Context: an optimization exercise on an open-source flow, tuned for small area and a short achievable clock period. The choices shown serve that exercise and are no tape-out recipe. RTL that was checked went through simulation tests only; none was proved equivalent to the original. Not every run is shown, and edits may drop behaviour that the tests do not exercise. For runs 2 and 3, only the layout was checked, not whether the RTL still works. The clock port is modelled as an ideal driver, which makes a skipped or thinned clock tree look cheaper than it is; a real chip needs a root buffer or a tree. Power is estimated from default activity; no workload was simulated.

**constraint.sdc**
```tcl
create_clock -name core_clock -period 15.0 [get_ports {clk}]
set_input_delay 3.0000 -clock core_clock [delete_from_list [all_inputs] [get_ports {clk}]]
set_output_delay 3.0000 -clock core_clock [all_outputs]
set_load 0.01 [all_outputs]
```
**design.v**
```verilog
module Adder #(
    parameter N = 32
)(
    input [N-1:0] a, b,
    output [N-1:0] out
);
    assign out = a + b;
endmodule
module Mux2To1 #(
    parameter N = 32
)(
    input [N-1:0] a0, a1,
    input sel,
    output [N-1:0] out
);
    assign out = sel ? a1 : a0;
endmodule
module Register #(
    parameter N = 32
)(
    input clk, rst,
    input [N-1:0] in1,
    input [N-1:0] in2,
    input ld, clr,
    output reg [N-1:0] out1,
    output reg [N-1:0] out2
);
    always @(posedge clk or posedge rst) begin
        if (rst) begin
            out1 <= {N{1'b0}};
            out2 <= {N{1'b0}};
        end
        else if (clr) begin
            out1 <= {N{1'b0}};
            out2 <= {N{1'b0}};
        end
        else if (ld) begin
            out1 <= in1;
            out2 <= in2;
        end
    end
endmodule
module ALU(
    input [31:0] in1, in2,
    input C_in,   
    input [3:0] exe_cmd,
    output reg [31:0] result,
    output reg [3:0] status  
);
    always @(*) begin
        status[3] = 1'b0;  
        status[2] = 1'b0;  
        status[1] = 1'b0;  
        status[0] = 1'b0;  
        case(exe_cmd)
            4'b0001: begin  
                result = in2;
            end
            4'b1001: begin  
                result = ~in2;
            end
            4'b0010: begin  
                {status[1], result} = in1 + in2;
                status[0] = (in1[31] == in2[31] && result[31] != in1[31]);  
            end
            4'b0011: begin  
                {status[1], result} = in1 + in2 + C_in;
                status[0] = (in1[31] == in2[31] && result[31] != in1[31]);  
            end
            4'b0100: begin  
                result = in1 - in2;
                status[1] = (in1 >= in2);  
                status[0] = (in1[31] != in2[31] && result[31] != in1[31]);  
            end
            4'b0101: begin  
                result = in1 - in2 - (C_in ? 0 : 1);
                status[1] = (in1 >= in2) && (C_in || in1 > in2);  
                status[0] = (in1[31] != in2[31] && result[31] != in1[31]);  
            end
            4'b0110: begin  
                result = in1 & in2;
            end
            4'b0111: begin  
                result = in1 | in2;
            end
            4'b1000: begin  
                result = in1 ^ in2;
            end
            default: begin
                result = 32'b0;
            end
        endcase
        status[3] = result[31];
        status[2] = (result == 32'b0);
    end
endmodule
module ConditionCheck(
    input [3:0] cond,
    input [3:0] status_bits,  
    output reg condition_met
);
    wire N, Z, C, V;
    assign N = status_bits[3];
    assign Z = status_bits[2];
    assign C = status_bits[1];
    assign V = status_bits[0];
    always @(*) begin
        case(cond)
            4'b0000: condition_met = Z;                  
            4'b0001: condition_met = ~Z;                 
            4'b0010: condition_met = C;                  
            4'b0011: condition_met = ~C;                 
            4'b0100: condition_met = N;                  
            4'b0101: condition_met = ~N;                 
            4'b0110: condition_met = V;                  
            4'b0111: condition_met = ~V;                 
            4'b1000: condition_met = C & ~Z;             
            4'b1001: condition_met = ~C | Z;             
            4'b1010: condition_met = N == V;             
            4'b1011: condition_met = N != V;             
            4'b1100: condition_met = ~Z & (N == V);      
            4'b1101: condition_met = Z | (N != V);       
            4'b1110: condition_met = 1'b1;               
            default: condition_met = 1'b0;               
        endcase
    end
endmodule
module ControlUnit(
    input [1:0] mode,
    input [3:0] opcode,
    input S_in,
    output reg [3:0] exe_cmd,
    output reg mem_read, mem_write,
    output reg wb_enable, branch_taken,
    output reg status_update
);
    always @(*) begin
        exe_cmd = 4'b0000;
        mem_read = 1'b0;
        mem_write = 1'b0;
        wb_enable = 1'b0;
        branch_taken = 1'b0;
        status_update = 1'b0;
        case(mode)
            2'b00: begin
                case(opcode)
                    4'b1101: begin  
                        exe_cmd = 4'b0001;
                        wb_enable = 1'b1;
                        status_update = S_in;
                    end
                    4'b1111: begin  
                        exe_cmd = 4'b1001;
                        wb_enable = 1'b1;
                        status_update = S_in;
                    end
                    4'b0100: begin  
                        exe_cmd = 4'b0010;
                        wb_enable = 1'b1;
                        status_update = S_in;
                    end
                    4'b0101: begin  
                        exe_cmd = 4'b0011;
                        wb_enable = 1'b1;
                        status_update = S_in;
                    end
                    4'b0010: begin  
                        exe_cmd = 4'b0100;
                        wb_enable = 1'b1;
                        status_update = S_in;
                    end
                    4'b0110: begin  
                        exe_cmd = 4'b0101;
                        wb_enable = 1'b1;
                        status_update = S_in;
                    end
                    4'b0000: begin  
                        exe_cmd = 4'b0110;
                        wb_enable = 1'b1;
                        status_update = S_in;
                    end
                    4'b1100: begin  
                        exe_cmd = 4'b0111;
                        wb_enable = 1'b1;
                        status_update = S_in;
                    end
                    4'b0001: begin  
                        exe_cmd = 4'b1000;
                        wb_enable = 1'b1;
                        status_update = S_in;
                    end
                    4'b1010: begin  
                        exe_cmd = 4'b0100;  
                        status_update = 1'b1;  
                    end
                    4'b1000: begin  
                        exe_cmd = 4'b0110;  
                        status_update = 1'b1;  
                    end
                endcase
            end
            2'b01: begin
                exe_cmd = 4'b0010;  
                if (S_in) begin  
                    mem_read = 1'b1;
                    wb_enable = 1'b1;
                end else begin  
                    mem_write = 1'b1;
                end
            end
            2'b10: begin
                branch_taken = 1'b1;
            end
        endcase
    end
endmodule
module Val2Generator(
    input [11:0] shift_operand,
    input [31:0] val_rm,
    input imm,
    input mem_command,  
    output reg [31:0] val2
);
    wire [7:0] imm_8;
    wire [3:0] rotate_imm;
    wire [4:0] shift_imm;
    wire [1:0] shift;
    assign imm_8 = shift_operand[7:0];
    assign rotate_imm = shift_operand[11:8];
    assign shift_imm = shift_operand[11:7];
    assign shift = shift_operand[6:5];
    reg [31:0] rotated_imm;
    integer i;
    always @(*) begin
        if (mem_command) begin
            val2 = {20'b0, shift_operand};
        end
        else if (imm) begin
            rotated_imm = {24'b0, imm_8};
            for (i = 0; i < 15; i = i + 1) begin
                if (i < rotate_imm) begin
                    rotated_imm = {rotated_imm[1:0], rotated_imm[31:2]};
                    rotated_imm = {rotated_imm[1:0], rotated_imm[31:2]};
                end
            end
            val2 = rotated_imm;
        end
        else begin
            case(shift)
                2'b00: val2 = val_rm << shift_imm;  
                2'b01: val2 = val_rm >> shift_imm;  
                2'b10: val2 = $signed(val_rm) >>> shift_imm;  
                2'b11: begin  
                    val2 = val_rm;
                    for (i = 0; i < 31; i = i + 1) begin
                        if (i < shift_imm)
                            val2 = {val2[0], val2[31:1]};
                    end
                end
            endcase
        end
    end
endmodule
module EXE_stage(
    input clk, rst,
    input [31:0] pc_in,
    input [31:0] val_rn, val_rm,
    input [3:0] exe_cmd,
    input mem_read, mem_write,
    input [23:0] signed_imm_24,
    input [11:0] shift_operand,
    input imm,
    input C_in,  
    output [31:0] alu_result,
    output [31:0] branch_address,
    output [3:0] status_bits
);
    wire [31:0] val2;
    wire mem_command;
    assign mem_command = mem_read | mem_write;
    Val2Generator val2_gen(
        .shift_operand(shift_operand),
        .val_rm(val_rm),
        .imm(imm),
        .mem_command(mem_command),
        .val2(val2)
    );
    ALU alu(
        .in1(val_rn),
        .in2(val2),
        .C_in(C_in),
        .exe_cmd(exe_cmd),
        .result(alu_result),
        .status(status_bits)
    );
    wire [31:0] sign_extended_imm;
    assign sign_extended_imm = {{8{signed_imm_24[23]}}, signed_imm_24} << 2;
    assign branch_address = pc_in + sign_extended_imm;
endmodule
module EXE_stage_reg(
    input clk, rst,
    input freeze,
    input [31:0] pc_in,
    input [31:0] alu_result_in,
    input [31:0] val_rm_in,
    input mem_read_in, mem_write_in, wb_enable_in,
    input [3:0] dest_reg_in,
    output reg [31:0] pc_out,
    output reg [31:0] alu_result_out,
    output reg [31:0] val_rm_out,
    output reg mem_read_out, mem_write_out, wb_enable_out,
    output reg [3:0] dest_reg_out
);
    always @(posedge clk or posedge rst) begin
        if (rst) begin
            pc_out <= 32'b0;
            alu_result_out <= 32'b0;
            val_rm_out <= 32'b0;
            mem_read_out <= 1'b0;
            mem_write_out <= 1'b0;
            wb_enable_out <= 1'b0;
            dest_reg_out <= 4'b0;
        end
        else if (~freeze) begin
            pc_out <= pc_in;
            alu_result_out <= alu_result_in;
            val_rm_out <= val_rm_in;
            mem_read_out <= mem_read_in;
            mem_write_out <= mem_write_in;
            wb_enable_out <= wb_enable_in;
            dest_reg_out <= dest_reg_in;
        end
    end
endmodule
module HazardDetectionUnit(
    input [3:0] src1,         
    input [3:0] src2,         
    input [3:0] exe_dest,     
    input [3:0] mem_dest,     
    input exe_wb_en,          
    input mem_wb_en,          
    input exe_mem_read,       
    input two_src,            
    output reg hazard_detected  
);
    always @(*) begin
        hazard_detected = 1'b0;
        if (exe_mem_read && exe_wb_en && 
            ((exe_dest == src1) || (exe_dest == src2 && two_src))) begin
            hazard_detected = 1'b1;
        end
        else if (exe_wb_en && exe_dest != 4'b0 && 
                ((exe_dest == src1) || (exe_dest == src2 && two_src))) begin
            hazard_detected = 1'b1;
        end
        else if (mem_wb_en && mem_dest != 4'b0 && 
                ((mem_dest == src1) || (mem_dest == src2 && two_src))) begin
            hazard_detected = 1'b1;
        end
    end
endmodule
module RegisterFile(
    input clk, rst,
    input [3:0] src1, src2, dest,
    input [31:0] write_val,
    input write_en,
    output [31:0] reg1, reg2
);
    reg [31:0] registers [0:14];
    integer i;
    assign reg1 = (src1 == 0 || src1 == 15) ? 32'b0 : registers[src1];
    assign reg2 = (src2 == 0 || src2 == 15) ? 32'b0 : registers[src2];
    always @(negedge clk or posedge rst) begin
        if (rst) begin
            for (i = 0; i < 15; i = i + 1) begin
                registers[i] <= i;
            end
        end else if (write_en && dest != 0 && dest != 15) begin
            registers[dest] <= write_val;
        end
    end
endmodule
module ID_stage(
    input clk, rst,
    input [31:0] pc_in,
    input [31:0] instruction,
    input [31:0] wb_value,
    input [3:0] wb_dest,
    input wb_en,
    input [3:0] status_bits,
    output [31:0] pc_out,
    output [31:0] val_rn, val_rm,
    output [3:0] exe_cmd,
    output mem_read, mem_write,
    output wb_enable,
    output branch_taken,
    output status_update,
    output [3:0] dest_reg,
    output [11:0] shift_operand,
    output [23:0] signed_imm_24,
    output imm,
    output two_src,               
    output [3:0] src1, src2       
);
    wire [3:0] rn, rm, rd;
    wire [1:0] mode;
    wire [3:0] opcode;
    wire S;
    wire [3:0] cond;
    wire [3:0] control_exe_cmd;
    wire control_mem_read, control_mem_write;
    wire control_wb_enable, control_branch_taken;
    wire control_status_update;
    wire condition_met;
    assign cond = instruction[31:28];
    assign mode = instruction[27:26];
    assign imm = instruction[25];
    assign opcode = instruction[24:21];
    assign S = instruction[20];
    assign rn = instruction[19:16];
    assign rd = instruction[15:12];
    assign rm = (control_mem_write) ? rd : instruction[3:0];  
    assign shift_operand = instruction[11:0];
    assign signed_imm_24 = instruction[23:0];
    ControlUnit control_unit(
        .mode(mode),
        .opcode(opcode),
        .S_in(S),
        .exe_cmd(control_exe_cmd),
        .mem_read(control_mem_read),
        .mem_write(control_mem_write),
        .wb_enable(control_wb_enable),
        .branch_taken(control_branch_taken),
        .status_update(control_status_update)
    );
    ConditionCheck cond_check(
        .cond(cond),
        .status_bits(status_bits),
        .condition_met(condition_met)
    );
    RegisterFile reg_file(
        .clk(clk),
        .rst(rst),
        .src1(rn),
        .src2(rm),
        .dest(wb_dest),
        .write_val(wb_value),
        .write_en(wb_en),
        .reg1(val_rn),
        .reg2(val_rm)
    );
    assign exe_cmd = condition_met ? control_exe_cmd : 4'b0;
    assign mem_read = condition_met ? control_mem_read : 1'b0;
    assign mem_write = condition_met ? control_mem_write : 1'b0;
    assign wb_enable = condition_met ? control_wb_enable : 1'b0;
    assign branch_taken = condition_met ? control_branch_taken : 1'b0;
    assign status_update = condition_met ? control_status_update : 1'b0;
    assign dest_reg = rd;
    assign pc_out = pc_in;
    assign src1 = rn;
    assign src2 = rm;
    assign two_src = (mode == 2'b00 && opcode != 4'b1101 && opcode != 4'b1111) ||  
                     (mode == 2'b01 && ~S);  
endmodule
module ID_stage_reg (
    input clk, rst, flush,
    input [31:0] pc_in,
    input [31:0] val_rn_in, val_rm_in,
    input [3:0] exe_cmd_in,
    input mem_read_in, mem_write_in,
    input wb_enable_in,
    input branch_taken_in,
    input status_update_in,
    input [3:0] dest_reg_in,
    input [11:0] shift_operand_in,
    input [23:0] signed_imm_24_in,
    input imm_in,
    input [3:0] src1_in, src2_in,
    output reg [31:0] pc_out,
    output reg [31:0] val_rn_out, val_rm_out,
    output reg [3:0] exe_cmd_out,
    output reg mem_read_out, mem_write_out,
    output reg wb_enable_out,
    output reg branch_taken_out,
    output reg status_update_out,
    output reg [3:0] dest_reg_out,
    output reg [11:0] shift_operand_out,
    output reg [23:0] signed_imm_24_out,
    output reg imm_out,
    output reg [3:0] src1_out, src2_out
);
    always @(posedge clk or posedge rst) begin
        if (rst) begin
            pc_out <= 32'b0;
            val_rn_out <= 32'b0;
            val_rm_out <= 32'b0;
            exe_cmd_out <= 4'b0;
            mem_read_out <= 1'b0;
            mem_write_out <= 1'b0;
            wb_enable_out <= 1'b0;
            branch_taken_out <= 1'b0;
            status_update_out <= 1'b0;
            dest_reg_out <= 4'b0;
            shift_operand_out <= 12'b0;
            signed_imm_24_out <= 24'b0;
            imm_out <= 1'b0;
            src1_out <= 4'b0;
            src2_out <= 4'b0;
        end else if (flush) begin
            pc_out <= 32'b0;
            val_rn_out <= 32'b0;
            val_rm_out <= 32'b0;
            exe_cmd_out <= 4'b0;
            mem_read_out <= 1'b0;
            mem_write_out <= 1'b0;
            wb_enable_out <= 1'b0;
            branch_taken_out <= 1'b0;
            status_update_out <= 1'b0;
            dest_reg_out <= 4'b0;
            shift_operand_out <= 12'b0;
            signed_imm_24_out <= 24'b0;
            imm_out <= 1'b0;
            src1_out <= 4'b0;
            src2_out <= 4'b0;
        end else begin
            pc_out <= pc_in;
            val_rn_out <= val_rn_in;
            val_rm_out <= val_rm_in;
            exe_cmd_out <= exe_cmd_in;
            mem_read_out <= mem_read_in;
            mem_write_out <= mem_write_in;
            wb_enable_out <= wb_enable_in;
            branch_taken_out <= branch_taken_in;
            status_update_out <= status_update_in;
            dest_reg_out <= dest_reg_in;
            shift_operand_out <= shift_operand_in;
            signed_imm_24_out <= signed_imm_24_in;
            imm_out <= imm_in;
            src1_out <= src1_in;
            src2_out <= src2_in;
        end
    end
endmodule
module IF_stage(
    input clk, rst,
    input branchTaken, freeze,
    input [31:0] instructionin,
    input [31:0] branchAddress, 
    output [31:0] pc,
    output [31:0] instruction,
    output [31:0] pcpipe
);
    wire [31:0] pcRegIn, pcRegOut, pcAdderOut, IFRegout, instructionout;
    Mux2To1 #(32) pcMux(
        .a0(pcAdderOut),
        .a1(branchAddress),
        .sel(branchTaken),
        .out(pcRegIn)
    );
    Register #(32) PCReg(
        .clk(clk),
        .rst(rst),
        .in1(pcRegIn),
        .in2(),
        .ld(~freeze),
        .clr(1'b0),
        .out1(pcRegOut),
        .out2()
    );
    Adder #(32) PCAdder(
        .a(pcRegOut),
        .b(32'd1),
        .out(pcAdderOut)
    );
     assign pc = pcRegOut;
     assign pcpipe = pcAdderOut;
     assign instruction = instructionin;
endmodule
module IF_stage_reg(
    input clk, rst, freeze, flush,
    input [31:0] branchAddress, 
    input [31:0] pcin, 
    input [31:0] instructionin, 
    output [31:0] pc,
    output [31:0] instruction
);
    wire [31:0] IFRegout, instructionout;
Register #(32) IFReg(
        .clk(clk),
        .rst(rst),
        .in1(pcin),
        .in2(instructionin),
        .ld(~freeze),
        .clr(flush),
        .out1(IFRegout),
        .out2(instructionout)
    );
     assign instruction = instructionout;
     assign pc = IFRegout;
    endmodule
module MEM_stage_reg(
    input clk, rst,
    input [31:0] alu_result_in,
    input [31:0] mem_data_in,
    input mem_read_in, wb_enable_in,
    input [3:0] dest_reg_in,
    output reg [31:0] alu_result_out,
    output reg [31:0] mem_data_out,
    output reg mem_read_out, wb_enable_out,
    output reg [3:0] dest_reg_out
);
    always @(posedge clk or posedge rst) begin
        if (rst) begin
            alu_result_out <= 32'b0;
            mem_data_out <= 32'b0;
            mem_read_out <= 1'b0;
            wb_enable_out <= 1'b0;
            dest_reg_out <= 4'b0;
        end
        else begin
            alu_result_out <= alu_result_in;
            mem_data_out <= mem_data_in;
            mem_read_out <= mem_read_in;
            wb_enable_out <= wb_enable_in;
            dest_reg_out <= dest_reg_in;
        end
    end
endmodule
module WB_stage(
    input [31:0] alu_result,
    input [31:0] mem_data,
    input mem_read,
    output [31:0] wb_value
);
    Mux2To1 #(32) wbMux(
        .a0(alu_result),
        .a1(mem_data),
        .sel(mem_read),
        .out(wb_value)
    );
endmodule
module Top_level(
    input clk, rst,
    output [31:0] imem_addr,
    input  [31:0] imem_data,
    output [31:0] dmem_addr,
    output [31:0] dmem_wdata,
    output dmem_we,
    output dmem_re,
    input  [31:0] dmem_rdata,
    output wb_en,
    output [3:0] wb_dest,
    output [31:0] wb_value
);
    wire hazard_detected;
    wire freeze;
    wire [31:0] pc, instruction, pc_plus_one, pc_if_reg_out, instruction_if_reg_out;
    wire [31:0] id_pc_out;
    wire [31:0] val_rn, val_rm;
    wire [3:0] exe_cmd;
    wire mem_read, mem_write, wb_enable, branch_taken, status_update;
    wire [3:0] dest_reg;
    wire [11:0] shift_operand;
    wire [23:0] signed_imm_24;
    wire imm, two_src;
    wire [3:0] src1, src2;
    wire [31:0] alu_result, branch_addr_calc;
    wire [3:0] status_bits;  
    wire [31:0] id_reg_pc_out, id_reg_val_rn_out, id_reg_val_rm_out;
    wire [3:0] id_reg_exe_cmd_out;
    wire id_reg_mem_read_out, id_reg_mem_write_out, id_reg_wb_enable_out;
    wire id_reg_branch_taken_out, id_reg_status_update_out;
    wire [3:0] id_reg_dest_reg_out;
    wire [11:0] id_reg_shift_operand_out;
    wire [23:0] id_reg_signed_imm_24_out;
    wire id_reg_imm_out;
    wire [3:0] id_reg_src1_out, id_reg_src2_out;
    wire [31:0] exe_reg_pc_out, exe_reg_alu_result_out, exe_reg_val_rm_out;
    wire exe_reg_mem_read_out, exe_reg_mem_write_out, exe_reg_wb_enable_out;
    wire [3:0] exe_reg_dest_reg_out;
    wire [31:0] mem_reg_alu_result_out, mem_reg_mem_data_out;
    wire mem_reg_mem_read_out, mem_reg_wb_enable_out;
    wire [3:0] mem_reg_dest_reg_out;
    wire [31:0] wb_value_int;
    wire exe_branch_taken = id_reg_branch_taken_out;
    assign freeze = hazard_detected & ~exe_branch_taken;
    reg [3:0] status_reg;
    always @(posedge clk or posedge rst) begin
        if (rst)
            status_reg <= 4'b0;
        else if (id_reg_status_update_out)
            status_reg <= status_bits;
    end
    wire [3:0] id_status = id_reg_status_update_out ? status_bits : status_reg;
    HazardDetectionUnit hazard_unit(
        .src1(src1),
        .src2(src2),
        .exe_dest(id_reg_dest_reg_out),
        .mem_dest(exe_reg_dest_reg_out),
        .exe_wb_en(id_reg_wb_enable_out),
        .mem_wb_en(exe_reg_wb_enable_out),
        .exe_mem_read(id_reg_mem_read_out),
        .two_src(two_src),
        .hazard_detected(hazard_detected)
    );
    IF_stage if_stage(
        .clk(clk),
        .rst(rst),
        .branchTaken(exe_branch_taken),
        .freeze(freeze),
        .instructionin(imem_data),
        .branchAddress(branch_addr_calc),
        .pc(pc),
        .instruction(instruction),
        .pcpipe(pc_plus_one)
    );
    IF_stage_reg if_reg(
        .clk(clk),
        .rst(rst),
        .freeze(freeze),
        .flush(exe_branch_taken),
        .branchAddress(branch_addr_calc),
        .pcin(pc_plus_one),
        .instructionin(instruction),
        .pc(pc_if_reg_out),
        .instruction(instruction_if_reg_out)
    );
    ID_stage id_stage(
        .clk(clk),
        .rst(rst),
        .pc_in(pc_if_reg_out),
        .instruction(instruction_if_reg_out),
        .wb_value(wb_value_int),
        .wb_dest(mem_reg_dest_reg_out),
        .wb_en(mem_reg_wb_enable_out),
        .status_bits(id_status),
        .pc_out(id_pc_out),
        .val_rn(val_rn),
        .val_rm(val_rm),
        .exe_cmd(exe_cmd),
        .mem_read(mem_read),
        .mem_write(mem_write),
        .wb_enable(wb_enable),
        .branch_taken(branch_taken),
        .status_update(status_update),
        .dest_reg(dest_reg),
        .shift_operand(shift_operand),
        .signed_imm_24(signed_imm_24),
        .imm(imm),
        .two_src(two_src),
        .src1(src1),
        .src2(src2)
    );
    ID_stage_reg id_reg(
        .clk(clk),
        .rst(rst),
        .flush(hazard_detected | exe_branch_taken),
        .pc_in(id_pc_out),
        .val_rn_in(val_rn),
        .val_rm_in(val_rm),
        .exe_cmd_in(exe_cmd),
        .mem_read_in(mem_read),
        .mem_write_in(mem_write),
        .wb_enable_in(wb_enable),
        .branch_taken_in(branch_taken),
        .status_update_in(status_update),
        .dest_reg_in(dest_reg),
        .shift_operand_in(shift_operand),
        .signed_imm_24_in(signed_imm_24),
        .imm_in(imm),
        .src1_in(src1),
        .src2_in(src2),
        .pc_out(id_reg_pc_out),
        .val_rn_out(id_reg_val_rn_out),
        .val_rm_out(id_reg_val_rm_out),
        .exe_cmd_out(id_reg_exe_cmd_out),
        .mem_read_out(id_reg_mem_read_out),
        .mem_write_out(id_reg_mem_write_out),
        .wb_enable_out(id_reg_wb_enable_out),
        .branch_taken_out(id_reg_branch_taken_out),
        .status_update_out(id_reg_status_update_out),
        .dest_reg_out(id_reg_dest_reg_out),
        .shift_operand_out(id_reg_shift_operand_out),
        .signed_imm_24_out(id_reg_signed_imm_24_out),
        .imm_out(id_reg_imm_out),
        .src1_out(id_reg_src1_out),
        .src2_out(id_reg_src2_out)
    );
    EXE_stage exe_stage(
        .clk(clk),
        .rst(rst),
        .pc_in(id_reg_pc_out),
        .val_rn(id_reg_val_rn_out),
        .val_rm(id_reg_val_rm_out),
        .exe_cmd(id_reg_exe_cmd_out),
        .mem_read(id_reg_mem_read_out),
        .mem_write(id_reg_mem_write_out),
        .signed_imm_24(id_reg_signed_imm_24_out),
        .shift_operand(id_reg_shift_operand_out),
        .imm(id_reg_imm_out),
        .C_in(status_reg[1]),  
        .alu_result(alu_result),
        .branch_address(branch_addr_calc),
        .status_bits(status_bits)
    );
    EXE_stage_reg exe_reg(
        .clk(clk),
        .rst(rst),
        .freeze(1'b0),
        .pc_in(id_reg_pc_out),
        .alu_result_in(alu_result),
        .val_rm_in(id_reg_val_rm_out),
        .mem_read_in(id_reg_mem_read_out),
        .mem_write_in(id_reg_mem_write_out),
        .wb_enable_in(id_reg_wb_enable_out),
        .dest_reg_in(id_reg_dest_reg_out),
        .pc_out(exe_reg_pc_out),
        .alu_result_out(exe_reg_alu_result_out),
        .val_rm_out(exe_reg_val_rm_out),
        .mem_read_out(exe_reg_mem_read_out),
        .mem_write_out(exe_reg_mem_write_out),
        .wb_enable_out(exe_reg_wb_enable_out),
        .dest_reg_out(exe_reg_dest_reg_out)
    );
    assign dmem_addr  = exe_reg_alu_result_out;
    assign dmem_wdata = exe_reg_val_rm_out;
    assign dmem_we    = exe_reg_mem_write_out;
    assign dmem_re    = exe_reg_mem_read_out;
    MEM_stage_reg mem_reg(
        .clk(clk),
        .rst(rst),
        .alu_result_in(exe_reg_alu_result_out),
        .mem_data_in(dmem_rdata),
        .mem_read_in(exe_reg_mem_read_out),
        .wb_enable_in(exe_reg_wb_enable_out),
        .dest_reg_in(exe_reg_dest_reg_out),
        .alu_result_out(mem_reg_alu_result_out),
        .mem_data_out(mem_reg_mem_data_out),
        .mem_read_out(mem_reg_mem_read_out),
        .wb_enable_out(mem_reg_wb_enable_out),
        .dest_reg_out(mem_reg_dest_reg_out)
    );
    WB_stage wb_stage(
        .alu_result(mem_reg_alu_result_out),
        .mem_data(mem_reg_mem_data_out),
        .mem_read(mem_reg_mem_read_out),
        .wb_value(wb_value_int)
    );
    assign imem_addr = pc;
    assign wb_en     = mem_reg_wb_enable_out;
    assign wb_dest   = mem_reg_dest_reg_out;
    assign wb_value  = wb_value_int;
endmodule
```
**run.sh**
```bash
#!/bin/bash
# synth_recipe.tcl (not shown) runs the flow's synth.tcl, then flattens the netlist and writes it again
# the make line also repeats each setting of config.mk as NAME=value (left out here)
make -C /OpenROAD-flow-scripts/flow DESIGN_CONFIG=/design/flow/config.mk WORK_HOME=/design/flow/orfs CLKGATE_MAP_FILE= SYNTH_SCRIPT=/design/flow/synth_recipe.tcl finish
```
**config.mk**
```make
export PLATFORM = sky130hd
export DESIGN_NAME = Top_level
export DESIGN_NICKNAME = Top_level
export VERILOG_FILES = /design/flow/design.v
export SDC_FILE = /design/flow/constraint.sdc
export NUM_CORES = 4
export LEC_CHECK = 0
export CAP_MARGIN = 20
export CORE_MARGIN = 2
export CORE_UTILIZATION = 40
export PLACE_DENSITY = 0.6
export SETUP_SLACK_MARGIN = 0.5
export SLEW_MARGIN = 20
```
==> impl_metrics.yaml, run 1 <==
outcome:
  status: "complete, no violations"
finish:
  stdcell_area_mm2: 0.0658
  layout_commonest_cell: "nor2_1"
  largest_reg_flops: 448
global_routing:
  gr-total-overflow: 0
  grt_max_degree: 149
critical_path:
  r2r-end: "id_reg.mem_read_out$_DFF_PP0_"
  crit_path_start: "id_reg.signed_imm_24_out[7]$_DFF_PP0_"
  reg2reg_slack_ns: 0.95
  crit_required_ns: 15.57
  cp.depth: 40
  endpoint: "id_reg.mem_read_out$_DFF_PP0_"
  worstSetupEndpointType: "register"
  cp_num_buf_inv: 2
placement:
  place.gp.congestion: 1.08
  dp_cells: 8856
  post_dp_cell_area_mm2: 0.0624
  dp_hpwl_mm: 216
  place_ws_ns: 1.75
drt:
  dr.max_layer_used: "met5"
  wire_per_inst_um: 34.4
  first_pass_iters: 7
  wl_mm: 312
  vias: 62200
  met1Wirelength_mm: 118
  drt_iter0_drc: 8972
sta:
  worst_pin_slew_ns: 1.32
  finalClockSkew_ns: 0.116
  period_minus_slack_ns: 14.05
  hold_ws_ns: 0.345
die:
  fp-row-count: 139
  die_area_mm2: 0.148
  initial_core_util_pct: 40.4
clock_network:
  post_cts_resized: 0
  cts_sinks: 819
  cts_max_path_buffers: 3
  ctsHoldBuffers: 0
  clkTransAtPathRegs_ns: 0.06
  root_buffer: "clkbuf_16"
  cts_tree: "built"
  h-tree-depth: 3
power_and_ir_drop:
  total_power_mw: 20.4
  p_leak_nw: 27.2
  power_density_mw_per_mm2: 310
  peakVddDrop_mv: 0.149
logic_synthesis:
  synthAdderAreaFrac_pct: 2.94
  async_flop_share_pct: 100
  syn_area_mm2: 0.0581
  synth_top_area_share_pct: 18.1
  muxShareOfSynthArea_pct: 3.75
  synth_ff_type: "dfrtn_1"
hold_path:
  min_to: "exe_reg.mem_write_out$_DFF_PP0_"
## run 1: metal layers
layer / vias up / global-route usage (%)
met5: - / 0
met1: 30200 / 51.7
met2: 4457 / 60.5
li1: 26200 / -
met4: 24 / 28.6
met3: 1296 / 12.2
## run 1: cell usage after synthesis (39+ instances only)
cell type and count:
a211oi_1 94, a21o_1 39, a21oi_1 667, a221oi_1 246, a22o_1 143, a22oi_1 171, a31oi_1 149, and3_1 92
buf_2 55, clkbuf_1 434, dfrtn_1 420, dfrtp_1 371, ha_1 131, inv_1 209, mux2i_1 149, nand2_1 687
nand2b_1 57, nand3_1 124, nor2_1 877, nor3_1 116, o211ai_1 88, o21ai_0 499, o21ai_1 42, o22ai_1 72
or3_1 42, xnor2_1 127, xor2_1 69
## run 1: area by class of cell
type,count,area (um^2)
tap,1903,2380
sequential,819,20600
fill,14100,78000
antenna,11,27.5
inverter,212,800
timing repair buffer,467,4120
clock inverter,72,678
clock buffer,131,2700
multi-input combinational,5455,34600
## run 1: report_power, final
part	switching, mW	internal [mW]
clock	1.07	1.39
combinational	9.70	4.29
sequential	0.941	3.05
Run 1, cells colored by class:
Drawn at 1 px/um. Fill, decap, tap and diode cells in gray.
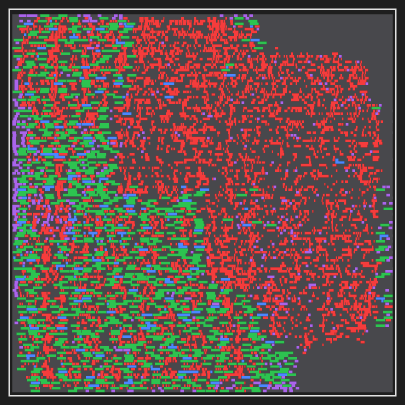
- remaining logic cells: red (cells 5667; share of their area 56%)
- clock drivers and dummy loads: blue (cells 203; share of their area 5.3%)
- registers: green (cells 819; share of their area 32%)
- remaining buffers and delay cells: purple (cells 467; share of their area 6.5%)

Run 1, placement view:
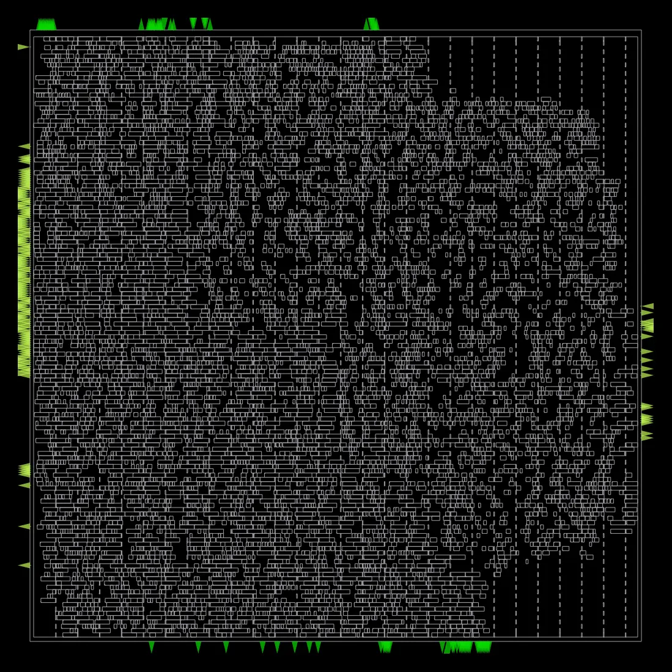
tap cell count: 1903
Post-Layout Cell Count: 9070

Run 1, the metal 4 layer:
Drawn at 1 px/um. Supply wires on this layer in gray.
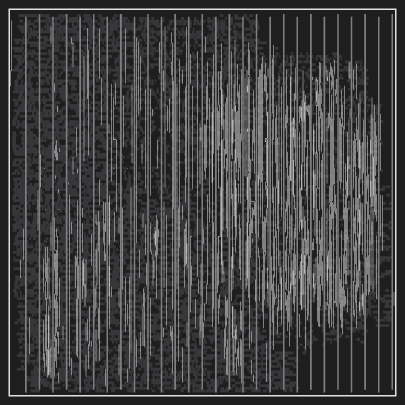
- longest straight run: 267 um
- nets with wire on the layer: 386
- share of all routed wire: 8.6%
- main direction: vertical

Run 1, zoomed window:
Region (84, 84) to (109, 109) um. Cells in gray, sequential cells in the stronger gray; small squares are vias.
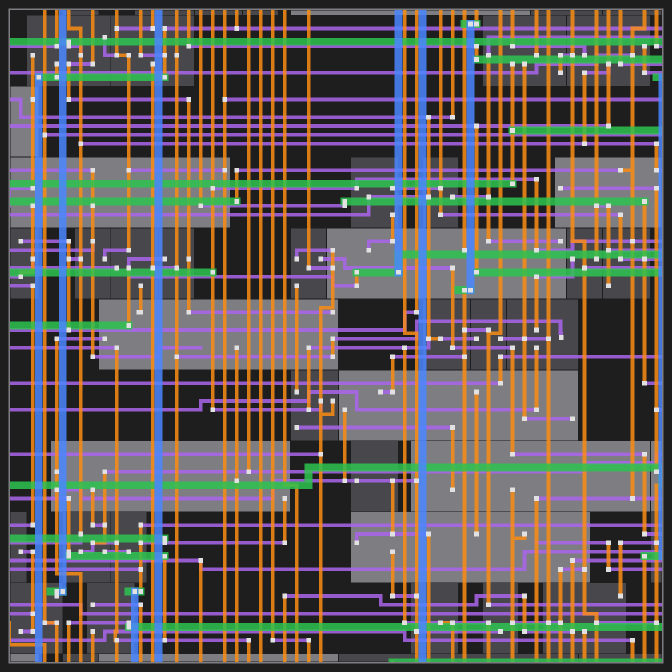
- M2: orange
- M3: green
- M1: purple
- M4: blue
- most frequent: dfrtn_1 (7), a21oi_1 (5), nand2_1 (5)
- netlist names of flops here include: id_stage.reg_file.registers (7)
- sequential cells in the window: 7
- cells with their middle in the window: 32

## Run 2: files that changed since run 1, shown whole
==> design.v <==
module Top_level(
    input clk, rst,
    output [31:0] imem_addr,
    input  [31:0] imem_data,
    output [31:0] dmem_addr,
    output [31:0] dmem_wdata,
    output dmem_we,
    output dmem_re,
    input  [31:0] dmem_rdata,
    output wb_en,
    output [3:0] wb_dest,
    output [31:0] wb_value
);
    reg  [31:0] pc;
    reg  [31:0] d_pc;           
    reg  [31:0] d_ins;          
    reg  [31:0] e_a;            
    reg  [31:0] e_b;            
    reg  [31:0] e_rm;           
    reg  [3:0]  e_cmd;          
    reg  [3:0]  e_cond;
    reg  [3:0]  e_dest;
    reg         e_wb, e_mr, e_mw, e_br, e_su, e_hz;
    reg  [31:0] m_alu, m_st;
    reg         m_wb, m_mr, m_mw, m_hz;
    reg  [3:0]  m_dest;
    reg         w_en;
    reg  [3:0]  w_dest;
    reg  [31:0] w_val;
    reg  [3:0]  status;         
    reg  [31:0] rf [1:14];
    reg  [14:1] rf_v;           
    wire [3:0] cond = d_ins[31:28];
    wire [1:0] mode = d_ins[27:26];
    wire       ins_i = d_ins[25];
    wire [3:0] opc  = d_ins[24:21];
    wire       ins_s = d_ins[20];
    wire [3:0] rn   = d_ins[19:16];
    wire [3:0] rd   = d_ins[15:12];
    wire is_dp  = (mode == 2'b00);
    wire is_mem = (mode == 2'b01);
    wire is_br  = (mode == 2'b10);
    wire is_str = is_mem & ~ins_s;
    reg       c_wb, c_su, c_inv;
    reg [3:0] c_cmd;
    always @(*) begin
        c_wb  = 1'b0;
        c_su  = 1'b0;
        c_inv = 1'b0;
        c_cmd = 4'b1000;
        if (is_dp) begin
            case (opc)
                4'b1101: begin c_cmd = 4'b0000; c_wb = 1'b1; c_su = ins_s; end  
                4'b1111: begin c_cmd = 4'b0000; c_inv = 1'b1; c_wb = 1'b1; c_su = ins_s; end  
                4'b0100: begin c_cmd = 4'b1000; c_wb = 1'b1; c_su = ins_s; end  
                4'b0101: begin c_cmd = 4'b1001; c_wb = 1'b1; c_su = ins_s; end  
                4'b0010: begin c_cmd = 4'b1010; c_inv = 1'b1; c_wb = 1'b1; c_su = ins_s; end  
                4'b0110: begin c_cmd = 4'b1011; c_inv = 1'b1; c_wb = 1'b1; c_su = ins_s; end  
                4'b0000: begin c_cmd = 4'b0001; c_wb = 1'b1; c_su = ins_s; end  
                4'b1100: begin c_cmd = 4'b0010; c_wb = 1'b1; c_su = ins_s; end  
                4'b0001: begin c_cmd = 4'b0011; c_wb = 1'b1; c_su = ins_s; end  
                4'b1010: begin c_cmd = 4'b1010; c_inv = 1'b1; c_su = 1'b1; end     
                4'b1000: begin c_cmd = 4'b0001; c_su = 1'b1; end                
                default: ;
            endcase
        end else if (is_mem) begin
            c_wb = ins_s;
        end
    end
    wire c_mr = is_mem & ins_s;
    wire c_mw = is_str;
    wire [3:0] src1 = rn;
    wire [3:0] src2 = is_str ? rd : d_ins[3:0];
    wire two_src = (is_dp & (opc != 4'b1101) & (opc != 4'b1111)) | is_str;
    function [31:0] rf_read;
        input [3:0] a;
        begin
            if (a == 4'd0 || a == 4'd15)
                rf_read = 32'b0;
            else if (rf_v[a])
                rf_read = rf[a];
            else
                rf_read = {28'b0, a};
        end
    endfunction
    wire [31:0] val_rn = rf_read(src1);
    wire [31:0] val_rm = rf_read(src2);
    reg [31:0] val2;
    wire [4:0] sh_amt = d_ins[11:7];
    wire [2:0] rot    = d_ins[10:8];
    always @(*) begin
        if (is_mem)
            val2 = {20'b0, d_ins[11:0]};
        else if (ins_i)
            val2 = {24'b0, d_ins[7:0], 24'b0, d_ins[7:0]} >> {rot, 2'b00};
        else case (d_ins[6:5])
            2'b00: val2 = val_rm << sh_amt;
            2'b01: val2 = val_rm >> sh_amt;
            2'b10: val2 = $signed(val_rm) >>> sh_amt;
            default: val2 = {val_rm, val_rm} >> sh_amt;
        endcase
    end
    wire [31:0] val2x = c_inv ? ~val2 : val2;
    wire [31:0] br_target = d_pc + {{6{d_ins[23]}}, d_ins[23:0], 2'b01};
    wire N = status[3], Z = status[2], C = status[1], V = status[0];
    reg cmet;
    always @(*) begin
        case (e_cond)
            4'b0000: cmet = Z;
            4'b0001: cmet = ~Z;
            4'b0010: cmet = C;
            4'b0011: cmet = ~C;
            4'b0100: cmet = N;
            4'b0101: cmet = ~N;
            4'b0110: cmet = V;
            4'b0111: cmet = ~V;
            4'b1000: cmet = C & ~Z;
            4'b1001: cmet = ~C | Z;
            4'b1010: cmet = (N == V);
            4'b1011: cmet = (N != V);
            4'b1100: cmet = ~Z & (N == V);
            4'b1101: cmet = Z | (N != V);
            4'b1110: cmet = 1'b1;
            default: cmet = 1'b0;
        endcase
    end
    wire x_wb = e_wb & cmet;
    wire x_mr = e_mr & cmet;
    wire x_mw = e_mw & cmet;
    wire x_br = e_br & cmet;
    wire x_su = e_su & cmet;
    wire        arith = e_cmd[3];
    wire        sub   = e_cmd[1];
    wire [31:0] b     = e_b;
    wire        cin   = e_cmd[0] ? C : sub;
    wire [33:0] sum34 = {1'b0, e_a, 1'b1} + {1'b0, b, cin};
    wire [31:0] sum   = sum34[32:1];
    wire        cout  = sum34[33];
    reg  [31:0] lres;
    always @(*) begin
        case (e_cmd[2:0])
            3'b000:  lres = b;
            3'b001:  lres = e_a & b;
            3'b010:  lres = e_a | b;
            default: lres = e_a ^ b;
        endcase
    end
    wire [31:0] res = arith ? sum : lres;
    wire [3:0] flags = {res[31], (res == 32'b0),
                        arith & cout,
                        arith & (e_a[31] == b[31]) & (sum[31] != e_a[31])};
    wire exe_hit = (e_dest == src1) | ((e_dest == src2) & two_src);
    wire mem_hit = (m_dest == src1) | ((m_dest == src2) & two_src);
    wire hazard  = (e_hz & cmet & exe_hit) | (m_hz & mem_hit);
    wire bubble  = hazard | x_br;
    wire [31:0] wbv = m_mr ? dmem_rdata : m_alu;
    wire rf_we = m_wb & (m_dest != 4'd0) & (m_dest != 4'd15);
    always @(posedge clk or posedge rst) begin
        if (rst) begin
            pc     <= 32'b0;
            d_ins  <= 32'b0;
            e_wb <= 1'b0; e_mr <= 1'b0; e_mw <= 1'b0; e_br <= 1'b0; e_su <= 1'b0; e_hz <= 1'b0;
            m_wb <= 1'b0; m_mr <= 1'b0; m_mw <= 1'b0; m_hz <= 1'b0;
            w_en   <= 1'b0;
            status <= 4'b0;
            rf_v   <= 14'b0;
        end else begin
            if (x_br)
                pc <= e_a;
            else if (~hazard)
                pc <= pc + 32'd1;
            if (x_br)
                d_ins <= 32'b0;
            else if (~hazard)
                d_ins <= imem_data;
            if (bubble) begin
                e_wb <= 1'b0; e_mr <= 1'b0; e_mw <= 1'b0; e_br <= 1'b0; e_su <= 1'b0; e_hz <= 1'b0;
            end else begin
                e_wb <= c_wb;
                e_mr <= c_mr;
                e_mw <= c_mw;
                e_br <= is_br;
                e_su <= c_su;
                e_hz <= c_wb & (c_mr | (rd != 4'd0));
            end
            m_wb <= x_wb;
            m_mr <= x_mr;
            m_mw <= x_mw;
            m_hz <= x_wb & (e_dest != 4'd0);
            w_en <= m_wb;
            if (x_su)
                status <= flags;
            if (rf_we)
                rf_v[m_dest] <= 1'b1;
        end
    end
    always @(posedge clk) begin
        if (~hazard & ~x_br)
            d_pc <= pc;
        e_a    <= is_br ? br_target : val_rn;
        e_b    <= val2x;
        e_rm   <= val_rm;
        e_cmd  <= c_cmd;
        e_cond <= cond;
        e_dest <= rd;
        m_alu  <= res;
        m_st   <= e_rm;
        m_dest <= e_dest;
        w_dest <= m_dest;
        w_val  <= wbv;
        if (rf_we)
            rf[m_dest] <= wbv;
    end
    assign imem_addr  = pc;
    assign dmem_addr  = m_alu;
    assign dmem_wdata = m_st;
    assign dmem_we    = m_mw;
    assign dmem_re    = m_mr;
    assign wb_en      = w_en;
    assign wb_dest    = w_dest;
    assign wb_value   = w_val;
endmodule
==> impl_metrics.yaml, run 2 <==
placement:
  post_dp_cell_area_mm2: 0.0481
  place.gp.congestion: 1.05
  dp_hpwl_mm: 129
  dp_cells: 5641
  place_ws_ns: 8.37
logic_synthesis:
  ys_seq_area_share_pct: 46.7
  synth_most_common_cell: "edfxtp_1"
  syn_area_mm2: 0.0449
  synth_ff_type: "edfxtp_1"
  synth_common_cells: "480 x edfxtp_1, 440 x nand2_1, 243 x a21oi_1, 226 x o21ai_0, 212 x nor2_1"
  avgSynthCellArea_um2: 10.8
  async_flop_share_pct: 11.9
  synthCells: 4167
  synth_top_area_share_pct: 32.1
finish:
  buffers: 290
  inv_count: 156
  layout_commonest_cell: "edfxtp_1"
  regArea_mm2: 0.0210
  clk_share_pct: 5.76
  antenna_cells: 3
  clkbuf_count: 123
  drive_gt1_share_pct: 12.6
  multi_input_area_share_pct: 43.1
  buffer_area_share_pct: 5.26
  seq_cells: 784
  stdcell_area_mm2: 0.0511
  fin_cells: 5804
  multi_input_cells: 2923
  largest_reg_flops: 448
  fillCellCount: 10200
  biggestCellCategory: "multi-input gates"
  multi_input_area_mm2: 0.0220
global_routing:
  grt_pass1_vias: 35700
  grt_max_degree: 95
  gr-total-overflow: 0
  grt_pass1_wl_mm: 265
  grt_antenna_before_repair: 11
clock_network:
  cts_made_buffers: 86
  cts_tree: "built"
  clkTransAtPathRegs_ns: 0.06
  h-tree-depth: 3
  clk_latency_ns: 0.71
  cts_max_path_buffers: 3
  cts_sinks: 784
  root_buffer: "clkbuf_16"
  postCtsSetupBuffers: 0
  ctsHoldBuffers: 0
  post_cts_resized: 0
die:
  fp.coreArea_mm2: 0.111
  die_h_um: 339
  io_pins: 201
  n_tap_cell: 1488
  initial_core_util_pct: 40.4
  die_area_mm2: 0.115
  fp-row-count: 122
critical_path:
  ff2ff_path_depth: 16
  endpoint: "e_b[8]$_DFF_P_"
  r2r-end: "e_b[8]$_DFF_P_"
  crit_required_ns: 15.57
  r2r-start: "d_ins[26]$_DFFE_PP0P_"
  cp-start-kind: "register"
  crit_arrival_ns: 7.52
  worstSetupEndpointType: "register"
  reg2reg_slack_ns: 8.04
  crit_path_start: "d_ins[26]$_DFFE_PP0P_"
outcome:
  status: "complete, no violations"
sta:
  rsz0062_at_grt: "no"
  finalClockSkew_ns: 0.0448
  period_minus_slack_ns: 6.96
  slew_violations: 0
  layout_setup_ws_ns: 8.04
  hold_ws_ns: 0.322
  final-hold-violation-count: 0
  worst_pin_slew_ns: 1.23
  fmax_mhz: 144
  setup_viol: 0
power_and_ir_drop:
  p_int_mw: 7.03
  p_sw_mw: 7.35
  p_leak_nw: 18.9
  peakVddDrop_mv: 0.166
  p_comb_mw: 8.65
  clockPowerShare_pct: 15.4
  comb_power_share_pct: 60.2
  power_leader: "combinational logic"
  clock_net_power_mw: 2.22
  swShare_pct: 51.1
  seqPwrFrac_pct: 24.4
  powerSeq_mw: 3.50
  power_density_mw_per_mm2: 281
  total_power_mw: 14.4
drt:
  drt_iter0_drc: 5618
  wl_mm: 187
  first_pass_iters: 8
  vias: 37700
hold_path:
  min_to: "m_st[12]$_DFF_P_"
  min_from: "e_rm[12]$_DFF_P_"
  hold_class: "reg -> reg"
run:
  drv_cap: 0
run 2: critical path: stages (launching register included):
cell	delay, ns
dfrtp_1	0.62
or3b_4	0.71
a21boi_4	0.57
buf_4	0.56
inv_4	0.30
ha_1	0.30
a22oi_2	0.61
nand2_1	0.32
nor3_4	0.17
buf_4	0.41
a22oi_1	0.27
mux2_2	0.37
mux2i_1	0.61
mux2i_1	0.18
a221oi_1	0.40
a31oi_1	0.16
xnor2_1	0.15
run 2: layer usage:
metal  part of all wire, %  track usage (%)
met1                    40             42.5
met2                    43             47.1
met3                    11             8.17
met4                   5.9             16.3
met5                 0.021           0.0417
run 2: logic make-up (layout without fill, tap and decap cells):
group / after synthesis / count (layout) / synth area share, %
compound gates: 1209 / 1209 / 18.8
simple gates: 1062 / 1062 / 11.1
flops: 784 / 784 / 46.7
buf+inv: 460 / 606 / 4.38
mux: 416 / 416 / 13.4
xor+xnor: 122 / 122 / 2.38
fa+ha+maj: 114 / 114 / 3.20
other cells: 0 / 3 / 0
Run 2, the metal 4 layer:
Drawn at 1 px/um. Supply wires on this layer in gray.
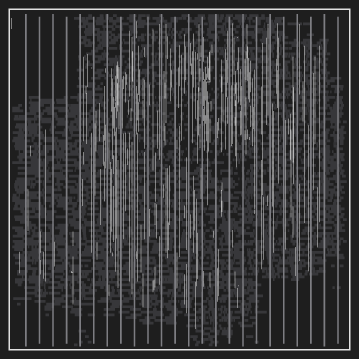
- share of all routed wire: 5.9%
- wire length on this layer: 11100 um
- main direction: vertical

Run 2, routing congestion:
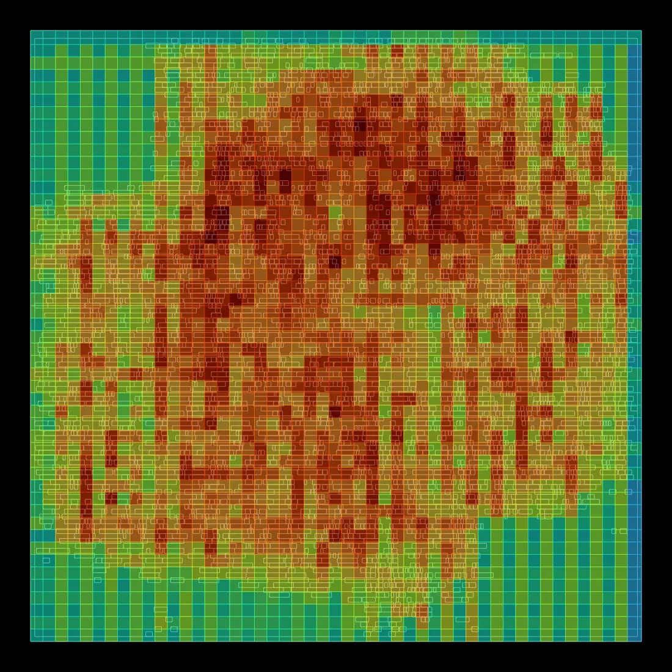
GR Layer Usage met2: 47.1%
met3 global-route usage: 8.17%
WL/cell: 32.2 um

Run 2, placement view:
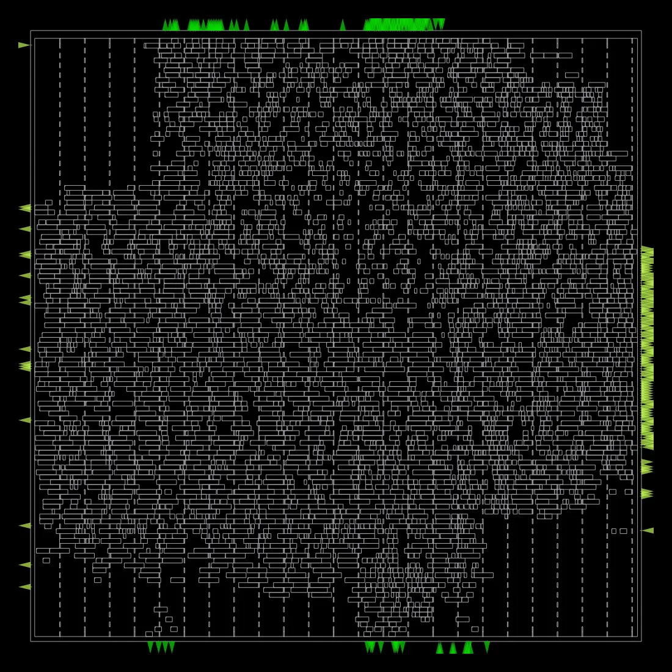
Seq area share: 41.1%
fin util: 46.1%

Run 2, cells colored by class:
Drawn at 1.5 px/um. Fill, decap, tap and diode cells in gray.
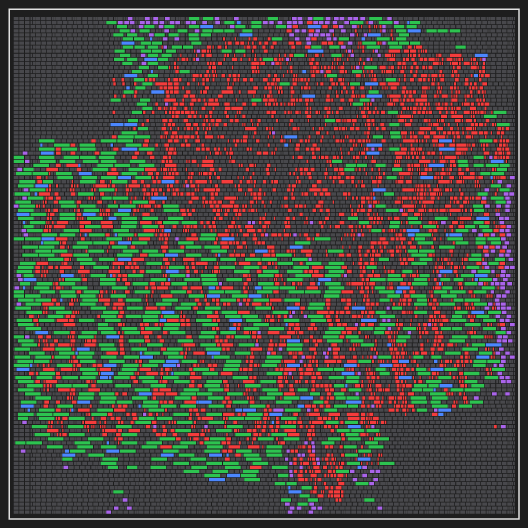

==> run 3: a larger rewrite; changed files in full <==
==> design.v <==
module Top_level(
    input clk, rst,
    output [31:0] imem_addr,
    input  [31:0] imem_data,
    output [31:0] dmem_addr,
    output [31:0] dmem_wdata,
    output dmem_we,
    output dmem_re,
    input  [31:0] dmem_rdata,
    output wb_en,
    output [3:0] wb_dest,
    output [31:0] wb_value
);
    reg  [31:0] pc;
    reg  [31:0] d_ins;          
    reg  [3:0]  d_s2;           
    reg  [31:0] e_a;            
    reg  [31:0] e_b;            
    reg  [31:0] e_rm;           
    reg  [3:0]  e_cmd;          
    reg  [3:0]  e_cond;
    reg  [3:0]  e_dest;
    reg         e_wb, e_mr, e_mw, e_br, e_su, e_hz;
    reg  [31:0] m_alu, m_st;
    reg         m_wb, m_mr, m_mw, m_hz;
    reg  [3:0]  m_dest;
    reg         w_en;
    reg  [3:0]  w_dest;
    reg  [31:0] w_val;
    reg  [3:0]  status;         
    reg  [31:0] rf [1:14];
    reg  [14:1] rf_v;           
    wire [3:0] f_s2 = (imem_data[27:26] == 2'b01 && !imem_data[20]) ?
                      imem_data[15:12] : imem_data[3:0];
    wire [3:0] cond = d_ins[31:28];
    wire [1:0] mode = d_ins[27:26];
    wire       ins_i = d_ins[25];
    wire [3:0] opc  = d_ins[24:21];
    wire       ins_s = d_ins[20];
    wire [3:0] rn   = d_ins[19:16];
    wire [3:0] rd   = d_ins[15:12];
    wire is_dp  = (mode == 2'b00);
    wire is_mem = (mode == 2'b01);
    wire is_br  = (mode == 2'b10);
    wire is_str = is_mem & ~ins_s;
    reg       c_wb, c_su, c_inv;
    reg [3:0] c_cmd;
    always @(*) begin
        c_wb  = 1'b0;
        c_su  = 1'b0;
        c_inv = 1'b0;
        c_cmd = 4'b1000;
        if (is_dp) begin
            case (opc)
                4'b1101: begin c_cmd = 4'b0000; c_wb = 1'b1; c_su = ins_s; end               
                4'b1111: begin c_cmd = 4'b0000; c_inv = 1'b1; c_wb = 1'b1; c_su = ins_s; end  
                4'b0100: begin c_cmd = 4'b1000; c_wb = 1'b1; c_su = ins_s; end               
                4'b0101: begin c_cmd = 4'b1001; c_wb = 1'b1; c_su = ins_s; end               
                4'b0010: begin c_cmd = 4'b1010; c_inv = 1'b1; c_wb = 1'b1; c_su = ins_s; end  
                4'b0110: begin c_cmd = 4'b1011; c_inv = 1'b1; c_wb = 1'b1; c_su = ins_s; end  
                4'b0000: begin c_cmd = 4'b0001; c_wb = 1'b1; c_su = ins_s; end               
                4'b1100: begin c_cmd = 4'b0010; c_wb = 1'b1; c_su = ins_s; end               
                4'b0001: begin c_cmd = 4'b0011; c_wb = 1'b1; c_su = ins_s; end               
                4'b1010: begin c_cmd = 4'b1010; c_inv = 1'b1; c_su = 1'b1; end               
                4'b1000: begin c_cmd = 4'b0001; c_su = 1'b1; end                             
                default: ;
            endcase
        end else if (is_mem) begin
            c_wb = ins_s;
        end
    end
    wire c_mr = is_mem & ins_s;
    wire c_mw = is_str;
    wire [3:0] src1 = rn;
    wire [3:0] src2 = d_s2;
    wire two_src = (is_dp & (opc != 4'b1101) & (opc != 4'b1111)) | is_str;
    function [31:0] rf_read;
        input [3:0] a;
        begin
            if (a == 4'd0 || a == 4'd15)
                rf_read = 32'b0;
            else if (rf_v[a])
                rf_read = rf[a];
            else
                rf_read = {28'b0, a};
        end
    endfunction
    wire [31:0] val_rn = rf_read(src1);
    wire [31:0] val_rm = rf_read(src2);
    wire       ucnst = is_mem | ins_i;
    wire [1:0] ty    = d_ins[6:5];
    wire [4:0] amt   = d_ins[11:7];
    wire [4:0] ramt  = is_mem ? 5'd0 : ins_i ? {d_ins[10:8], 2'b00} :
                       (ty == 2'b00) ? (5'd0 - amt) : amt;
    wire [31:0] rx   = ucnst ? {20'b0, d_ins[11:8] & {4{is_mem}}, d_ins[7:0]} : val_rm;
    wire [31:0] rot  = {rx, rx} >> ramt;
    reg  [31:0] keep;
    integer i;
    always @(*) begin
        for (i = 0; i < 32; i = i + 1) begin
            if (ucnst || ty == 2'b11) keep[i] = 1'b1;
            else if (ty == 2'b00) keep[i] = (i >= amt);
            else keep[i] = (i + amt < 32);
        end
    end
    wire        fill  = ~ucnst & (ty == 2'b10) & val_rm[31];
    wire [31:0] val2  = (rot & keep) | (~keep & {32{fill}});
    wire [31:0] val2x = c_inv ? ~val2 : val2;
    wire [31:0] br_target = pc + {{6{d_ins[23]}}, d_ins[23:0], 2'b00};
    wire N = status[3], Z = status[2], C = status[1], V = status[0];
    reg cmet;
    always @(*) begin
        case (e_cond)
            4'b0000: cmet = Z;
            4'b0001: cmet = ~Z;
            4'b0010: cmet = C;
            4'b0011: cmet = ~C;
            4'b0100: cmet = N;
            4'b0101: cmet = ~N;
            4'b0110: cmet = V;
            4'b0111: cmet = ~V;
            4'b1000: cmet = C & ~Z;
            4'b1001: cmet = ~C | Z;
            4'b1010: cmet = (N == V);
            4'b1011: cmet = (N != V);
            4'b1100: cmet = ~Z & (N == V);
            4'b1101: cmet = Z | (N != V);
            4'b1110: cmet = 1'b1;
            default: cmet = 1'b0;
        endcase
    end
    wire x_wb = e_wb & cmet;
    wire x_mr = e_mr & cmet;
    wire x_mw = e_mw & cmet;
    wire x_br = e_br & cmet;
    wire x_su = e_su & cmet;
    wire        arith = e_cmd[3];
    wire        sub   = e_cmd[1];
    wire [31:0] a     = e_a;
    wire [31:0] b     = e_b;
    wire        cin   = e_cmd[0] ? C : sub;
    wire [33:0] sum34 = {1'b0, a, 1'b1} + {1'b0, b, cin};
    wire [31:0] sum   = sum34[32:1];
    wire        cout  = sum34[33];
    wire [31:0] p     = a ^ b;
    wire [31:0] k     = {a[30:0] | b[30:0], cin};
    wire        zsum  = (p == k);
    reg  [31:0] lres;
    always @(*) begin
        case (e_cmd[1:0])
            2'b00:   lres = b;
            2'b01:   lres = a & b;
            2'b10:   lres = a | b;
            default: lres = p;
        endcase
    end
    wire [31:0] res = arith ? sum : lres;
    wire [3:0] flags = {res[31],
                        arith ? zsum : (lres == 32'b0),
                        arith & cout,
                        arith & (a[31] == b[31]) & (sum[31] != a[31])};
    wire exe_hit = (e_dest == src1) | ((e_dest == src2) & two_src);
    wire mem_hit = (m_dest == src1) | ((m_dest == src2) & two_src);
    wire hazard  = (e_hz & cmet & exe_hit) | (m_hz & mem_hit);
    wire bubble  = hazard | x_br;
    wire [31:0] wbv = m_mr ? dmem_rdata : m_alu;
    wire rf_we = m_wb & (m_dest != 4'd0) & (m_dest != 4'd15);
    always @(posedge clk or posedge rst) begin
        if (rst) begin
            pc     <= 32'b0;
            d_ins  <= 32'b0;
            d_s2   <= 4'b0;
            e_wb <= 1'b0; e_mr <= 1'b0; e_mw <= 1'b0; e_br <= 1'b0; e_su <= 1'b0; e_hz <= 1'b0;
            m_wb <= 1'b0; m_mr <= 1'b0; m_mw <= 1'b0; m_hz <= 1'b0;
            w_en   <= 1'b0;
            status <= 4'b0;
            rf_v   <= 14'b0;
        end else begin
            if (x_br)
                pc <= e_a;
            else if (~hazard)
                pc <= pc + 32'd1;
            if (x_br) begin
                d_ins <= 32'b0;
                d_s2  <= 4'b0;
            end else if (~hazard) begin
                d_ins <= imem_data;
                d_s2  <= f_s2;
            end
            if (bubble) begin
                e_wb <= 1'b0; e_mr <= 1'b0; e_mw <= 1'b0; e_br <= 1'b0; e_su <= 1'b0; e_hz <= 1'b0;
            end else begin
                e_wb <= c_wb;
                e_mr <= c_mr;
                e_mw <= c_mw;
                e_br <= is_br;
                e_su <= c_su;
                e_hz <= c_wb & (c_mr | (rd != 4'd0));
            end
            m_wb <= x_wb;
            m_mr <= x_mr;
            m_mw <= x_mw;
            m_hz <= x_wb & (e_dest != 4'd0);
            w_en <= m_wb;
            if (x_su)
                status <= flags;
            if (rf_we)
                rf_v[m_dest] <= 1'b1;
        end
    end
    always @(posedge clk) begin
        e_a    <= is_br ? br_target : val_rn;
        e_b    <= val2x;
        e_rm   <= val_rm;
        e_cmd  <= c_cmd;
        e_cond <= cond;
        e_dest <= rd;
        m_alu  <= res;
        m_st   <= e_rm;
        m_dest <= e_dest;
        w_dest <= m_dest;
        w_val  <= wbv;
        if (rf_we)
            rf[m_dest] <= wbv;
    end
    assign imem_addr  = pc;
    assign dmem_addr  = m_alu;
    assign dmem_wdata = m_st;
    assign dmem_we    = m_mw;
    assign dmem_re    = m_mr;
    assign wb_en      = w_en;
    assign wb_dest    = w_dest;
    assign wb_value   = w_val;
endmodule
Run 3, cells colored by class:
Drawn at 1.5 px/um. Fill, decap, tap and diode cells in gray.
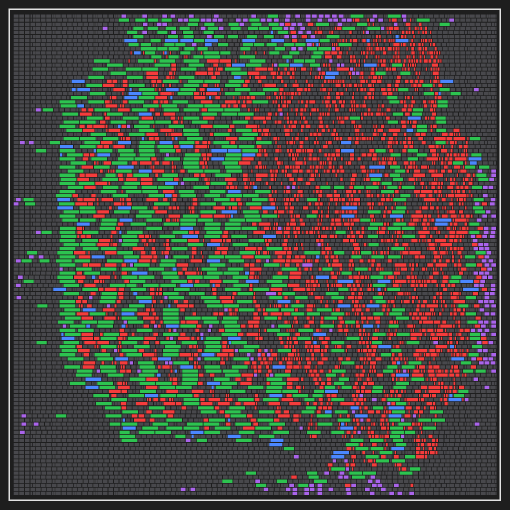
- remaining buffers and delay cells: purple (cells 271; share of their area 5.5%)
- remaining logic cells: red (cells 2595; share of their area 44%)
- clock drivers and dummy loads: blue (cells 159; share of their area 6.7%)
- registers: green (cells 756; share of their area 44%)

Run 3, routing congestion:
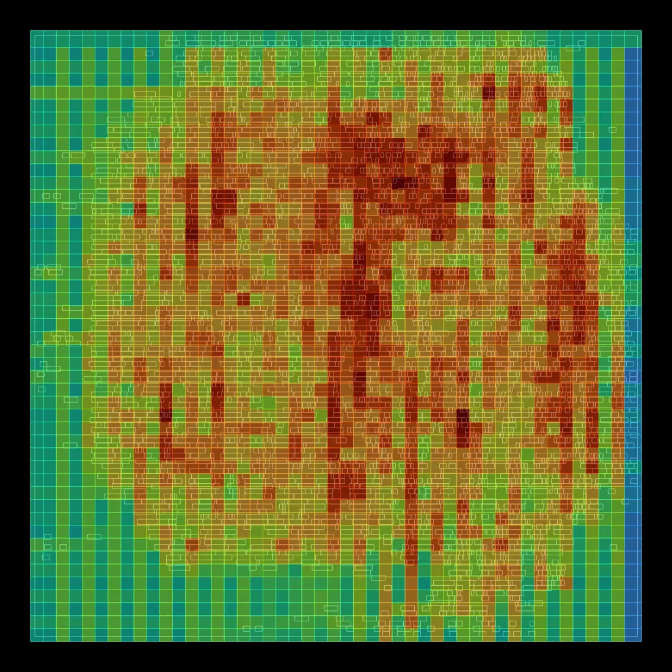
GR Layer Usage met2: 41.1%
met3 global-route usage: 4.44%

==> impl_metrics.yaml, run 3 <==
finish:
  stdcell_area_mm2: 0.0479
  layout_commonest_cell: "edfxtp_1"
  drive_gt1_share_pct: 15.2
  finish.utilization_pct: 46.4
  fillCellCount: 9371
  syn_to_final_growth_pct: 15.2
  largest_reg_flops: 448
drt:
  wire_per_inst_um: 27.6
  dr.max_layer_used: "met5"
  met1Wirelength_mm: 58.4
  first_pass_iters: 6
  drt_iter0_drc: 4008
  met2WireLength_mm: 64.5
  vias: 31100
  wl_met3_mm: 12.3
  wl_mm: 142
logic_synthesis:
  syn_area_mm2: 0.0416
  synthAdderAreaFrac_pct: 3.59
  synth_xor_area_share_pct: 3.67
  synth_top_area_share_pct: 32.4
  synth_most_common_cell: "edfxtp_1"
  avgSynthCellArea_um2: 11.5
  synth_ff_type: "edfxtp_1"
  synth_common_cells: "448 x edfxtp_1, 261 x nand2_1, 257 x nor2_1, 241 x mux2i_1, 211 x dfxtp_1"
  synth_top_family_by_area: "multiplexers"
  async_flop_share_pct: 12.8
  muxShareOfSynthArea_pct: 18.8
  synth-compound-area-share_pct: 11.7
  synth_largest_area_cell: "edfxtp_1"
  synthSimpleGateAreaFrac_pct: 9.59
  ys_seq_area_share_pct: 48.4
  synthCells: 3604
critical_path:
  endpoint: "e_b[31]$_DFF_P_"
  cp.depth: 13
  r2r-start: "d_s2[0]$_DFFE_PP0P_"
  crit_path_start: "d_s2[0]$_DFFE_PP0P_"
  crit_required_ns: 15.57
  cp_num_buf_inv: 2
  ff2ff_path_depth: 13
  cp_slowest_cell: "dfrtp_4"
  cp-start-kind: "register"
  critPathTopFamily: "compound AO/OA/AOI/OAI gates"
  worstSetupPathType: "reg -> reg"
  worstSetupEndpointType: "register"
  reg2reg_slack_ns: 8.98
  cp_max_fo: 53
  worstPathCellList: "buf_4, buf_4, mux2_2, mux4_2, a221oi_2, o22ai_1, o211ai_2, a31oi_1, a31oi_1, nor2_1, a211o_1, a31o_1, xnor2_1"
  crit_arrival_ns: 6.60
  max_stage_delay_ns: 0.85
  r2r-end: "e_b[31]$_DFF_P_"
power_and_ir_drop:
  power_density_mw_per_mm2: 225
  comb_power_share_pct: 48.3
  swShare_pct: 42.7
  p_sw_mw: 4.61
  p_int_mw: 6.18
  clockPowerShare_pct: 21.3
  p_leak_nw: 18.1
  clock_net_power_mw: 2.30
  peakVddDrop_mv: 0.134
  p_comb_mw: 5.21
  powerSeq_mw: 3.28
  power_leader: "combinational logic"
  seqPwrFrac_pct: 30.4
clock_network:
  root_buffer: "clkbuf_16"
  clkTransAtPathRegs_ns: 0.06
  clk_latency_ns: 0.70
  cts_tree: "built"
  h-tree-depth: 3
  post_cts_resized: 0
  cts_max_path_buffers: 3
  postCtsSetupBuffers: 0
  ctsHoldBuffers: 0
  cts_sinks: 756
  cts_made_buffers: 85
hold_path:
  hold_class: "reg -> reg"
  min_to: "m_st[22]$_DFF_P_"
  min_from: "e_rm[22]$_DFF_P_"
  min_path_cells: 0
sta:
  layout_setup_ws_ns: 8.98
  fmax_mhz: 166
  period_minus_slack_ns: 6.02
  slew_headroom_pct: 22.8
  finalClockSkew_ns: 0.0431
  fin_crit_sh_pct: 40.1
  slew_violations: 0
  rsz0062_at_grt: "no"
  final-hold-violation-count: 0
  worst_pin_slew_ns: 1.16
  hold_ws_ns: 0.320
  setup_viol: 0
die:
  fp-row-count: 118
  fp.coreArea_mm2: 0.103
  die_h_um: 326
  die_area_mm2: 0.107
  io_pins: 201
  initial_core_util_pct: 40.2
global_routing:
  met1_usage_pct: 35.8
  grt_antenna_before_repair: 7
  grt_pass1_vias: 29500
  gr-total-overflow: 0
  grt_busiest_layer: "met2"
  grt_max_degree: 136
  grt_pass1_wl_mm: 205
outcome:
  status: "complete, no violations"
run:
  drv_cap: 0
placement:
  place.gp.congestion: 1.02
  dp_hpwl_mm: 97.8
  post_dp_cell_area_mm2: 0.0448
  place_ws_ns: 9.03
Run 3, zoomed window:
Region (69, 69) to (94, 94) um. Cells in gray, sequential cells in the stronger gray; small squares are vias.
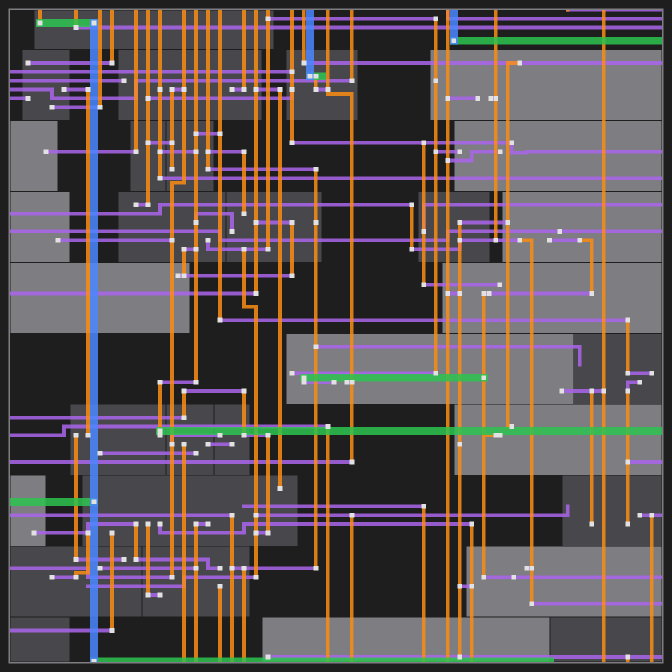
- M1: purple
- M3: green
- M4: blue
- M2: orange
- netlist names of flops here include: rf (9)
- most frequent: edfxtp_1 (9), mux2_2 (3)
- sequential cells in the window: 9
- cells with their middle in the window: 25

## run 3: changes by cell type in the layout (fill, tap and decap cells not counted), moves of 49 or more
cell | previous run | this run
nand2_1 | 440 | 260
a21oi_1 | 243 | 151
o21ai_0 | 226 | 159
mux2i_1 | 181 | 239
a211oi_1 | 110 | 55
o211ai_1 | 63 | 12
o211a_1 | 54 | 5
## run 3: cell type report
| cell class | instances | area, um^2 | area share, % |
|---|---|---|---|
| well taps | 1380 | 1730 | 3.60 |
| multi-input cells | 2422 | 19700 | 41.2 |
| clock buffers | 107 | 2380 | 4.96 |
| clock inverters | 52 | 721 | 1.50 |
| inverters | 173 | 652 | 1.36 |
| flip-flops and latches | 756 | 20100 | 42.0 |
| repair buffers | 271 | 2560 | 5.34 |
| diodes | 1 | 2.50 | 0.00522 |
## run 3: through the flow
stage / instances / power [mW]
after floorplan: 3604 / 6.45
after global placement: 5002 / 8.39
after detailed placement: 5002 / 8.42
after CTS: 5161 / 10.7
after global routing: 5161 / 11.3
final: 5162 / 10.8
## Run 4: what changed since run 3
--- a/design.v
+++ b/design.v
@@ -29,5 +29,5 @@
     reg  [31:0] w_val;
     reg  [3:0]  status;         
-    reg  [31:0] rf [1:14];
+    wire [31:0] wbv;            
     reg  [14:1] rf_v;           
     wire [3:0] f_s2 = (imem_data[27:26] == 2'b01 && !imem_data[20]) ?
@@ -75,14 +75,21 @@
     wire [3:0] src2 = d_s2;
     wire two_src = (is_dp & (opc != 4'b1101) & (opc != 4'b1111)) | is_str;
+    wire        rf_we = m_wb & (m_dest != 4'd0) & (m_dest != 4'd15);
+    wire [31:0] rfq [0:15];
+    assign rfq[0]  = 32'b0;
+    assign rfq[15] = 32'b0;
+    genvar g;
+    generate
+        for (g = 1; g < 15; g = g + 1) begin : R
+            reg [31:0] q;
+            always @(posedge clk)
+                if (m_wb && m_dest == g)
+                    q <= wbv;
+            assign rfq[g] = rf_v[g] ? q : g;
+        end
+    endgenerate
     function [31:0] rf_read;
-        input [3:0] a;
-        begin
-            if (a == 4'd0 || a == 4'd15)
-                rf_read = 32'b0;
-            else if (rf_v[a])
-                rf_read = rf[a];
-            else
-                rf_read = {28'b0, a};
-        end
+        input [3:0] ad;
+        rf_read = rfq[ad];
     endfunction
     wire [31:0] val_rn = rf_read(src1);
@@ -164,6 +171,5 @@
     wire hazard  = (e_hz & cmet & exe_hit) | (m_hz & mem_hit);
     wire bubble  = hazard | x_br;
-    wire [31:0] wbv = m_mr ? dmem_rdata : m_alu;
-    wire rf_we = m_wb & (m_dest != 4'd0) & (m_dest != 4'd15);
+    assign wbv = m_mr ? dmem_rdata : m_alu;
     always @(posedge clk or posedge rst) begin
         if (rst) begin
@@ -221,6 +227,4 @@
         w_dest <= m_dest;
         w_val  <= wbv;
-        if (rf_we)
-            rf[m_dest] <= wbv;
     end
     assign imem_addr  = pc;
==> flow/run.sh (new file) <==
#!/bin/bash
# Standard ORFS layout (standard.sh), with timing repair aimed well
# below the clock period: the setup margin makes repair_timing work until
# paths are about 4 ns long, and the port buffers start as buf_2 so they can
# be resized.  All make output goes to flow_make.log.
set -euo pipefail
bash standard.sh \
    SETUP_SLACK_MARGIN=10.5 \
    "BUFFER_PORTS_ARGS=-buffer_cell sky130_fd_sc_hd__buf_2" \
    finish > flow_make.log 2>&1
==> standard.sh (new file) <==
#!/bin/bash
# synth_recipe.tcl (not shown) runs the flow's synth.tcl, then flattens the netlist and writes it again
# the make line also repeats each setting of config.mk as NAME=value (left out here)
make -C /OpenROAD-flow-scripts/flow DESIGN_CONFIG=/design/flow/config.mk WORK_HOME=/design/flow/orfs CLKGATE_MAP_FILE= SYNTH_SCRIPT=/design/flow/synth_recipe.tcl "${@:-finish}"
removed: run.sh
Run 4, placement view:
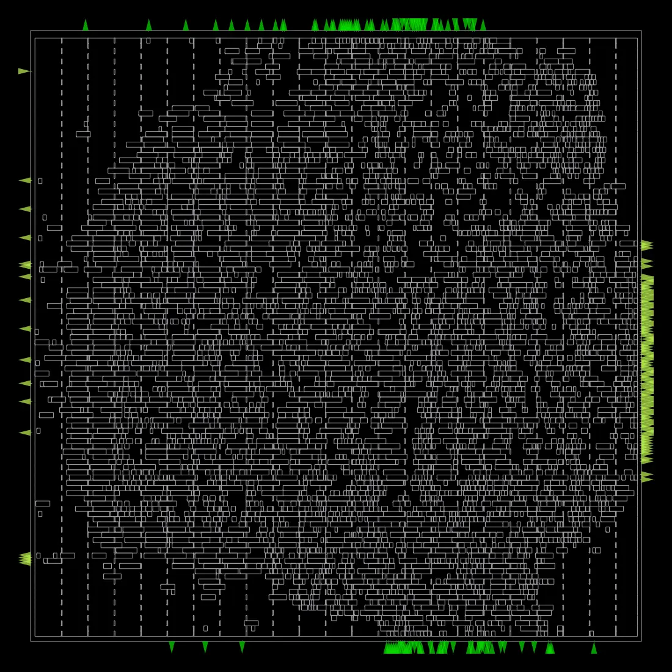
row cnt: 115
Core Area: 0.0986 mm^2
Seq cells: 756
Seq area share: 44.3%
tap cell count: 1287

Run 4, routing congestion:
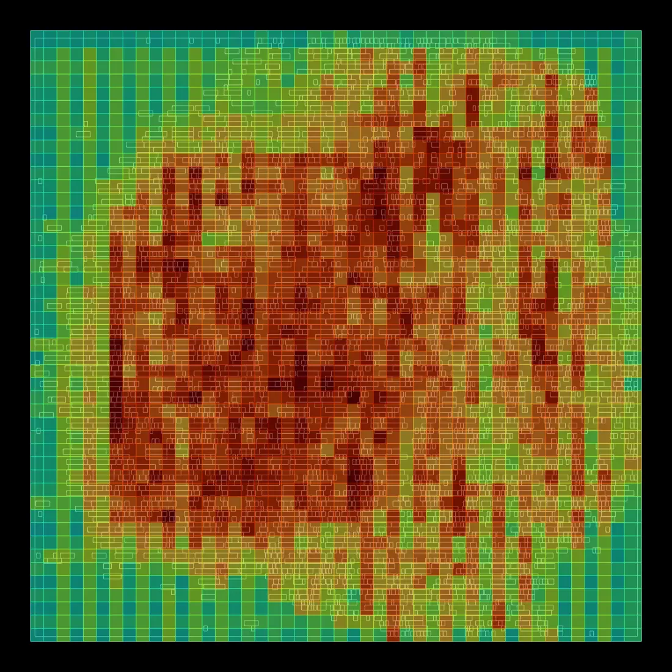
fin util: 46.0%
WL/cell: 32.8 um
met1 Resource Use GR: 41.7%
total track usage: 33.1%

==> impl_metrics.yaml, run 4 <==
logic_synthesis:
  synthAdderAreaFrac_pct: 3.59
  synth_common_cells: "448 x edfxtp_1, 321 x nand2_1, 211 x dfxtp_1, 191 x clkbuf_1, 189 x nor2_1"
  ys_seq_area_share_pct: 50.5
critical_path:
  crit_top_cell: "nand2_1"
  worstPathCellList: "nor2b_1, buf_4, and3_1, nor4_1, nand4_1, a32oi_2, nand2_1, a2bb2oi_1, nand2_1, a2111oi_0, or3_1, xnor2_1"
  cp-start-kind: "register"
  reg2reg_slack_ns: 10.46
  critPathTopFamily: "simple AND/OR/NAND/NOR gates"
sta:
  slew_violations: 0
  setup_viol: 0
  worst_pin_slew_ns: 1.25
  fmax_mhz: 220
finish:
  regArea_mm2: 0.0201
  fillCellCount: 9184
  largest_reg_flops: 448
  multi_input_area_mm2: 0.0182
  drive_gt1_share_pct: 16.5
clock_network:
  clkTransAtPathRegs_ns: 0.06
  post_cts_resized: 10
  cts_made_buffers: 85
  cts_tree: "built"
  postCtsSetupBuffers: 4
  clk_latency_ns: 0.69
  cts_max_path_buffers: 3
  root_buffer: "clkbuf_16"
die:
  die_h_um: 319
  io_pins: 201
power_and_ir_drop:
  swShare_pct: 44.9
  seqPwrFrac_pct: 32.1
  p_sw_mw: 4.63
  power_density_mw_per_mm2: 227
  clockPowerShare_pct: 20.9
  clock_net_power_mw: 2.15
  powerSeq_mw: 3.31
hold_path:
  hold_class: "reg -> reg"
drt:
  wl_mm: 174
  met2WireLength_mm: 74.1
  met1Wirelength_mm: 65.3
  wl_met3_mm: 21.0
  vias: 34700
placement:
  place.gp.congestion: 1.00
  dp_hpwl_mm: 120
global_routing:
  grt_antenna_before_repair: 15
  gr-total-overflow: 0
  grt_pass1_vias: 32900
outcome:
  status: "complete, no violations"
Run 4, the metal 4 layer:
Drawn at 1 px/um. Supply wires on this layer in gray.
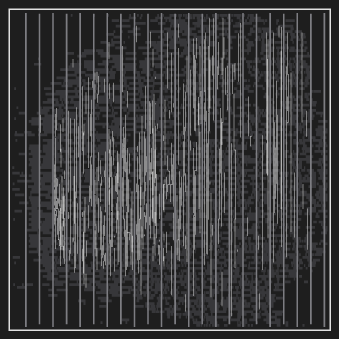
- share of all routed wire: 7.5%
- longest straight run: 230 um

[run 4: kinds of logic after synthesis]
kind of cell | after synthesis
compound gates | 1005
flops | 756
fa+ha+maj | 113
mux | 140
buf+inv | 424
simple gates | 1175
xor+xnor | 168
[run 4: worst paths after layout]
path                                           from                    end  cells after the start
worst max-delay path            rf_v[2]$_DFFE_PP0P_        e_b[30]$_DFF_P_                     12
worst min-delay path               e_rm[22]$_DFF_P_       m_st[22]$_DFF_P_                      0
worst max register to register  rf_v[2]$_DFFE_PP0P_        e_b[30]$_DFF_P_                     12
worst min register to register     e_rm[22]$_DFF_P_       m_st[22]$_DFF_P_                      0
max in group asynchronous                       rst      pc[9]$_DFFE_PP0P_                      4
min in group asynchronous                       rst  d_ins[29]$_DFFE_PP0P_                      3
[run 4: metal layers]
metal	GRT usage, %	vias to the layer above
met4	21.9	16
met5	0	-
met3	9.46	663
li1	-	14700
met2	49.4	2441
met1	41.7	16900
[run 4: final cells by class]
type,instances,area share (%)
clock inverter,41,0.819
inverter,153,1.27
clock buffer,119,5.49
antenna,7,0.0386
tap,1287,3.55
multi-input combinational,2601,40.1
timing repair buffer,326,4.37
sequential,756,44.3
Run 4, drive-strength map:
Drawn at 1.5 px/um.
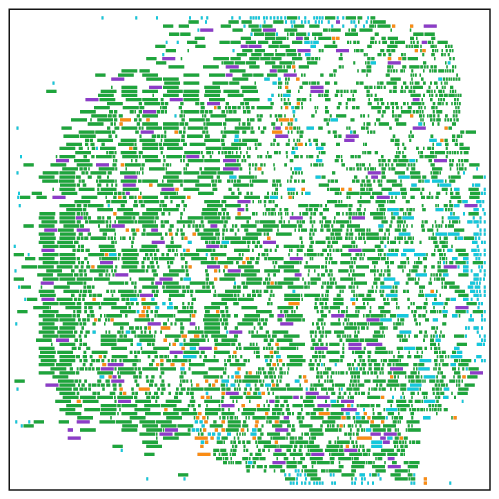

## Run 5: what changed since run 4
--- a/design.v
+++ b/design.v
@@ -17,5 +17,7 @@
     reg  [31:0] e_a;            
     reg  [31:0] e_b;            
-    reg  [31:0] e_rm;           
+    reg         e_inv;          
+    reg  [11:0] e_off;          
+    reg         e_memc;         
     reg  [3:0]  e_cmd;          
     reg  [3:0]  e_cond;
@@ -76,7 +78,5 @@
     wire two_src = (is_dp & (opc != 4'b1101) & (opc != 4'b1111)) | is_str;
     wire        rf_we = m_wb & (m_dest != 4'd0) & (m_dest != 4'd15);
-    wire [31:0] rfq [0:15];
-    assign rfq[0]  = 32'b0;
-    assign rfq[15] = 32'b0;
+    wire [31:0] rfq [1:14];
     genvar g;
     generate
@@ -86,19 +86,27 @@
                 if (m_wb && m_dest == g)
                     q <= wbv;
-            assign rfq[g] = rf_v[g] ? q : g;
+            assign rfq[g] = q;
         end
     endgenerate
     function [31:0] rf_read;
         input [3:0] ad;
-        rf_read = rfq[ad];
+        reg   [31:0] acc;
+        integer j;
+        begin
+            acc = 32'b0;
+            for (j = 1; j < 15; j = j + 1)
+                acc = acc | ({32{(ad == j) & rf_v[j]}} & rfq[j]);
+            rf_read = acc | {28'b0, (ad != 4'd0 && ad != 4'd15 && !rf_v[ad]) ? ad : 4'b0};
+        end
     endfunction
     wire [31:0] val_rn = rf_read(src1);
     wire [31:0] val_rm = rf_read(src2);
-    wire       ucnst = is_mem | ins_i;
+    wire       ucnst = (ins_i & ~is_mem) | is_br;
     wire [1:0] ty    = d_ins[6:5];
     wire [4:0] amt   = d_ins[11:7];
-    wire [4:0] ramt  = is_mem ? 5'd0 : ins_i ? {d_ins[10:8], 2'b00} :
+    wire [4:0] ramt  = (is_mem | is_br) ? 5'd0 : ins_i ? {d_ins[10:8], 2'b00} :
                        (ty == 2'b00) ? (5'd0 - amt) : amt;
-    wire [31:0] rx   = ucnst ? {20'b0, d_ins[11:8] & {4{is_mem}}, d_ins[7:0]} : val_rm;
+    wire [31:0] rx   = is_br ? {{6{d_ins[23]}}, d_ins[23:0], 2'b00} :
+                       ucnst ? {24'b0, d_ins[7:0]} : val_rm;
     wire [31:0] rot  = {rx, rx} >> ramt;
     reg  [31:0] keep;
@@ -106,13 +114,11 @@
     always @(*) begin
         for (i = 0; i < 32; i = i + 1) begin
-            if (ucnst || ty == 2'b11) keep[i] = 1'b1;
+            if (ucnst || is_mem || ty == 2'b11) keep[i] = 1'b1;
             else if (ty == 2'b00) keep[i] = (i >= amt);
             else keep[i] = (i + amt < 32);
         end
     end
-    wire        fill  = ~ucnst & (ty == 2'b10) & val_rm[31];
+    wire        fill  = ~ucnst & ~is_mem & (ty == 2'b10) & val_rm[31];
     wire [31:0] val2  = (rot & keep) | (~keep & {32{fill}});
-    wire [31:0] val2x = c_inv ? ~val2 : val2;
-    wire [31:0] br_target = pc + {{6{d_ins[23]}}, d_ins[23:0], 2'b00};
     wire N = status[3], Z = status[2], C = status[1], V = status[0];
     reg cmet;
@@ -145,5 +151,5 @@
     wire        sub   = e_cmd[1];
     wire [31:0] a     = e_a;
-    wire [31:0] b     = e_b;
+    wire [31:0] b     = e_memc ? {20'b0, e_off} : e_inv ? ~e_b : e_b;
     wire        cin   = e_cmd[0] ? C : sub;
     wire [33:0] sum34 = {1'b0, a, 1'b1} + {1'b0, b, cin};
@@ -175,5 +181,6 @@
         if (rst) begin
             pc     <= 32'b0;
-            d_ins  <= 32'b0;
+            d_ins[31:26] <= 6'b0;
+            d_ins[24:12] <= 13'b0;
             d_s2   <= 4'b0;
             e_wb <= 1'b0; e_mr <= 1'b0; e_mw <= 1'b0; e_br <= 1'b0; e_su <= 1'b0; e_hz <= 1'b0;
@@ -184,12 +191,14 @@
         end else begin
             if (x_br)
-                pc <= e_a;
+                pc <= sum;
             else if (~hazard)
                 pc <= pc + 32'd1;
             if (x_br) begin
-                d_ins <= 32'b0;
+                d_ins[31:26] <= 6'b0;
+                d_ins[24:12] <= 13'b0;
                 d_s2  <= 4'b0;
             end else if (~hazard) begin
-                d_ins <= imem_data;
+                d_ins[31:26] <= imem_data[31:26];
+                d_ins[24:12] <= imem_data[24:12];
                 d_s2  <= f_s2;
             end
@@ -216,12 +225,18 @@
     end
     always @(posedge clk) begin
-        e_a    <= is_br ? br_target : val_rn;
-        e_b    <= val2x;
-        e_rm   <= val_rm;
+        if (~x_br & ~hazard) begin
+            d_ins[25]   <= imem_data[25];
+            d_ins[11:0] <= imem_data[11:0];
+        end
+        e_a    <= is_br ? pc : val_rn;
+        e_b    <= val2;
+        e_inv  <= c_inv;
+        e_off  <= d_ins[11:0];
+        e_memc <= is_mem;
         e_cmd  <= c_cmd;
         e_cond <= cond;
         e_dest <= rd;
         m_alu  <= res;
-        m_st   <= e_rm;
+        m_st   <= e_b;
         m_dest <= e_dest;
         w_dest <= m_dest;
==> flow/run.sh (replaced) <==
#!/bin/bash
# Standard ORFS layout (standard.sh, standard synthesis unchanged),
# with these changes:
#  * timing repair aims well below the clock period (setup margin 11 ns),
#    free to resize across cell footprints;
#  * port buffers start as buf_2, so they can be resized;
#  * clock tree: larger sink clusters (fewer, fully loaded leaf buffers) and
#    no dummy loads.
# All make output goes to flow_make.log; each ORFS step keeps its own log
# under orfs/logs.
set -euo pipefail
bash standard.sh \
    SETUP_SLACK_MARGIN=11 \
    MATCH_CELL_FOOTPRINT=0 \
    "BUFFER_PORTS_ARGS=-buffer_cell sky130_fd_sc_hd__buf_2" \
    "CTS_ARGS=-sink_clustering_enable -repair_clock_nets -dont_use_dummy_load -sink_clustering_size 22 -sink_clustering_max_diameter 100" \
    finish > flow_make.log 2>&1
Run 5, drive-strength map:
Drawn at 1.5 px/um.
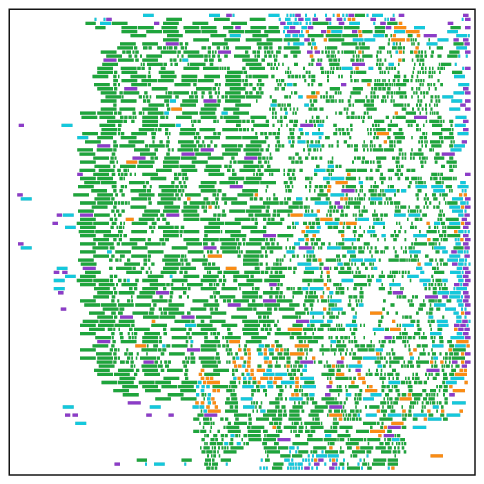
- x1 and smaller: green (cells 2844; share 81%)
- x2: cyan (cells 355; share 10%)
- x3 and x4: orange (cells 178; share 5.0%)
- x6 and larger: purple (cells 153; share 4.3%)

Run 5, routing congestion:
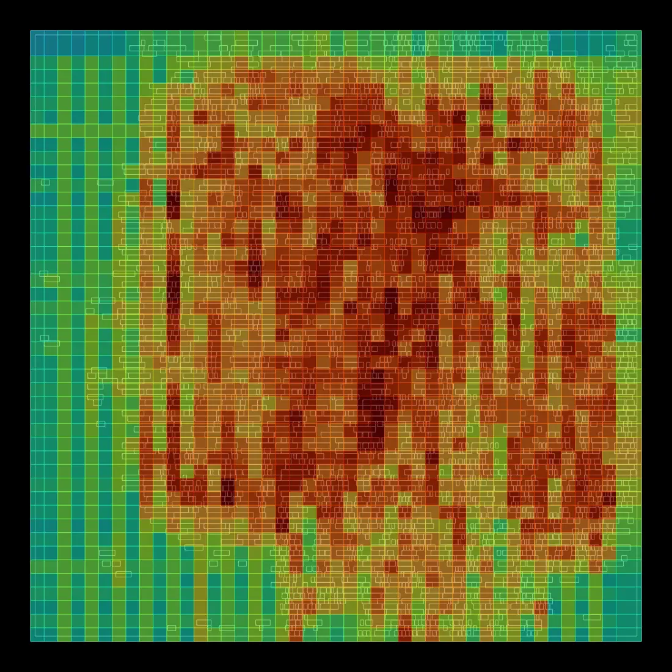
WL/cell: 33.6 um
fin util: 45.5%
GRT busiest layer: met2
met3 global-route usage: 7.18%
total track usage: 32.7%

Run 5, placement view:
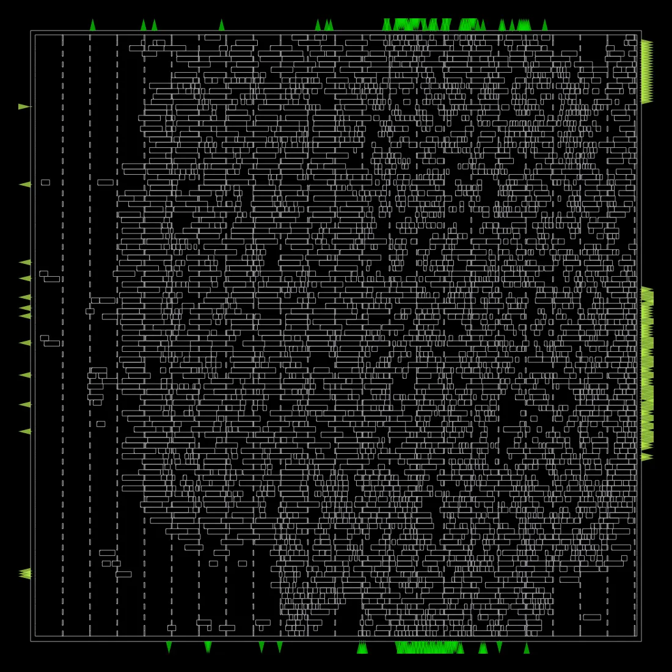
row cnt: 112
Seq cells: 738
Core Area: 0.0929 mm^2
# fillers: 8603

==> impl_metrics.yaml, run 5 <==
sta:
  worst_pin_slew_ns: 0.980
  finalClockSkew_ns: 0.0278
  slew_headroom_pct: 34.4
  layout_setup_ws_ns: 10.74
  period_minus_slack_ns: 4.26
  rsz0062_at_grt: "yes"
  fmax_mhz: 235
  slew_violations: 0
  fin_crit_sh_pct: 28.4
drt:
  first_pass_iters: 10
  vias: 31600
  wl_mm: 161
  wl_met3_mm: 18.8
  dr.max_layer_used: "met5"
  met2WireLength_mm: 71.4
  vias_per_cell: 6.60
finish:
  largest_reg_flops: 448
  stdcell_area_mm2: 0.0423
  syn_to_final_growth_pct: 13.3
  layout_commonest_cell: "edfxtp_1"
logic_synthesis:
  synth_top_family_by_area: "compound AO/OA/AOI/OAI gates"
  syn_nets: 3567
  ys_seq_area_share_pct: 53.0
  synthSimpleGateAreaFrac_pct: 11.9
  synthCells: 3406
  synth_common_cells: "461 x edfxtp_1, 323 x a22oi_1, 224 x nand2_1, 193 x dfxtp_1, 187 x clkbuf_1"
  synth-compound-area-share_pct: 18.4
  syn_area_mm2: 0.0373
  synth_xor_area_share_pct: 3.49
  avgSynthCellArea_um2: 11.0
  synth_ff_type: "edfxtp_1"
  async_flop_share_pct: 11.4
  synth_largest_area_cell: "edfxtp_1"
  synth_most_common_cell: "edfxtp_1"
  synthAdderAreaFrac_pct: 3.20
  synth_top_area_share_pct: 37.1
  yosys_warnings: 1
clock_network:
  ctsHoldBuffers: 0
  cts_max_path_buffers: 3
  cts_made_buffers: 40
  h-tree-depth: 2
  cts_tree: "built"
  clkTransAtPathRegs_ns: 0.09
  postCtsSetupBuffers: 50
  clk_latency_ns: 0.62
  root_buffer: "clkbuf_16"
  post_cts_resized: 258
outcome:
  status: "complete, no violations"
hold_path:
  min_from: "e_b[12]$_DFF_P_"
  hold_class: "reg -> reg"
  min_to: "m_st[12]$_DFF_P_"
  min_path_cells: 0
global_routing:
  grt_max_degree: 56
  grtUsageMet2_pct: 50.9
  grt_antenna_before_repair: 3
  gr-total-overflow: 0
  grt_pass1_wl_mm: 223
  met1_usage_pct: 42.3
  grt_pass1_vias: 29500
critical_path:
  cp_num_buf_inv: 1
  worstPathCellList: "buf_6"
  ff2ff_path_depth: 12
  worstSetupPathType: "reg -> out"
  cp_max_fo: 2
  cp-start-kind: "register"
  cp_slowest_cell: "dfrtp_2"
  critPathTopFamily: "flip-flops"
  crit_arrival_ns: 1.26
  endpoint: "imem_addr[31]"
  crit_path_start: "pc[31]$_DFFE_PP0P_"
  r2r-end: "e_b[10]$_DFF_P_"
  worstSetupEndpointType: "primary output"
  max_stage_delay_ns: 0.50
  crit_required_ns: 12.00
  r2r-start: "d_s2[1]$_DFFE_PP0P_"
  cp.depth: 1
  reg2reg_slack_ns: 11.08
run:
  drv_cap: 0
placement:
  place.gp.congestion: 1.02
  place_ws_ns: 10.31
  dp_hpwl_mm: 104
  post_dp_cell_area_mm2: 0.0395
power_and_ir_drop:
  p_comb_mw: 4.73
  seqPwrFrac_pct: 35.6
  peakVddDrop_mv: 0.0817
  total_power_mw: 9.12
  p_int_mw: 4.93
  p_leak_nw: 15.3
  comb_power_share_pct: 51.9
  p_sw_mw: 4.19
  power_leader: "combinational logic"
  swShare_pct: 45.9
  clockPowerShare_pct: 12.5
  power_density_mw_per_mm2: 216
die:
  die_h_um: 310
  die_area_mm2: 0.0958
  io_pins: 201
  initial_core_util_pct: 40.2
[run 5: changes by cell type after synthesis, sizes merged, moves of 24 or more]
cell,before,now
o211ai,42,66
a22o,36,9
a221oi,34,9
a222oi,32,63
nand2,321,224
a22oi,148,323
nor3,76,46
and3,124,32
a2111oi,46,2
and2,48,21
o21ai,165,130
[run 5: cells by family (layout without fill, tap and decap cells)]
group	Yosys count	after routing
other cells	0	1
mux	150	150
flops	738	738
fa+ha+maj	95	95
buf+inv	426	550
compound gates	966	966
xor+xnor	149	149
simple gates	882	882
[run 5: final cells by class]
class | instances | area (um^2)
Antenna cell | 1 | 2.50
Clock buffer | 40 | 1000
Fill cell | 8603 | 50600
Inverter | 163 | 619
Multi-Input combinational cell | 2242 | 16300
Sequential cell | 738 | 20000
Tap cell | 1254 | 1570
Timing Repair Buffer | 347 | 2830
[run 5: metrics by stage]
stage / utilization, % / hold WS [ns] / std cells
2_1_floorplan: - / 0.329 / 3406
4_1_cts: 45.1 / 0.366 / 4764
3_5_place_dp: 42.6 / 0.360 / 4674
6_report: 45.5 / 0.365 / 4785
5_1_grt: 45.5 / 0.375 / 4784
3_3_place_gp: 42.6 / 0.358 / 4674
## Run 6: what changed since run 5
--- a/flow/run.sh
+++ b/flow/run.sh
@@ -5,6 +5,7 @@
 #    free to resize across cell footprints;
 #  * port buffers start as buf_2, so they can be resized;
-#  * clock tree: larger sink clusters (fewer, fully loaded leaf buffers) and
-#    no dummy loads.
+#  * clock tree: sink clusters of up to 22 flip-flops, no dummy loads, and
+#    the H-tree's root buffer removed (flow/cts_hook.tcl), so the clock port
+#    drives the tree's first 4 buffers directly.
 # All make output goes to flow_make.log; each ORFS step keeps its own log
 # under orfs/logs.
@@ -15,3 +16,4 @@
     "BUFFER_PORTS_ARGS=-buffer_cell sky130_fd_sc_hd__buf_2" \
     "CTS_ARGS=-sink_clustering_enable -repair_clock_nets -dont_use_dummy_load -sink_clustering_size 22 -sink_clustering_max_diameter 100" \
+    "PRE_CTS_TCL=$PWD/flow/cts_hook.tcl" \
     finish > flow_make.log 2>&1
==> flow/cts_hook.tcl (new file) <==
proc drop_clock_root {} {
  set block [ord::get_db_block]
  set root [$block findInst clkbuf_0_clk]
  if {$root eq "NULL"} { puts "drop_clock_root: no root buffer"; return }
  set innet [[$root findITerm A] getNet]
  set outnet [[$root findITerm X] getNet]
  set loads {}
  foreach it [$outnet getITerms] { if {[$it getInst] ne $root} { lappend loads $it } }
  set bufs 1
  foreach it $loads {
    if {![string match "sky130_fd_sc_hd__clkbuf*" [[[$it getInst] getMaster] getName]]} { set bufs 0 }
  }
  if {[llength $loads] > 4 || !$bufs} {
    puts "drop_clock_root: root drives [llength $loads] pins, kept"
    return
  }
  foreach it $loads { $it disconnect; $it connect $innet }
  [$root findITerm A] disconnect
  [$root findITerm X] disconnect
  odb::dbInst_destroy $root
  odb::dbNet_destroy $outnet
  puts "drop_clock_root: clock port now drives [llength $loads] buffers"
}
rename clock_tree_synthesis my_cts_orig
proc clock_tree_synthesis {args} {
  my_cts_orig {*}$args
  drop_clock_root
}
==> impl_metrics.yaml, run 6 <==
critical_path:
  r2r-start: "d_s2[0]$_DFFE_PP0P_"
  cp_slowest_cell: "dfrtp_2"
  ff2ff_path_depth: 12
  crit_arrival_ns: 1.06
  max_stage_delay_ns: 0.50
  cp-start-kind: "register"
  crit_path_start: "pc[28]$_DFFE_PP0P_"
  critPathTopFamily: "flip-flops"
  worstSetupPathType: "reg -> out"
  worstPathCellList: "buf_6"
  cp_max_fo: 2
  endpoint: "imem_addr[28]"
  r2r-end: "e_b[23]$_DFF_P_"
  cp.depth: 1
  crit_required_ns: 12.00
  worstSetupEndpointType: "primary output"
finish:
  largest_reg_flops: 448
  syn_to_final_growth_pct: 11.4
  drive_gt1_share_pct: 17.2
  stdcell_area_mm2: 0.0416
drt:
  met1Wirelength_mm: 59.3
  met2WireLength_mm: 71.0
  wl_mm: 161
  vias_per_cell: 6.60
  wire_per_inst_um: 33.7
  vias: 31500
  first_pass_iters: 10
  dr.max_layer_used: "met5"
logic_synthesis:
  synth_top_area_share_pct: 37.1
  syn_area_mm2: 0.0373
  synth_largest_area_cell: "edfxtp_1"
  yosys_warnings: 1
  synthCells: 3406
  avgSynthCellArea_um2: 11.0
  ys_seq_area_share_pct: 53.0
  async_flop_share_pct: 11.4
  synth_common_cells: "461 x edfxtp_1, 323 x a22oi_1, 224 x nand2_1, 193 x dfxtp_1, 187 x clkbuf_1"
outcome:
  status: "complete, no violations"
global_routing:
  grtUsageMet3_pct: 6.67
  grt_busiest_layer: "met2"
  grt_max_degree: 56
  grt_pass1_vias: 29300
  grt_antenna_before_repair: 5
  met1_usage_pct: 42.4
  grtUsageMet2_pct: 50.2
  grt_pass1_wl_mm: 222
  gr-total-overflow: 0
power_and_ir_drop:
  power_leader: "combinational logic"
  seqPwrFrac_pct: 36.0
  p_comb_mw: 4.59
  p_sw_mw: 4.15
  total_power_mw: 8.91
  clock_net_power_mw: 1.11
  comb_power_share_pct: 51.5
  power_density_mw_per_mm2: 214
  clockPowerShare_pct: 12.5
placement:
  dp_hpwl_mm: 104
  place_ws_ns: 10.31
  place.gp.congestion: 1.02
sta:
  final-hold-violation-count: 0
  finalClockSkew_ns: 0.0306
  fmax_mhz: 246
  setup_viol: 0
  hold_ws_ns: 0.372
  slew_headroom_pct: 22.8
  worst_pin_slew_ns: 1.15
  slew_violations: 0
  fin_crit_sh_pct: 27.1
  rsz0062_at_grt: "yes"
die:
  die_area_mm2: 0.0958
  fp-row-count: 112
  initial_core_util_pct: 40.2
  die_h_um: 310
  io_pins: 201
  fp.coreArea_mm2: 0.0929
clock_network:
  clkTransAtPathRegs_ns: 0.10
  clk_latency_ns: 0.42
  ctsHoldBuffers: 0
hold_path:
  min_from: "e_b[12]$_DFF_P_"
  min_to: "m_st[12]$_DFF_P_"
  hold_class: "reg -> reg"
run:
  drv_cap: 0
## run 6: changes by cell type in the layout (fill, tap and decap cells not counted), moves of 2 or more
cell,change
o21ai_1,+2
o31ai_2,+2
diode_2,+4
buf_6,-77
buf_2,+78
dfxtp_4,-10
dfxtp_1,+63
dfxtp_2,-53
buf_4,-19
clkbuf_4,+2
## run 6: kinds of logic (layout without fill, tap and decap cells)
kind of cell	count (synthesis)	count (layout)	share of synthesized area (%)
flops	738	738	53.0
fa+ha+maj	95	95	3.20
simple gates	882	883	11.9
mux	150	150	5.34
other cells	0	5	0
buf+inv	426	533	4.61
xor+xnor	149	149	3.49
compound gates	966	966	18.4
## run 6: layout make-up
type	count	area, um^2
Clock buffer	39	976
Multi-Input combinational cell	2243	16300
Sequential cell	738	19900
Timing Repair Buffer	331	2220
Fill cell	8665	51300
Antenna cell	5	12.5
Tap cell	1254	1570
Inverter	163	619
## run 6: repair_timing
| action | 4_1_cts | 5_1_grt |
|---|---|---|
| pin swaps | 3 | 4 |
| hold endpoints to repair | 0 | 0 |
| setup buffers | 40 | 14 |
| cloned | 0 | 1 |
| resized for setup | 110 | 58 |
| endpoints found under the setup margin | 166 | 91 |
Run 6, the metal 4 layer:
Drawn at 1 px/um. Supply wires on this layer in gray.
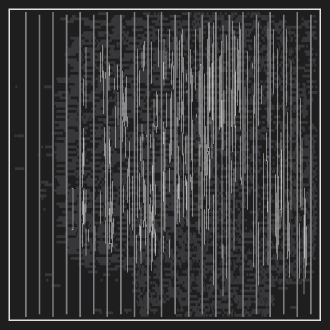
- wire length on this layer: 10900 um
- main direction: vertical
- share of all routed wire: 6.8%
- longest straight run: 243 um
- nets with wire on the layer: 130

Run 6, placement view:
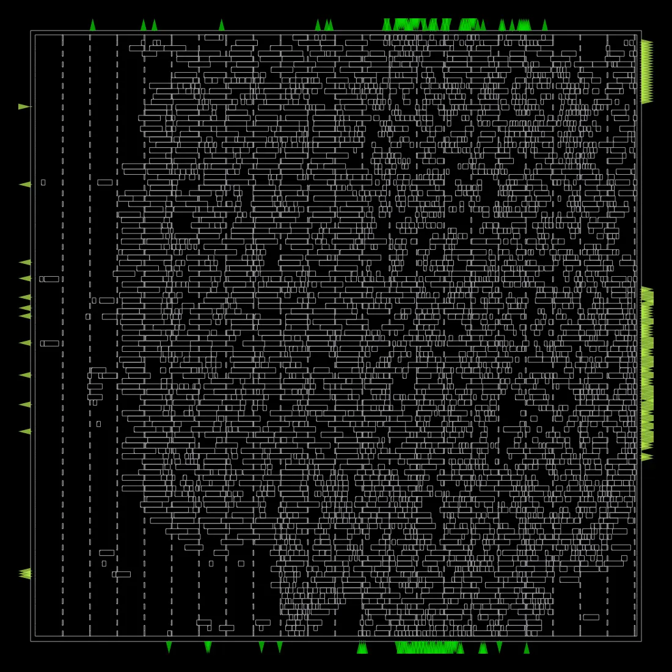
Seq area share: 47.8%
fin util: 44.8%
# fillers: 8665
tap cell count: 1254
Post-Layout Cell Count: 4773

Run 6, drive-strength map:
Drawn at 1.5 px/um.
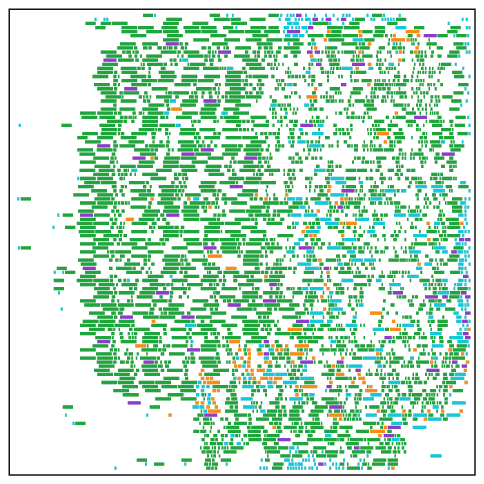
- x3 and x4: orange (cells 152; share 4.3%)
- x1 and smaller: green (cells 2911; share 83%)
- x2: cyan (cells 376; share 11%)
- x6 and larger: purple (cells 75; share 2.1%)

## Run 7: what changed since run 6
--- a/flow/run.sh
+++ b/flow/run.sh
@@ -2,6 +2,7 @@
 # Standard ORFS layout (standard.sh, standard synthesis unchanged),
 # with these changes:
-#  * timing repair aims well below the clock period (setup margin 11 ns),
+#  * timing repair aims well below the clock period (setup margin 11.1 ns),
 #    free to resize across cell footprints;
+#  * 55% core utilisation and 0.75 placement density (shorter wires);
 #  * port buffers start as buf_2, so they can be resized;
 #  * clock tree: sink clusters of up to 22 flip-flops, no dummy loads, and
@@ -12,6 +13,8 @@
 set -euo pipefail
 bash standard.sh \
-    SETUP_SLACK_MARGIN=11 \
+    SETUP_SLACK_MARGIN=11.1 \
     MATCH_CELL_FOOTPRINT=0 \
+    CORE_UTILIZATION=55 \
+    PLACE_DENSITY=0.75 \
     "BUFFER_PORTS_ARGS=-buffer_cell sky130_fd_sc_hd__buf_2" \
     "CTS_ARGS=-sink_clustering_enable -repair_clock_nets -dont_use_dummy_load -sink_clustering_size 22 -sink_clustering_max_diameter 100" \
Run 7, placement view:
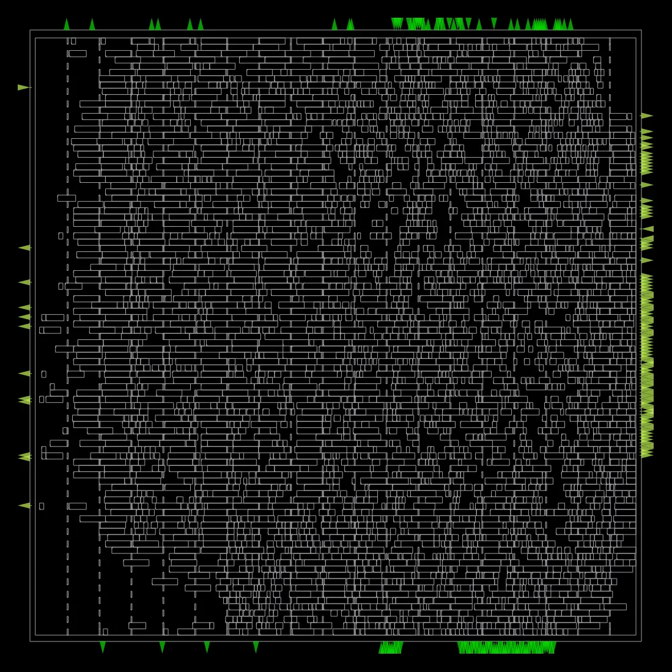
# fillers: 5285
row cnt: 95
Seq area share: 48.3%

Run 7, cells colored by class:
Drawn at 2 px/um. Fill, decap, tap and diode cells in gray.
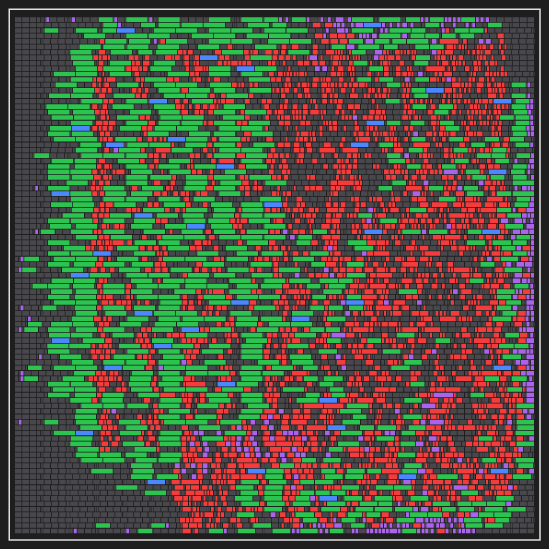
- remaining logic cells: red (cells 2405; share of their area 42%)
- clock-net drivers: blue (cells 40; share of their area 2.5%)
- remaining buffers and delay cells: purple (cells 340; share of their area 5.9%)
- registers: green (cells 738; share of their area 50%)

==> impl_metrics.yaml, run 7 <==
sta:
  period_minus_slack_ns: 4.04
  fin_crit_sh_pct: 26.9
  rsz0062_at_grt: "yes"
  finalClockSkew_ns: 0.0769
  setup_viol: 0
  fmax_mhz: 248
power_and_ir_drop:
  power_leader: "combinational logic"
  seqPwrFrac_pct: 35.9
  peakVddDrop_mv: 0.0995
  clock_net_power_mw: 1.10
  total_power_mw: 8.85
  powerSeq_mw: 3.18
  power_density_mw_per_mm2: 214
  p_leak_nw: 15.2
clock_network:
  clkTransAtPathRegs_ns: 0.09
  ctsHoldBuffers: 0
finish:
  syn_to_final_growth_pct: 10.5
  antenna_cells: 0
  layout_commonest_cell: "edfxtp_1"
  multi_input_area_mm2: 0.0163
  drive_gt1_share_pct: 17.2
  finish.utilization_pct: 61.4
die:
  die_h_um: 265
  initial_core_util_pct: 55.6
  fp.coreArea_mm2: 0.0672
global_routing:
  grt_antenna_before_repair: 12
  gr-total-overflow: 0
  grt_busiest_layer: "met2"
  grt_max_degree: 60
  grt_use_total_pct: 41.5
  grtUsageMet3_pct: 13.6
  grt_pass1_vias: 29800
drt:
  drt_iter0_drc: 6329
  wire_per_inst_um: 33.9
  met1Wirelength_mm: 51.7
  vias: 32000
critical_path:
  cp-start-kind: "register"
  cp_slowest_cell: "dfrtp_4"
  cp_max_fo: 2
  worstSetupPathType: "reg -> out"
  ff2ff_path_depth: 12
  reg2reg_slack_ns: 11.13
  critPathTopFamily: "flip-flops"
  crit_arrival_ns: 1.04
logic_synthesis:
  synth_ff_type: "edfxtp_1"
  syn_area_mm2: 0.0373
  yosys_warnings: 1
  synth_common_cells: "461 x edfxtp_1, 323 x a22oi_1, 224 x nand2_1, 193 x dfxtp_1, 187 x clkbuf_1"
placement:
  dp_cells: 4288
  place.gp.congestion: 1.05
outcome:
  status: "complete, no violations"
hold_path:
  min_path_cells: 0
  hold_class: "reg -> reg"
run:
  drv_cap: 0
Run 7, drive-strength map:
Drawn at 2 px/um.
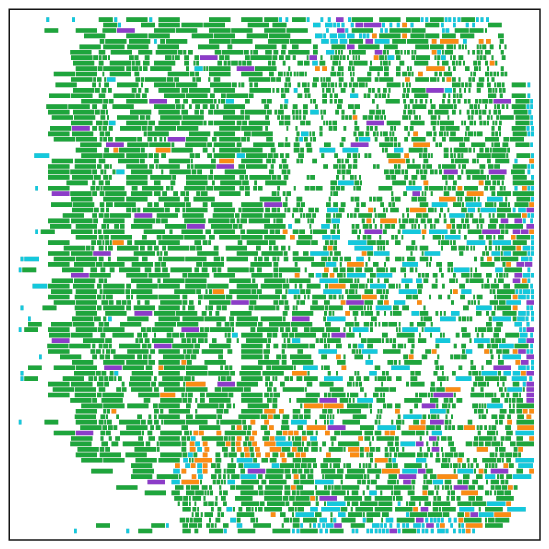
- x1 and smaller: green (cells 2917; share 83%)
- x3 and x4: orange (cells 171; share 4.9%)
- x6 and larger: purple (cells 86; share 2.4%)
- x2: cyan (cells 349; share 9.9%)

-- run 7: logic make-up after synthesis --
family	synth area share, %
AO/OA/AOI/OAI	18.4
XOR/XNOR	3.49
adder cells (fa/ha/maj)	3.20
buffers and inverters	4.61
flip-flops	53.0
multiplexers	5.34
AND/OR/NAND/NOR	11.9
-- run 7: path summary, 6_finish.rpt --
check / startpoint / endpoint
max in group asynchronous: rst / pc[8]$_DFFE_PP0P_
setup / recovery: m_mr$_DFF_PP0_ / dmem_re
hold reg to reg: d_ins[28]$_DFFE_PP0P_ / e_cond[0]$_DFF_P_
min in group asynchronous: rst / pc[16]$_DFFE_PP0P_
hold / removal: d_ins[28]$_DFFE_PP0P_ / e_cond[0]$_DFF_P_
setup reg to reg: d_ins[27]$_DFFE_PP0P_ / e_b[12]$_DFF_P_
-- run 7: timing repair --
item | in CTS | in global routing
endpoints found under the setup margin | 185 | 101
pin swaps | 2 | 4
setup buffers | 54 | 14
gates resized for setup | 120 | 57
-- run 7: area by class of cell --
type	instances	area share, %
sequential	738	48.3
inverter	163	1.50
tap	873	2.65
timing repair buffer	340	5.75
clock buffer	40	2.43
multi-input combinational	2242	39.4

==> gallery <==
Cells colored by class.
Drawn at 1.5 px/um. Fill, decap, tap and diode cells in gray.
panel A
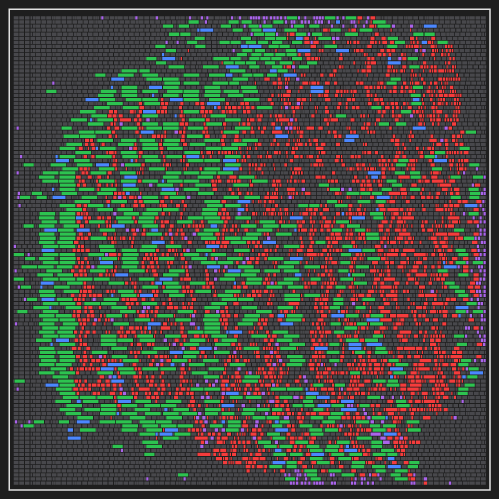
panel B
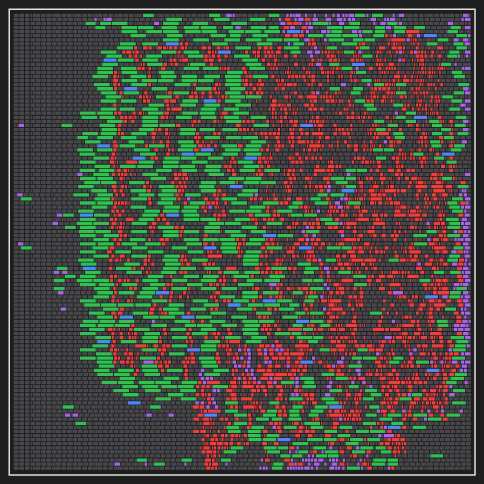
panel A: run 4
panel B: run 5


==> notes/layouts.md <==
Pictures saved along the way, in no particular order.

The metal 4 layer.
(a)
Drawn at 1 px/um. Supply wires on this layer in gray.
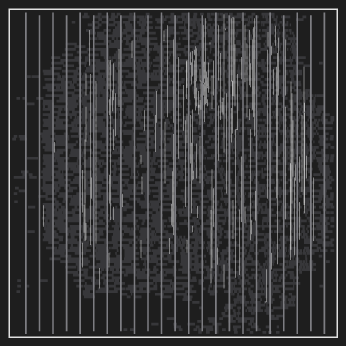
(b)
Drawn at 1.5 px/um. Supply wires on this layer in gray.
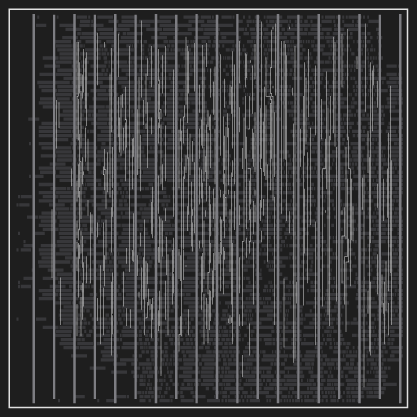
(a) -> run 3
(b) -> run 7
Of these, largest die: (a)

## afterwards: timing with drivers on the ports
The results above use ideal ports. As a check the final layouts listed here were re-extracted and re-timed, cells and wires unchanged.
Step 1 assumes that a clkbuf_16 drives the clock port and a buf_2 every other input.
Step 2 moves the port delays by t, midway between the first and last clock arrival at a register: inputs arrive t later, outputs are due t later. That takes back most of the time a late clock gives input paths.
Slacks: ideal / step 1 / step 2; pairs: ideal / step 1.
| run | t, ns | slack for setup (ns) | hold slack, ns | worst register clock-pin slew, ns |
|---|---|---|---|---|
| run 2 | 0.765 | 8.045 / 8.045 / 8.045 | 0.322 / 0.322 / 0.322 | 0.08 / 0.08 |
| run 3 | 0.745 | 8.978 / 8.978 / 8.978 | 0.320 / 0.320 / 0.320 | 0.07 / 0.07 |
| run 4 | 0.746 | 10.459 / 10.458 / 10.280 | 0.318 / 0.318 / 0.318 | 0.08 / 0.08 |
| run 5 | 0.677 | 10.737 / 10.666 / 10.592 | 0.365 / 0.365 / 0.365 | 0.10 / 0.10 |
| run 6 | 0.532 | 10.942 / 10.815 / 10.816 | 0.372 / 0.372 / 0.372 | 0.10 / 0.10 |
| run 7 | 0.527 | 10.962 / 10.831 / 10.761 | 0.376 / 0.376 / 0.376 | 0.11 / 0.11 |
After both steps every run listed still meets setup and hold. The setup slack of run 7, which loses most, moves by -0.131 ns with the drivers and by -0.201 ns with both steps. The worst setup slack also covers recovery checks on asynchronous resets.
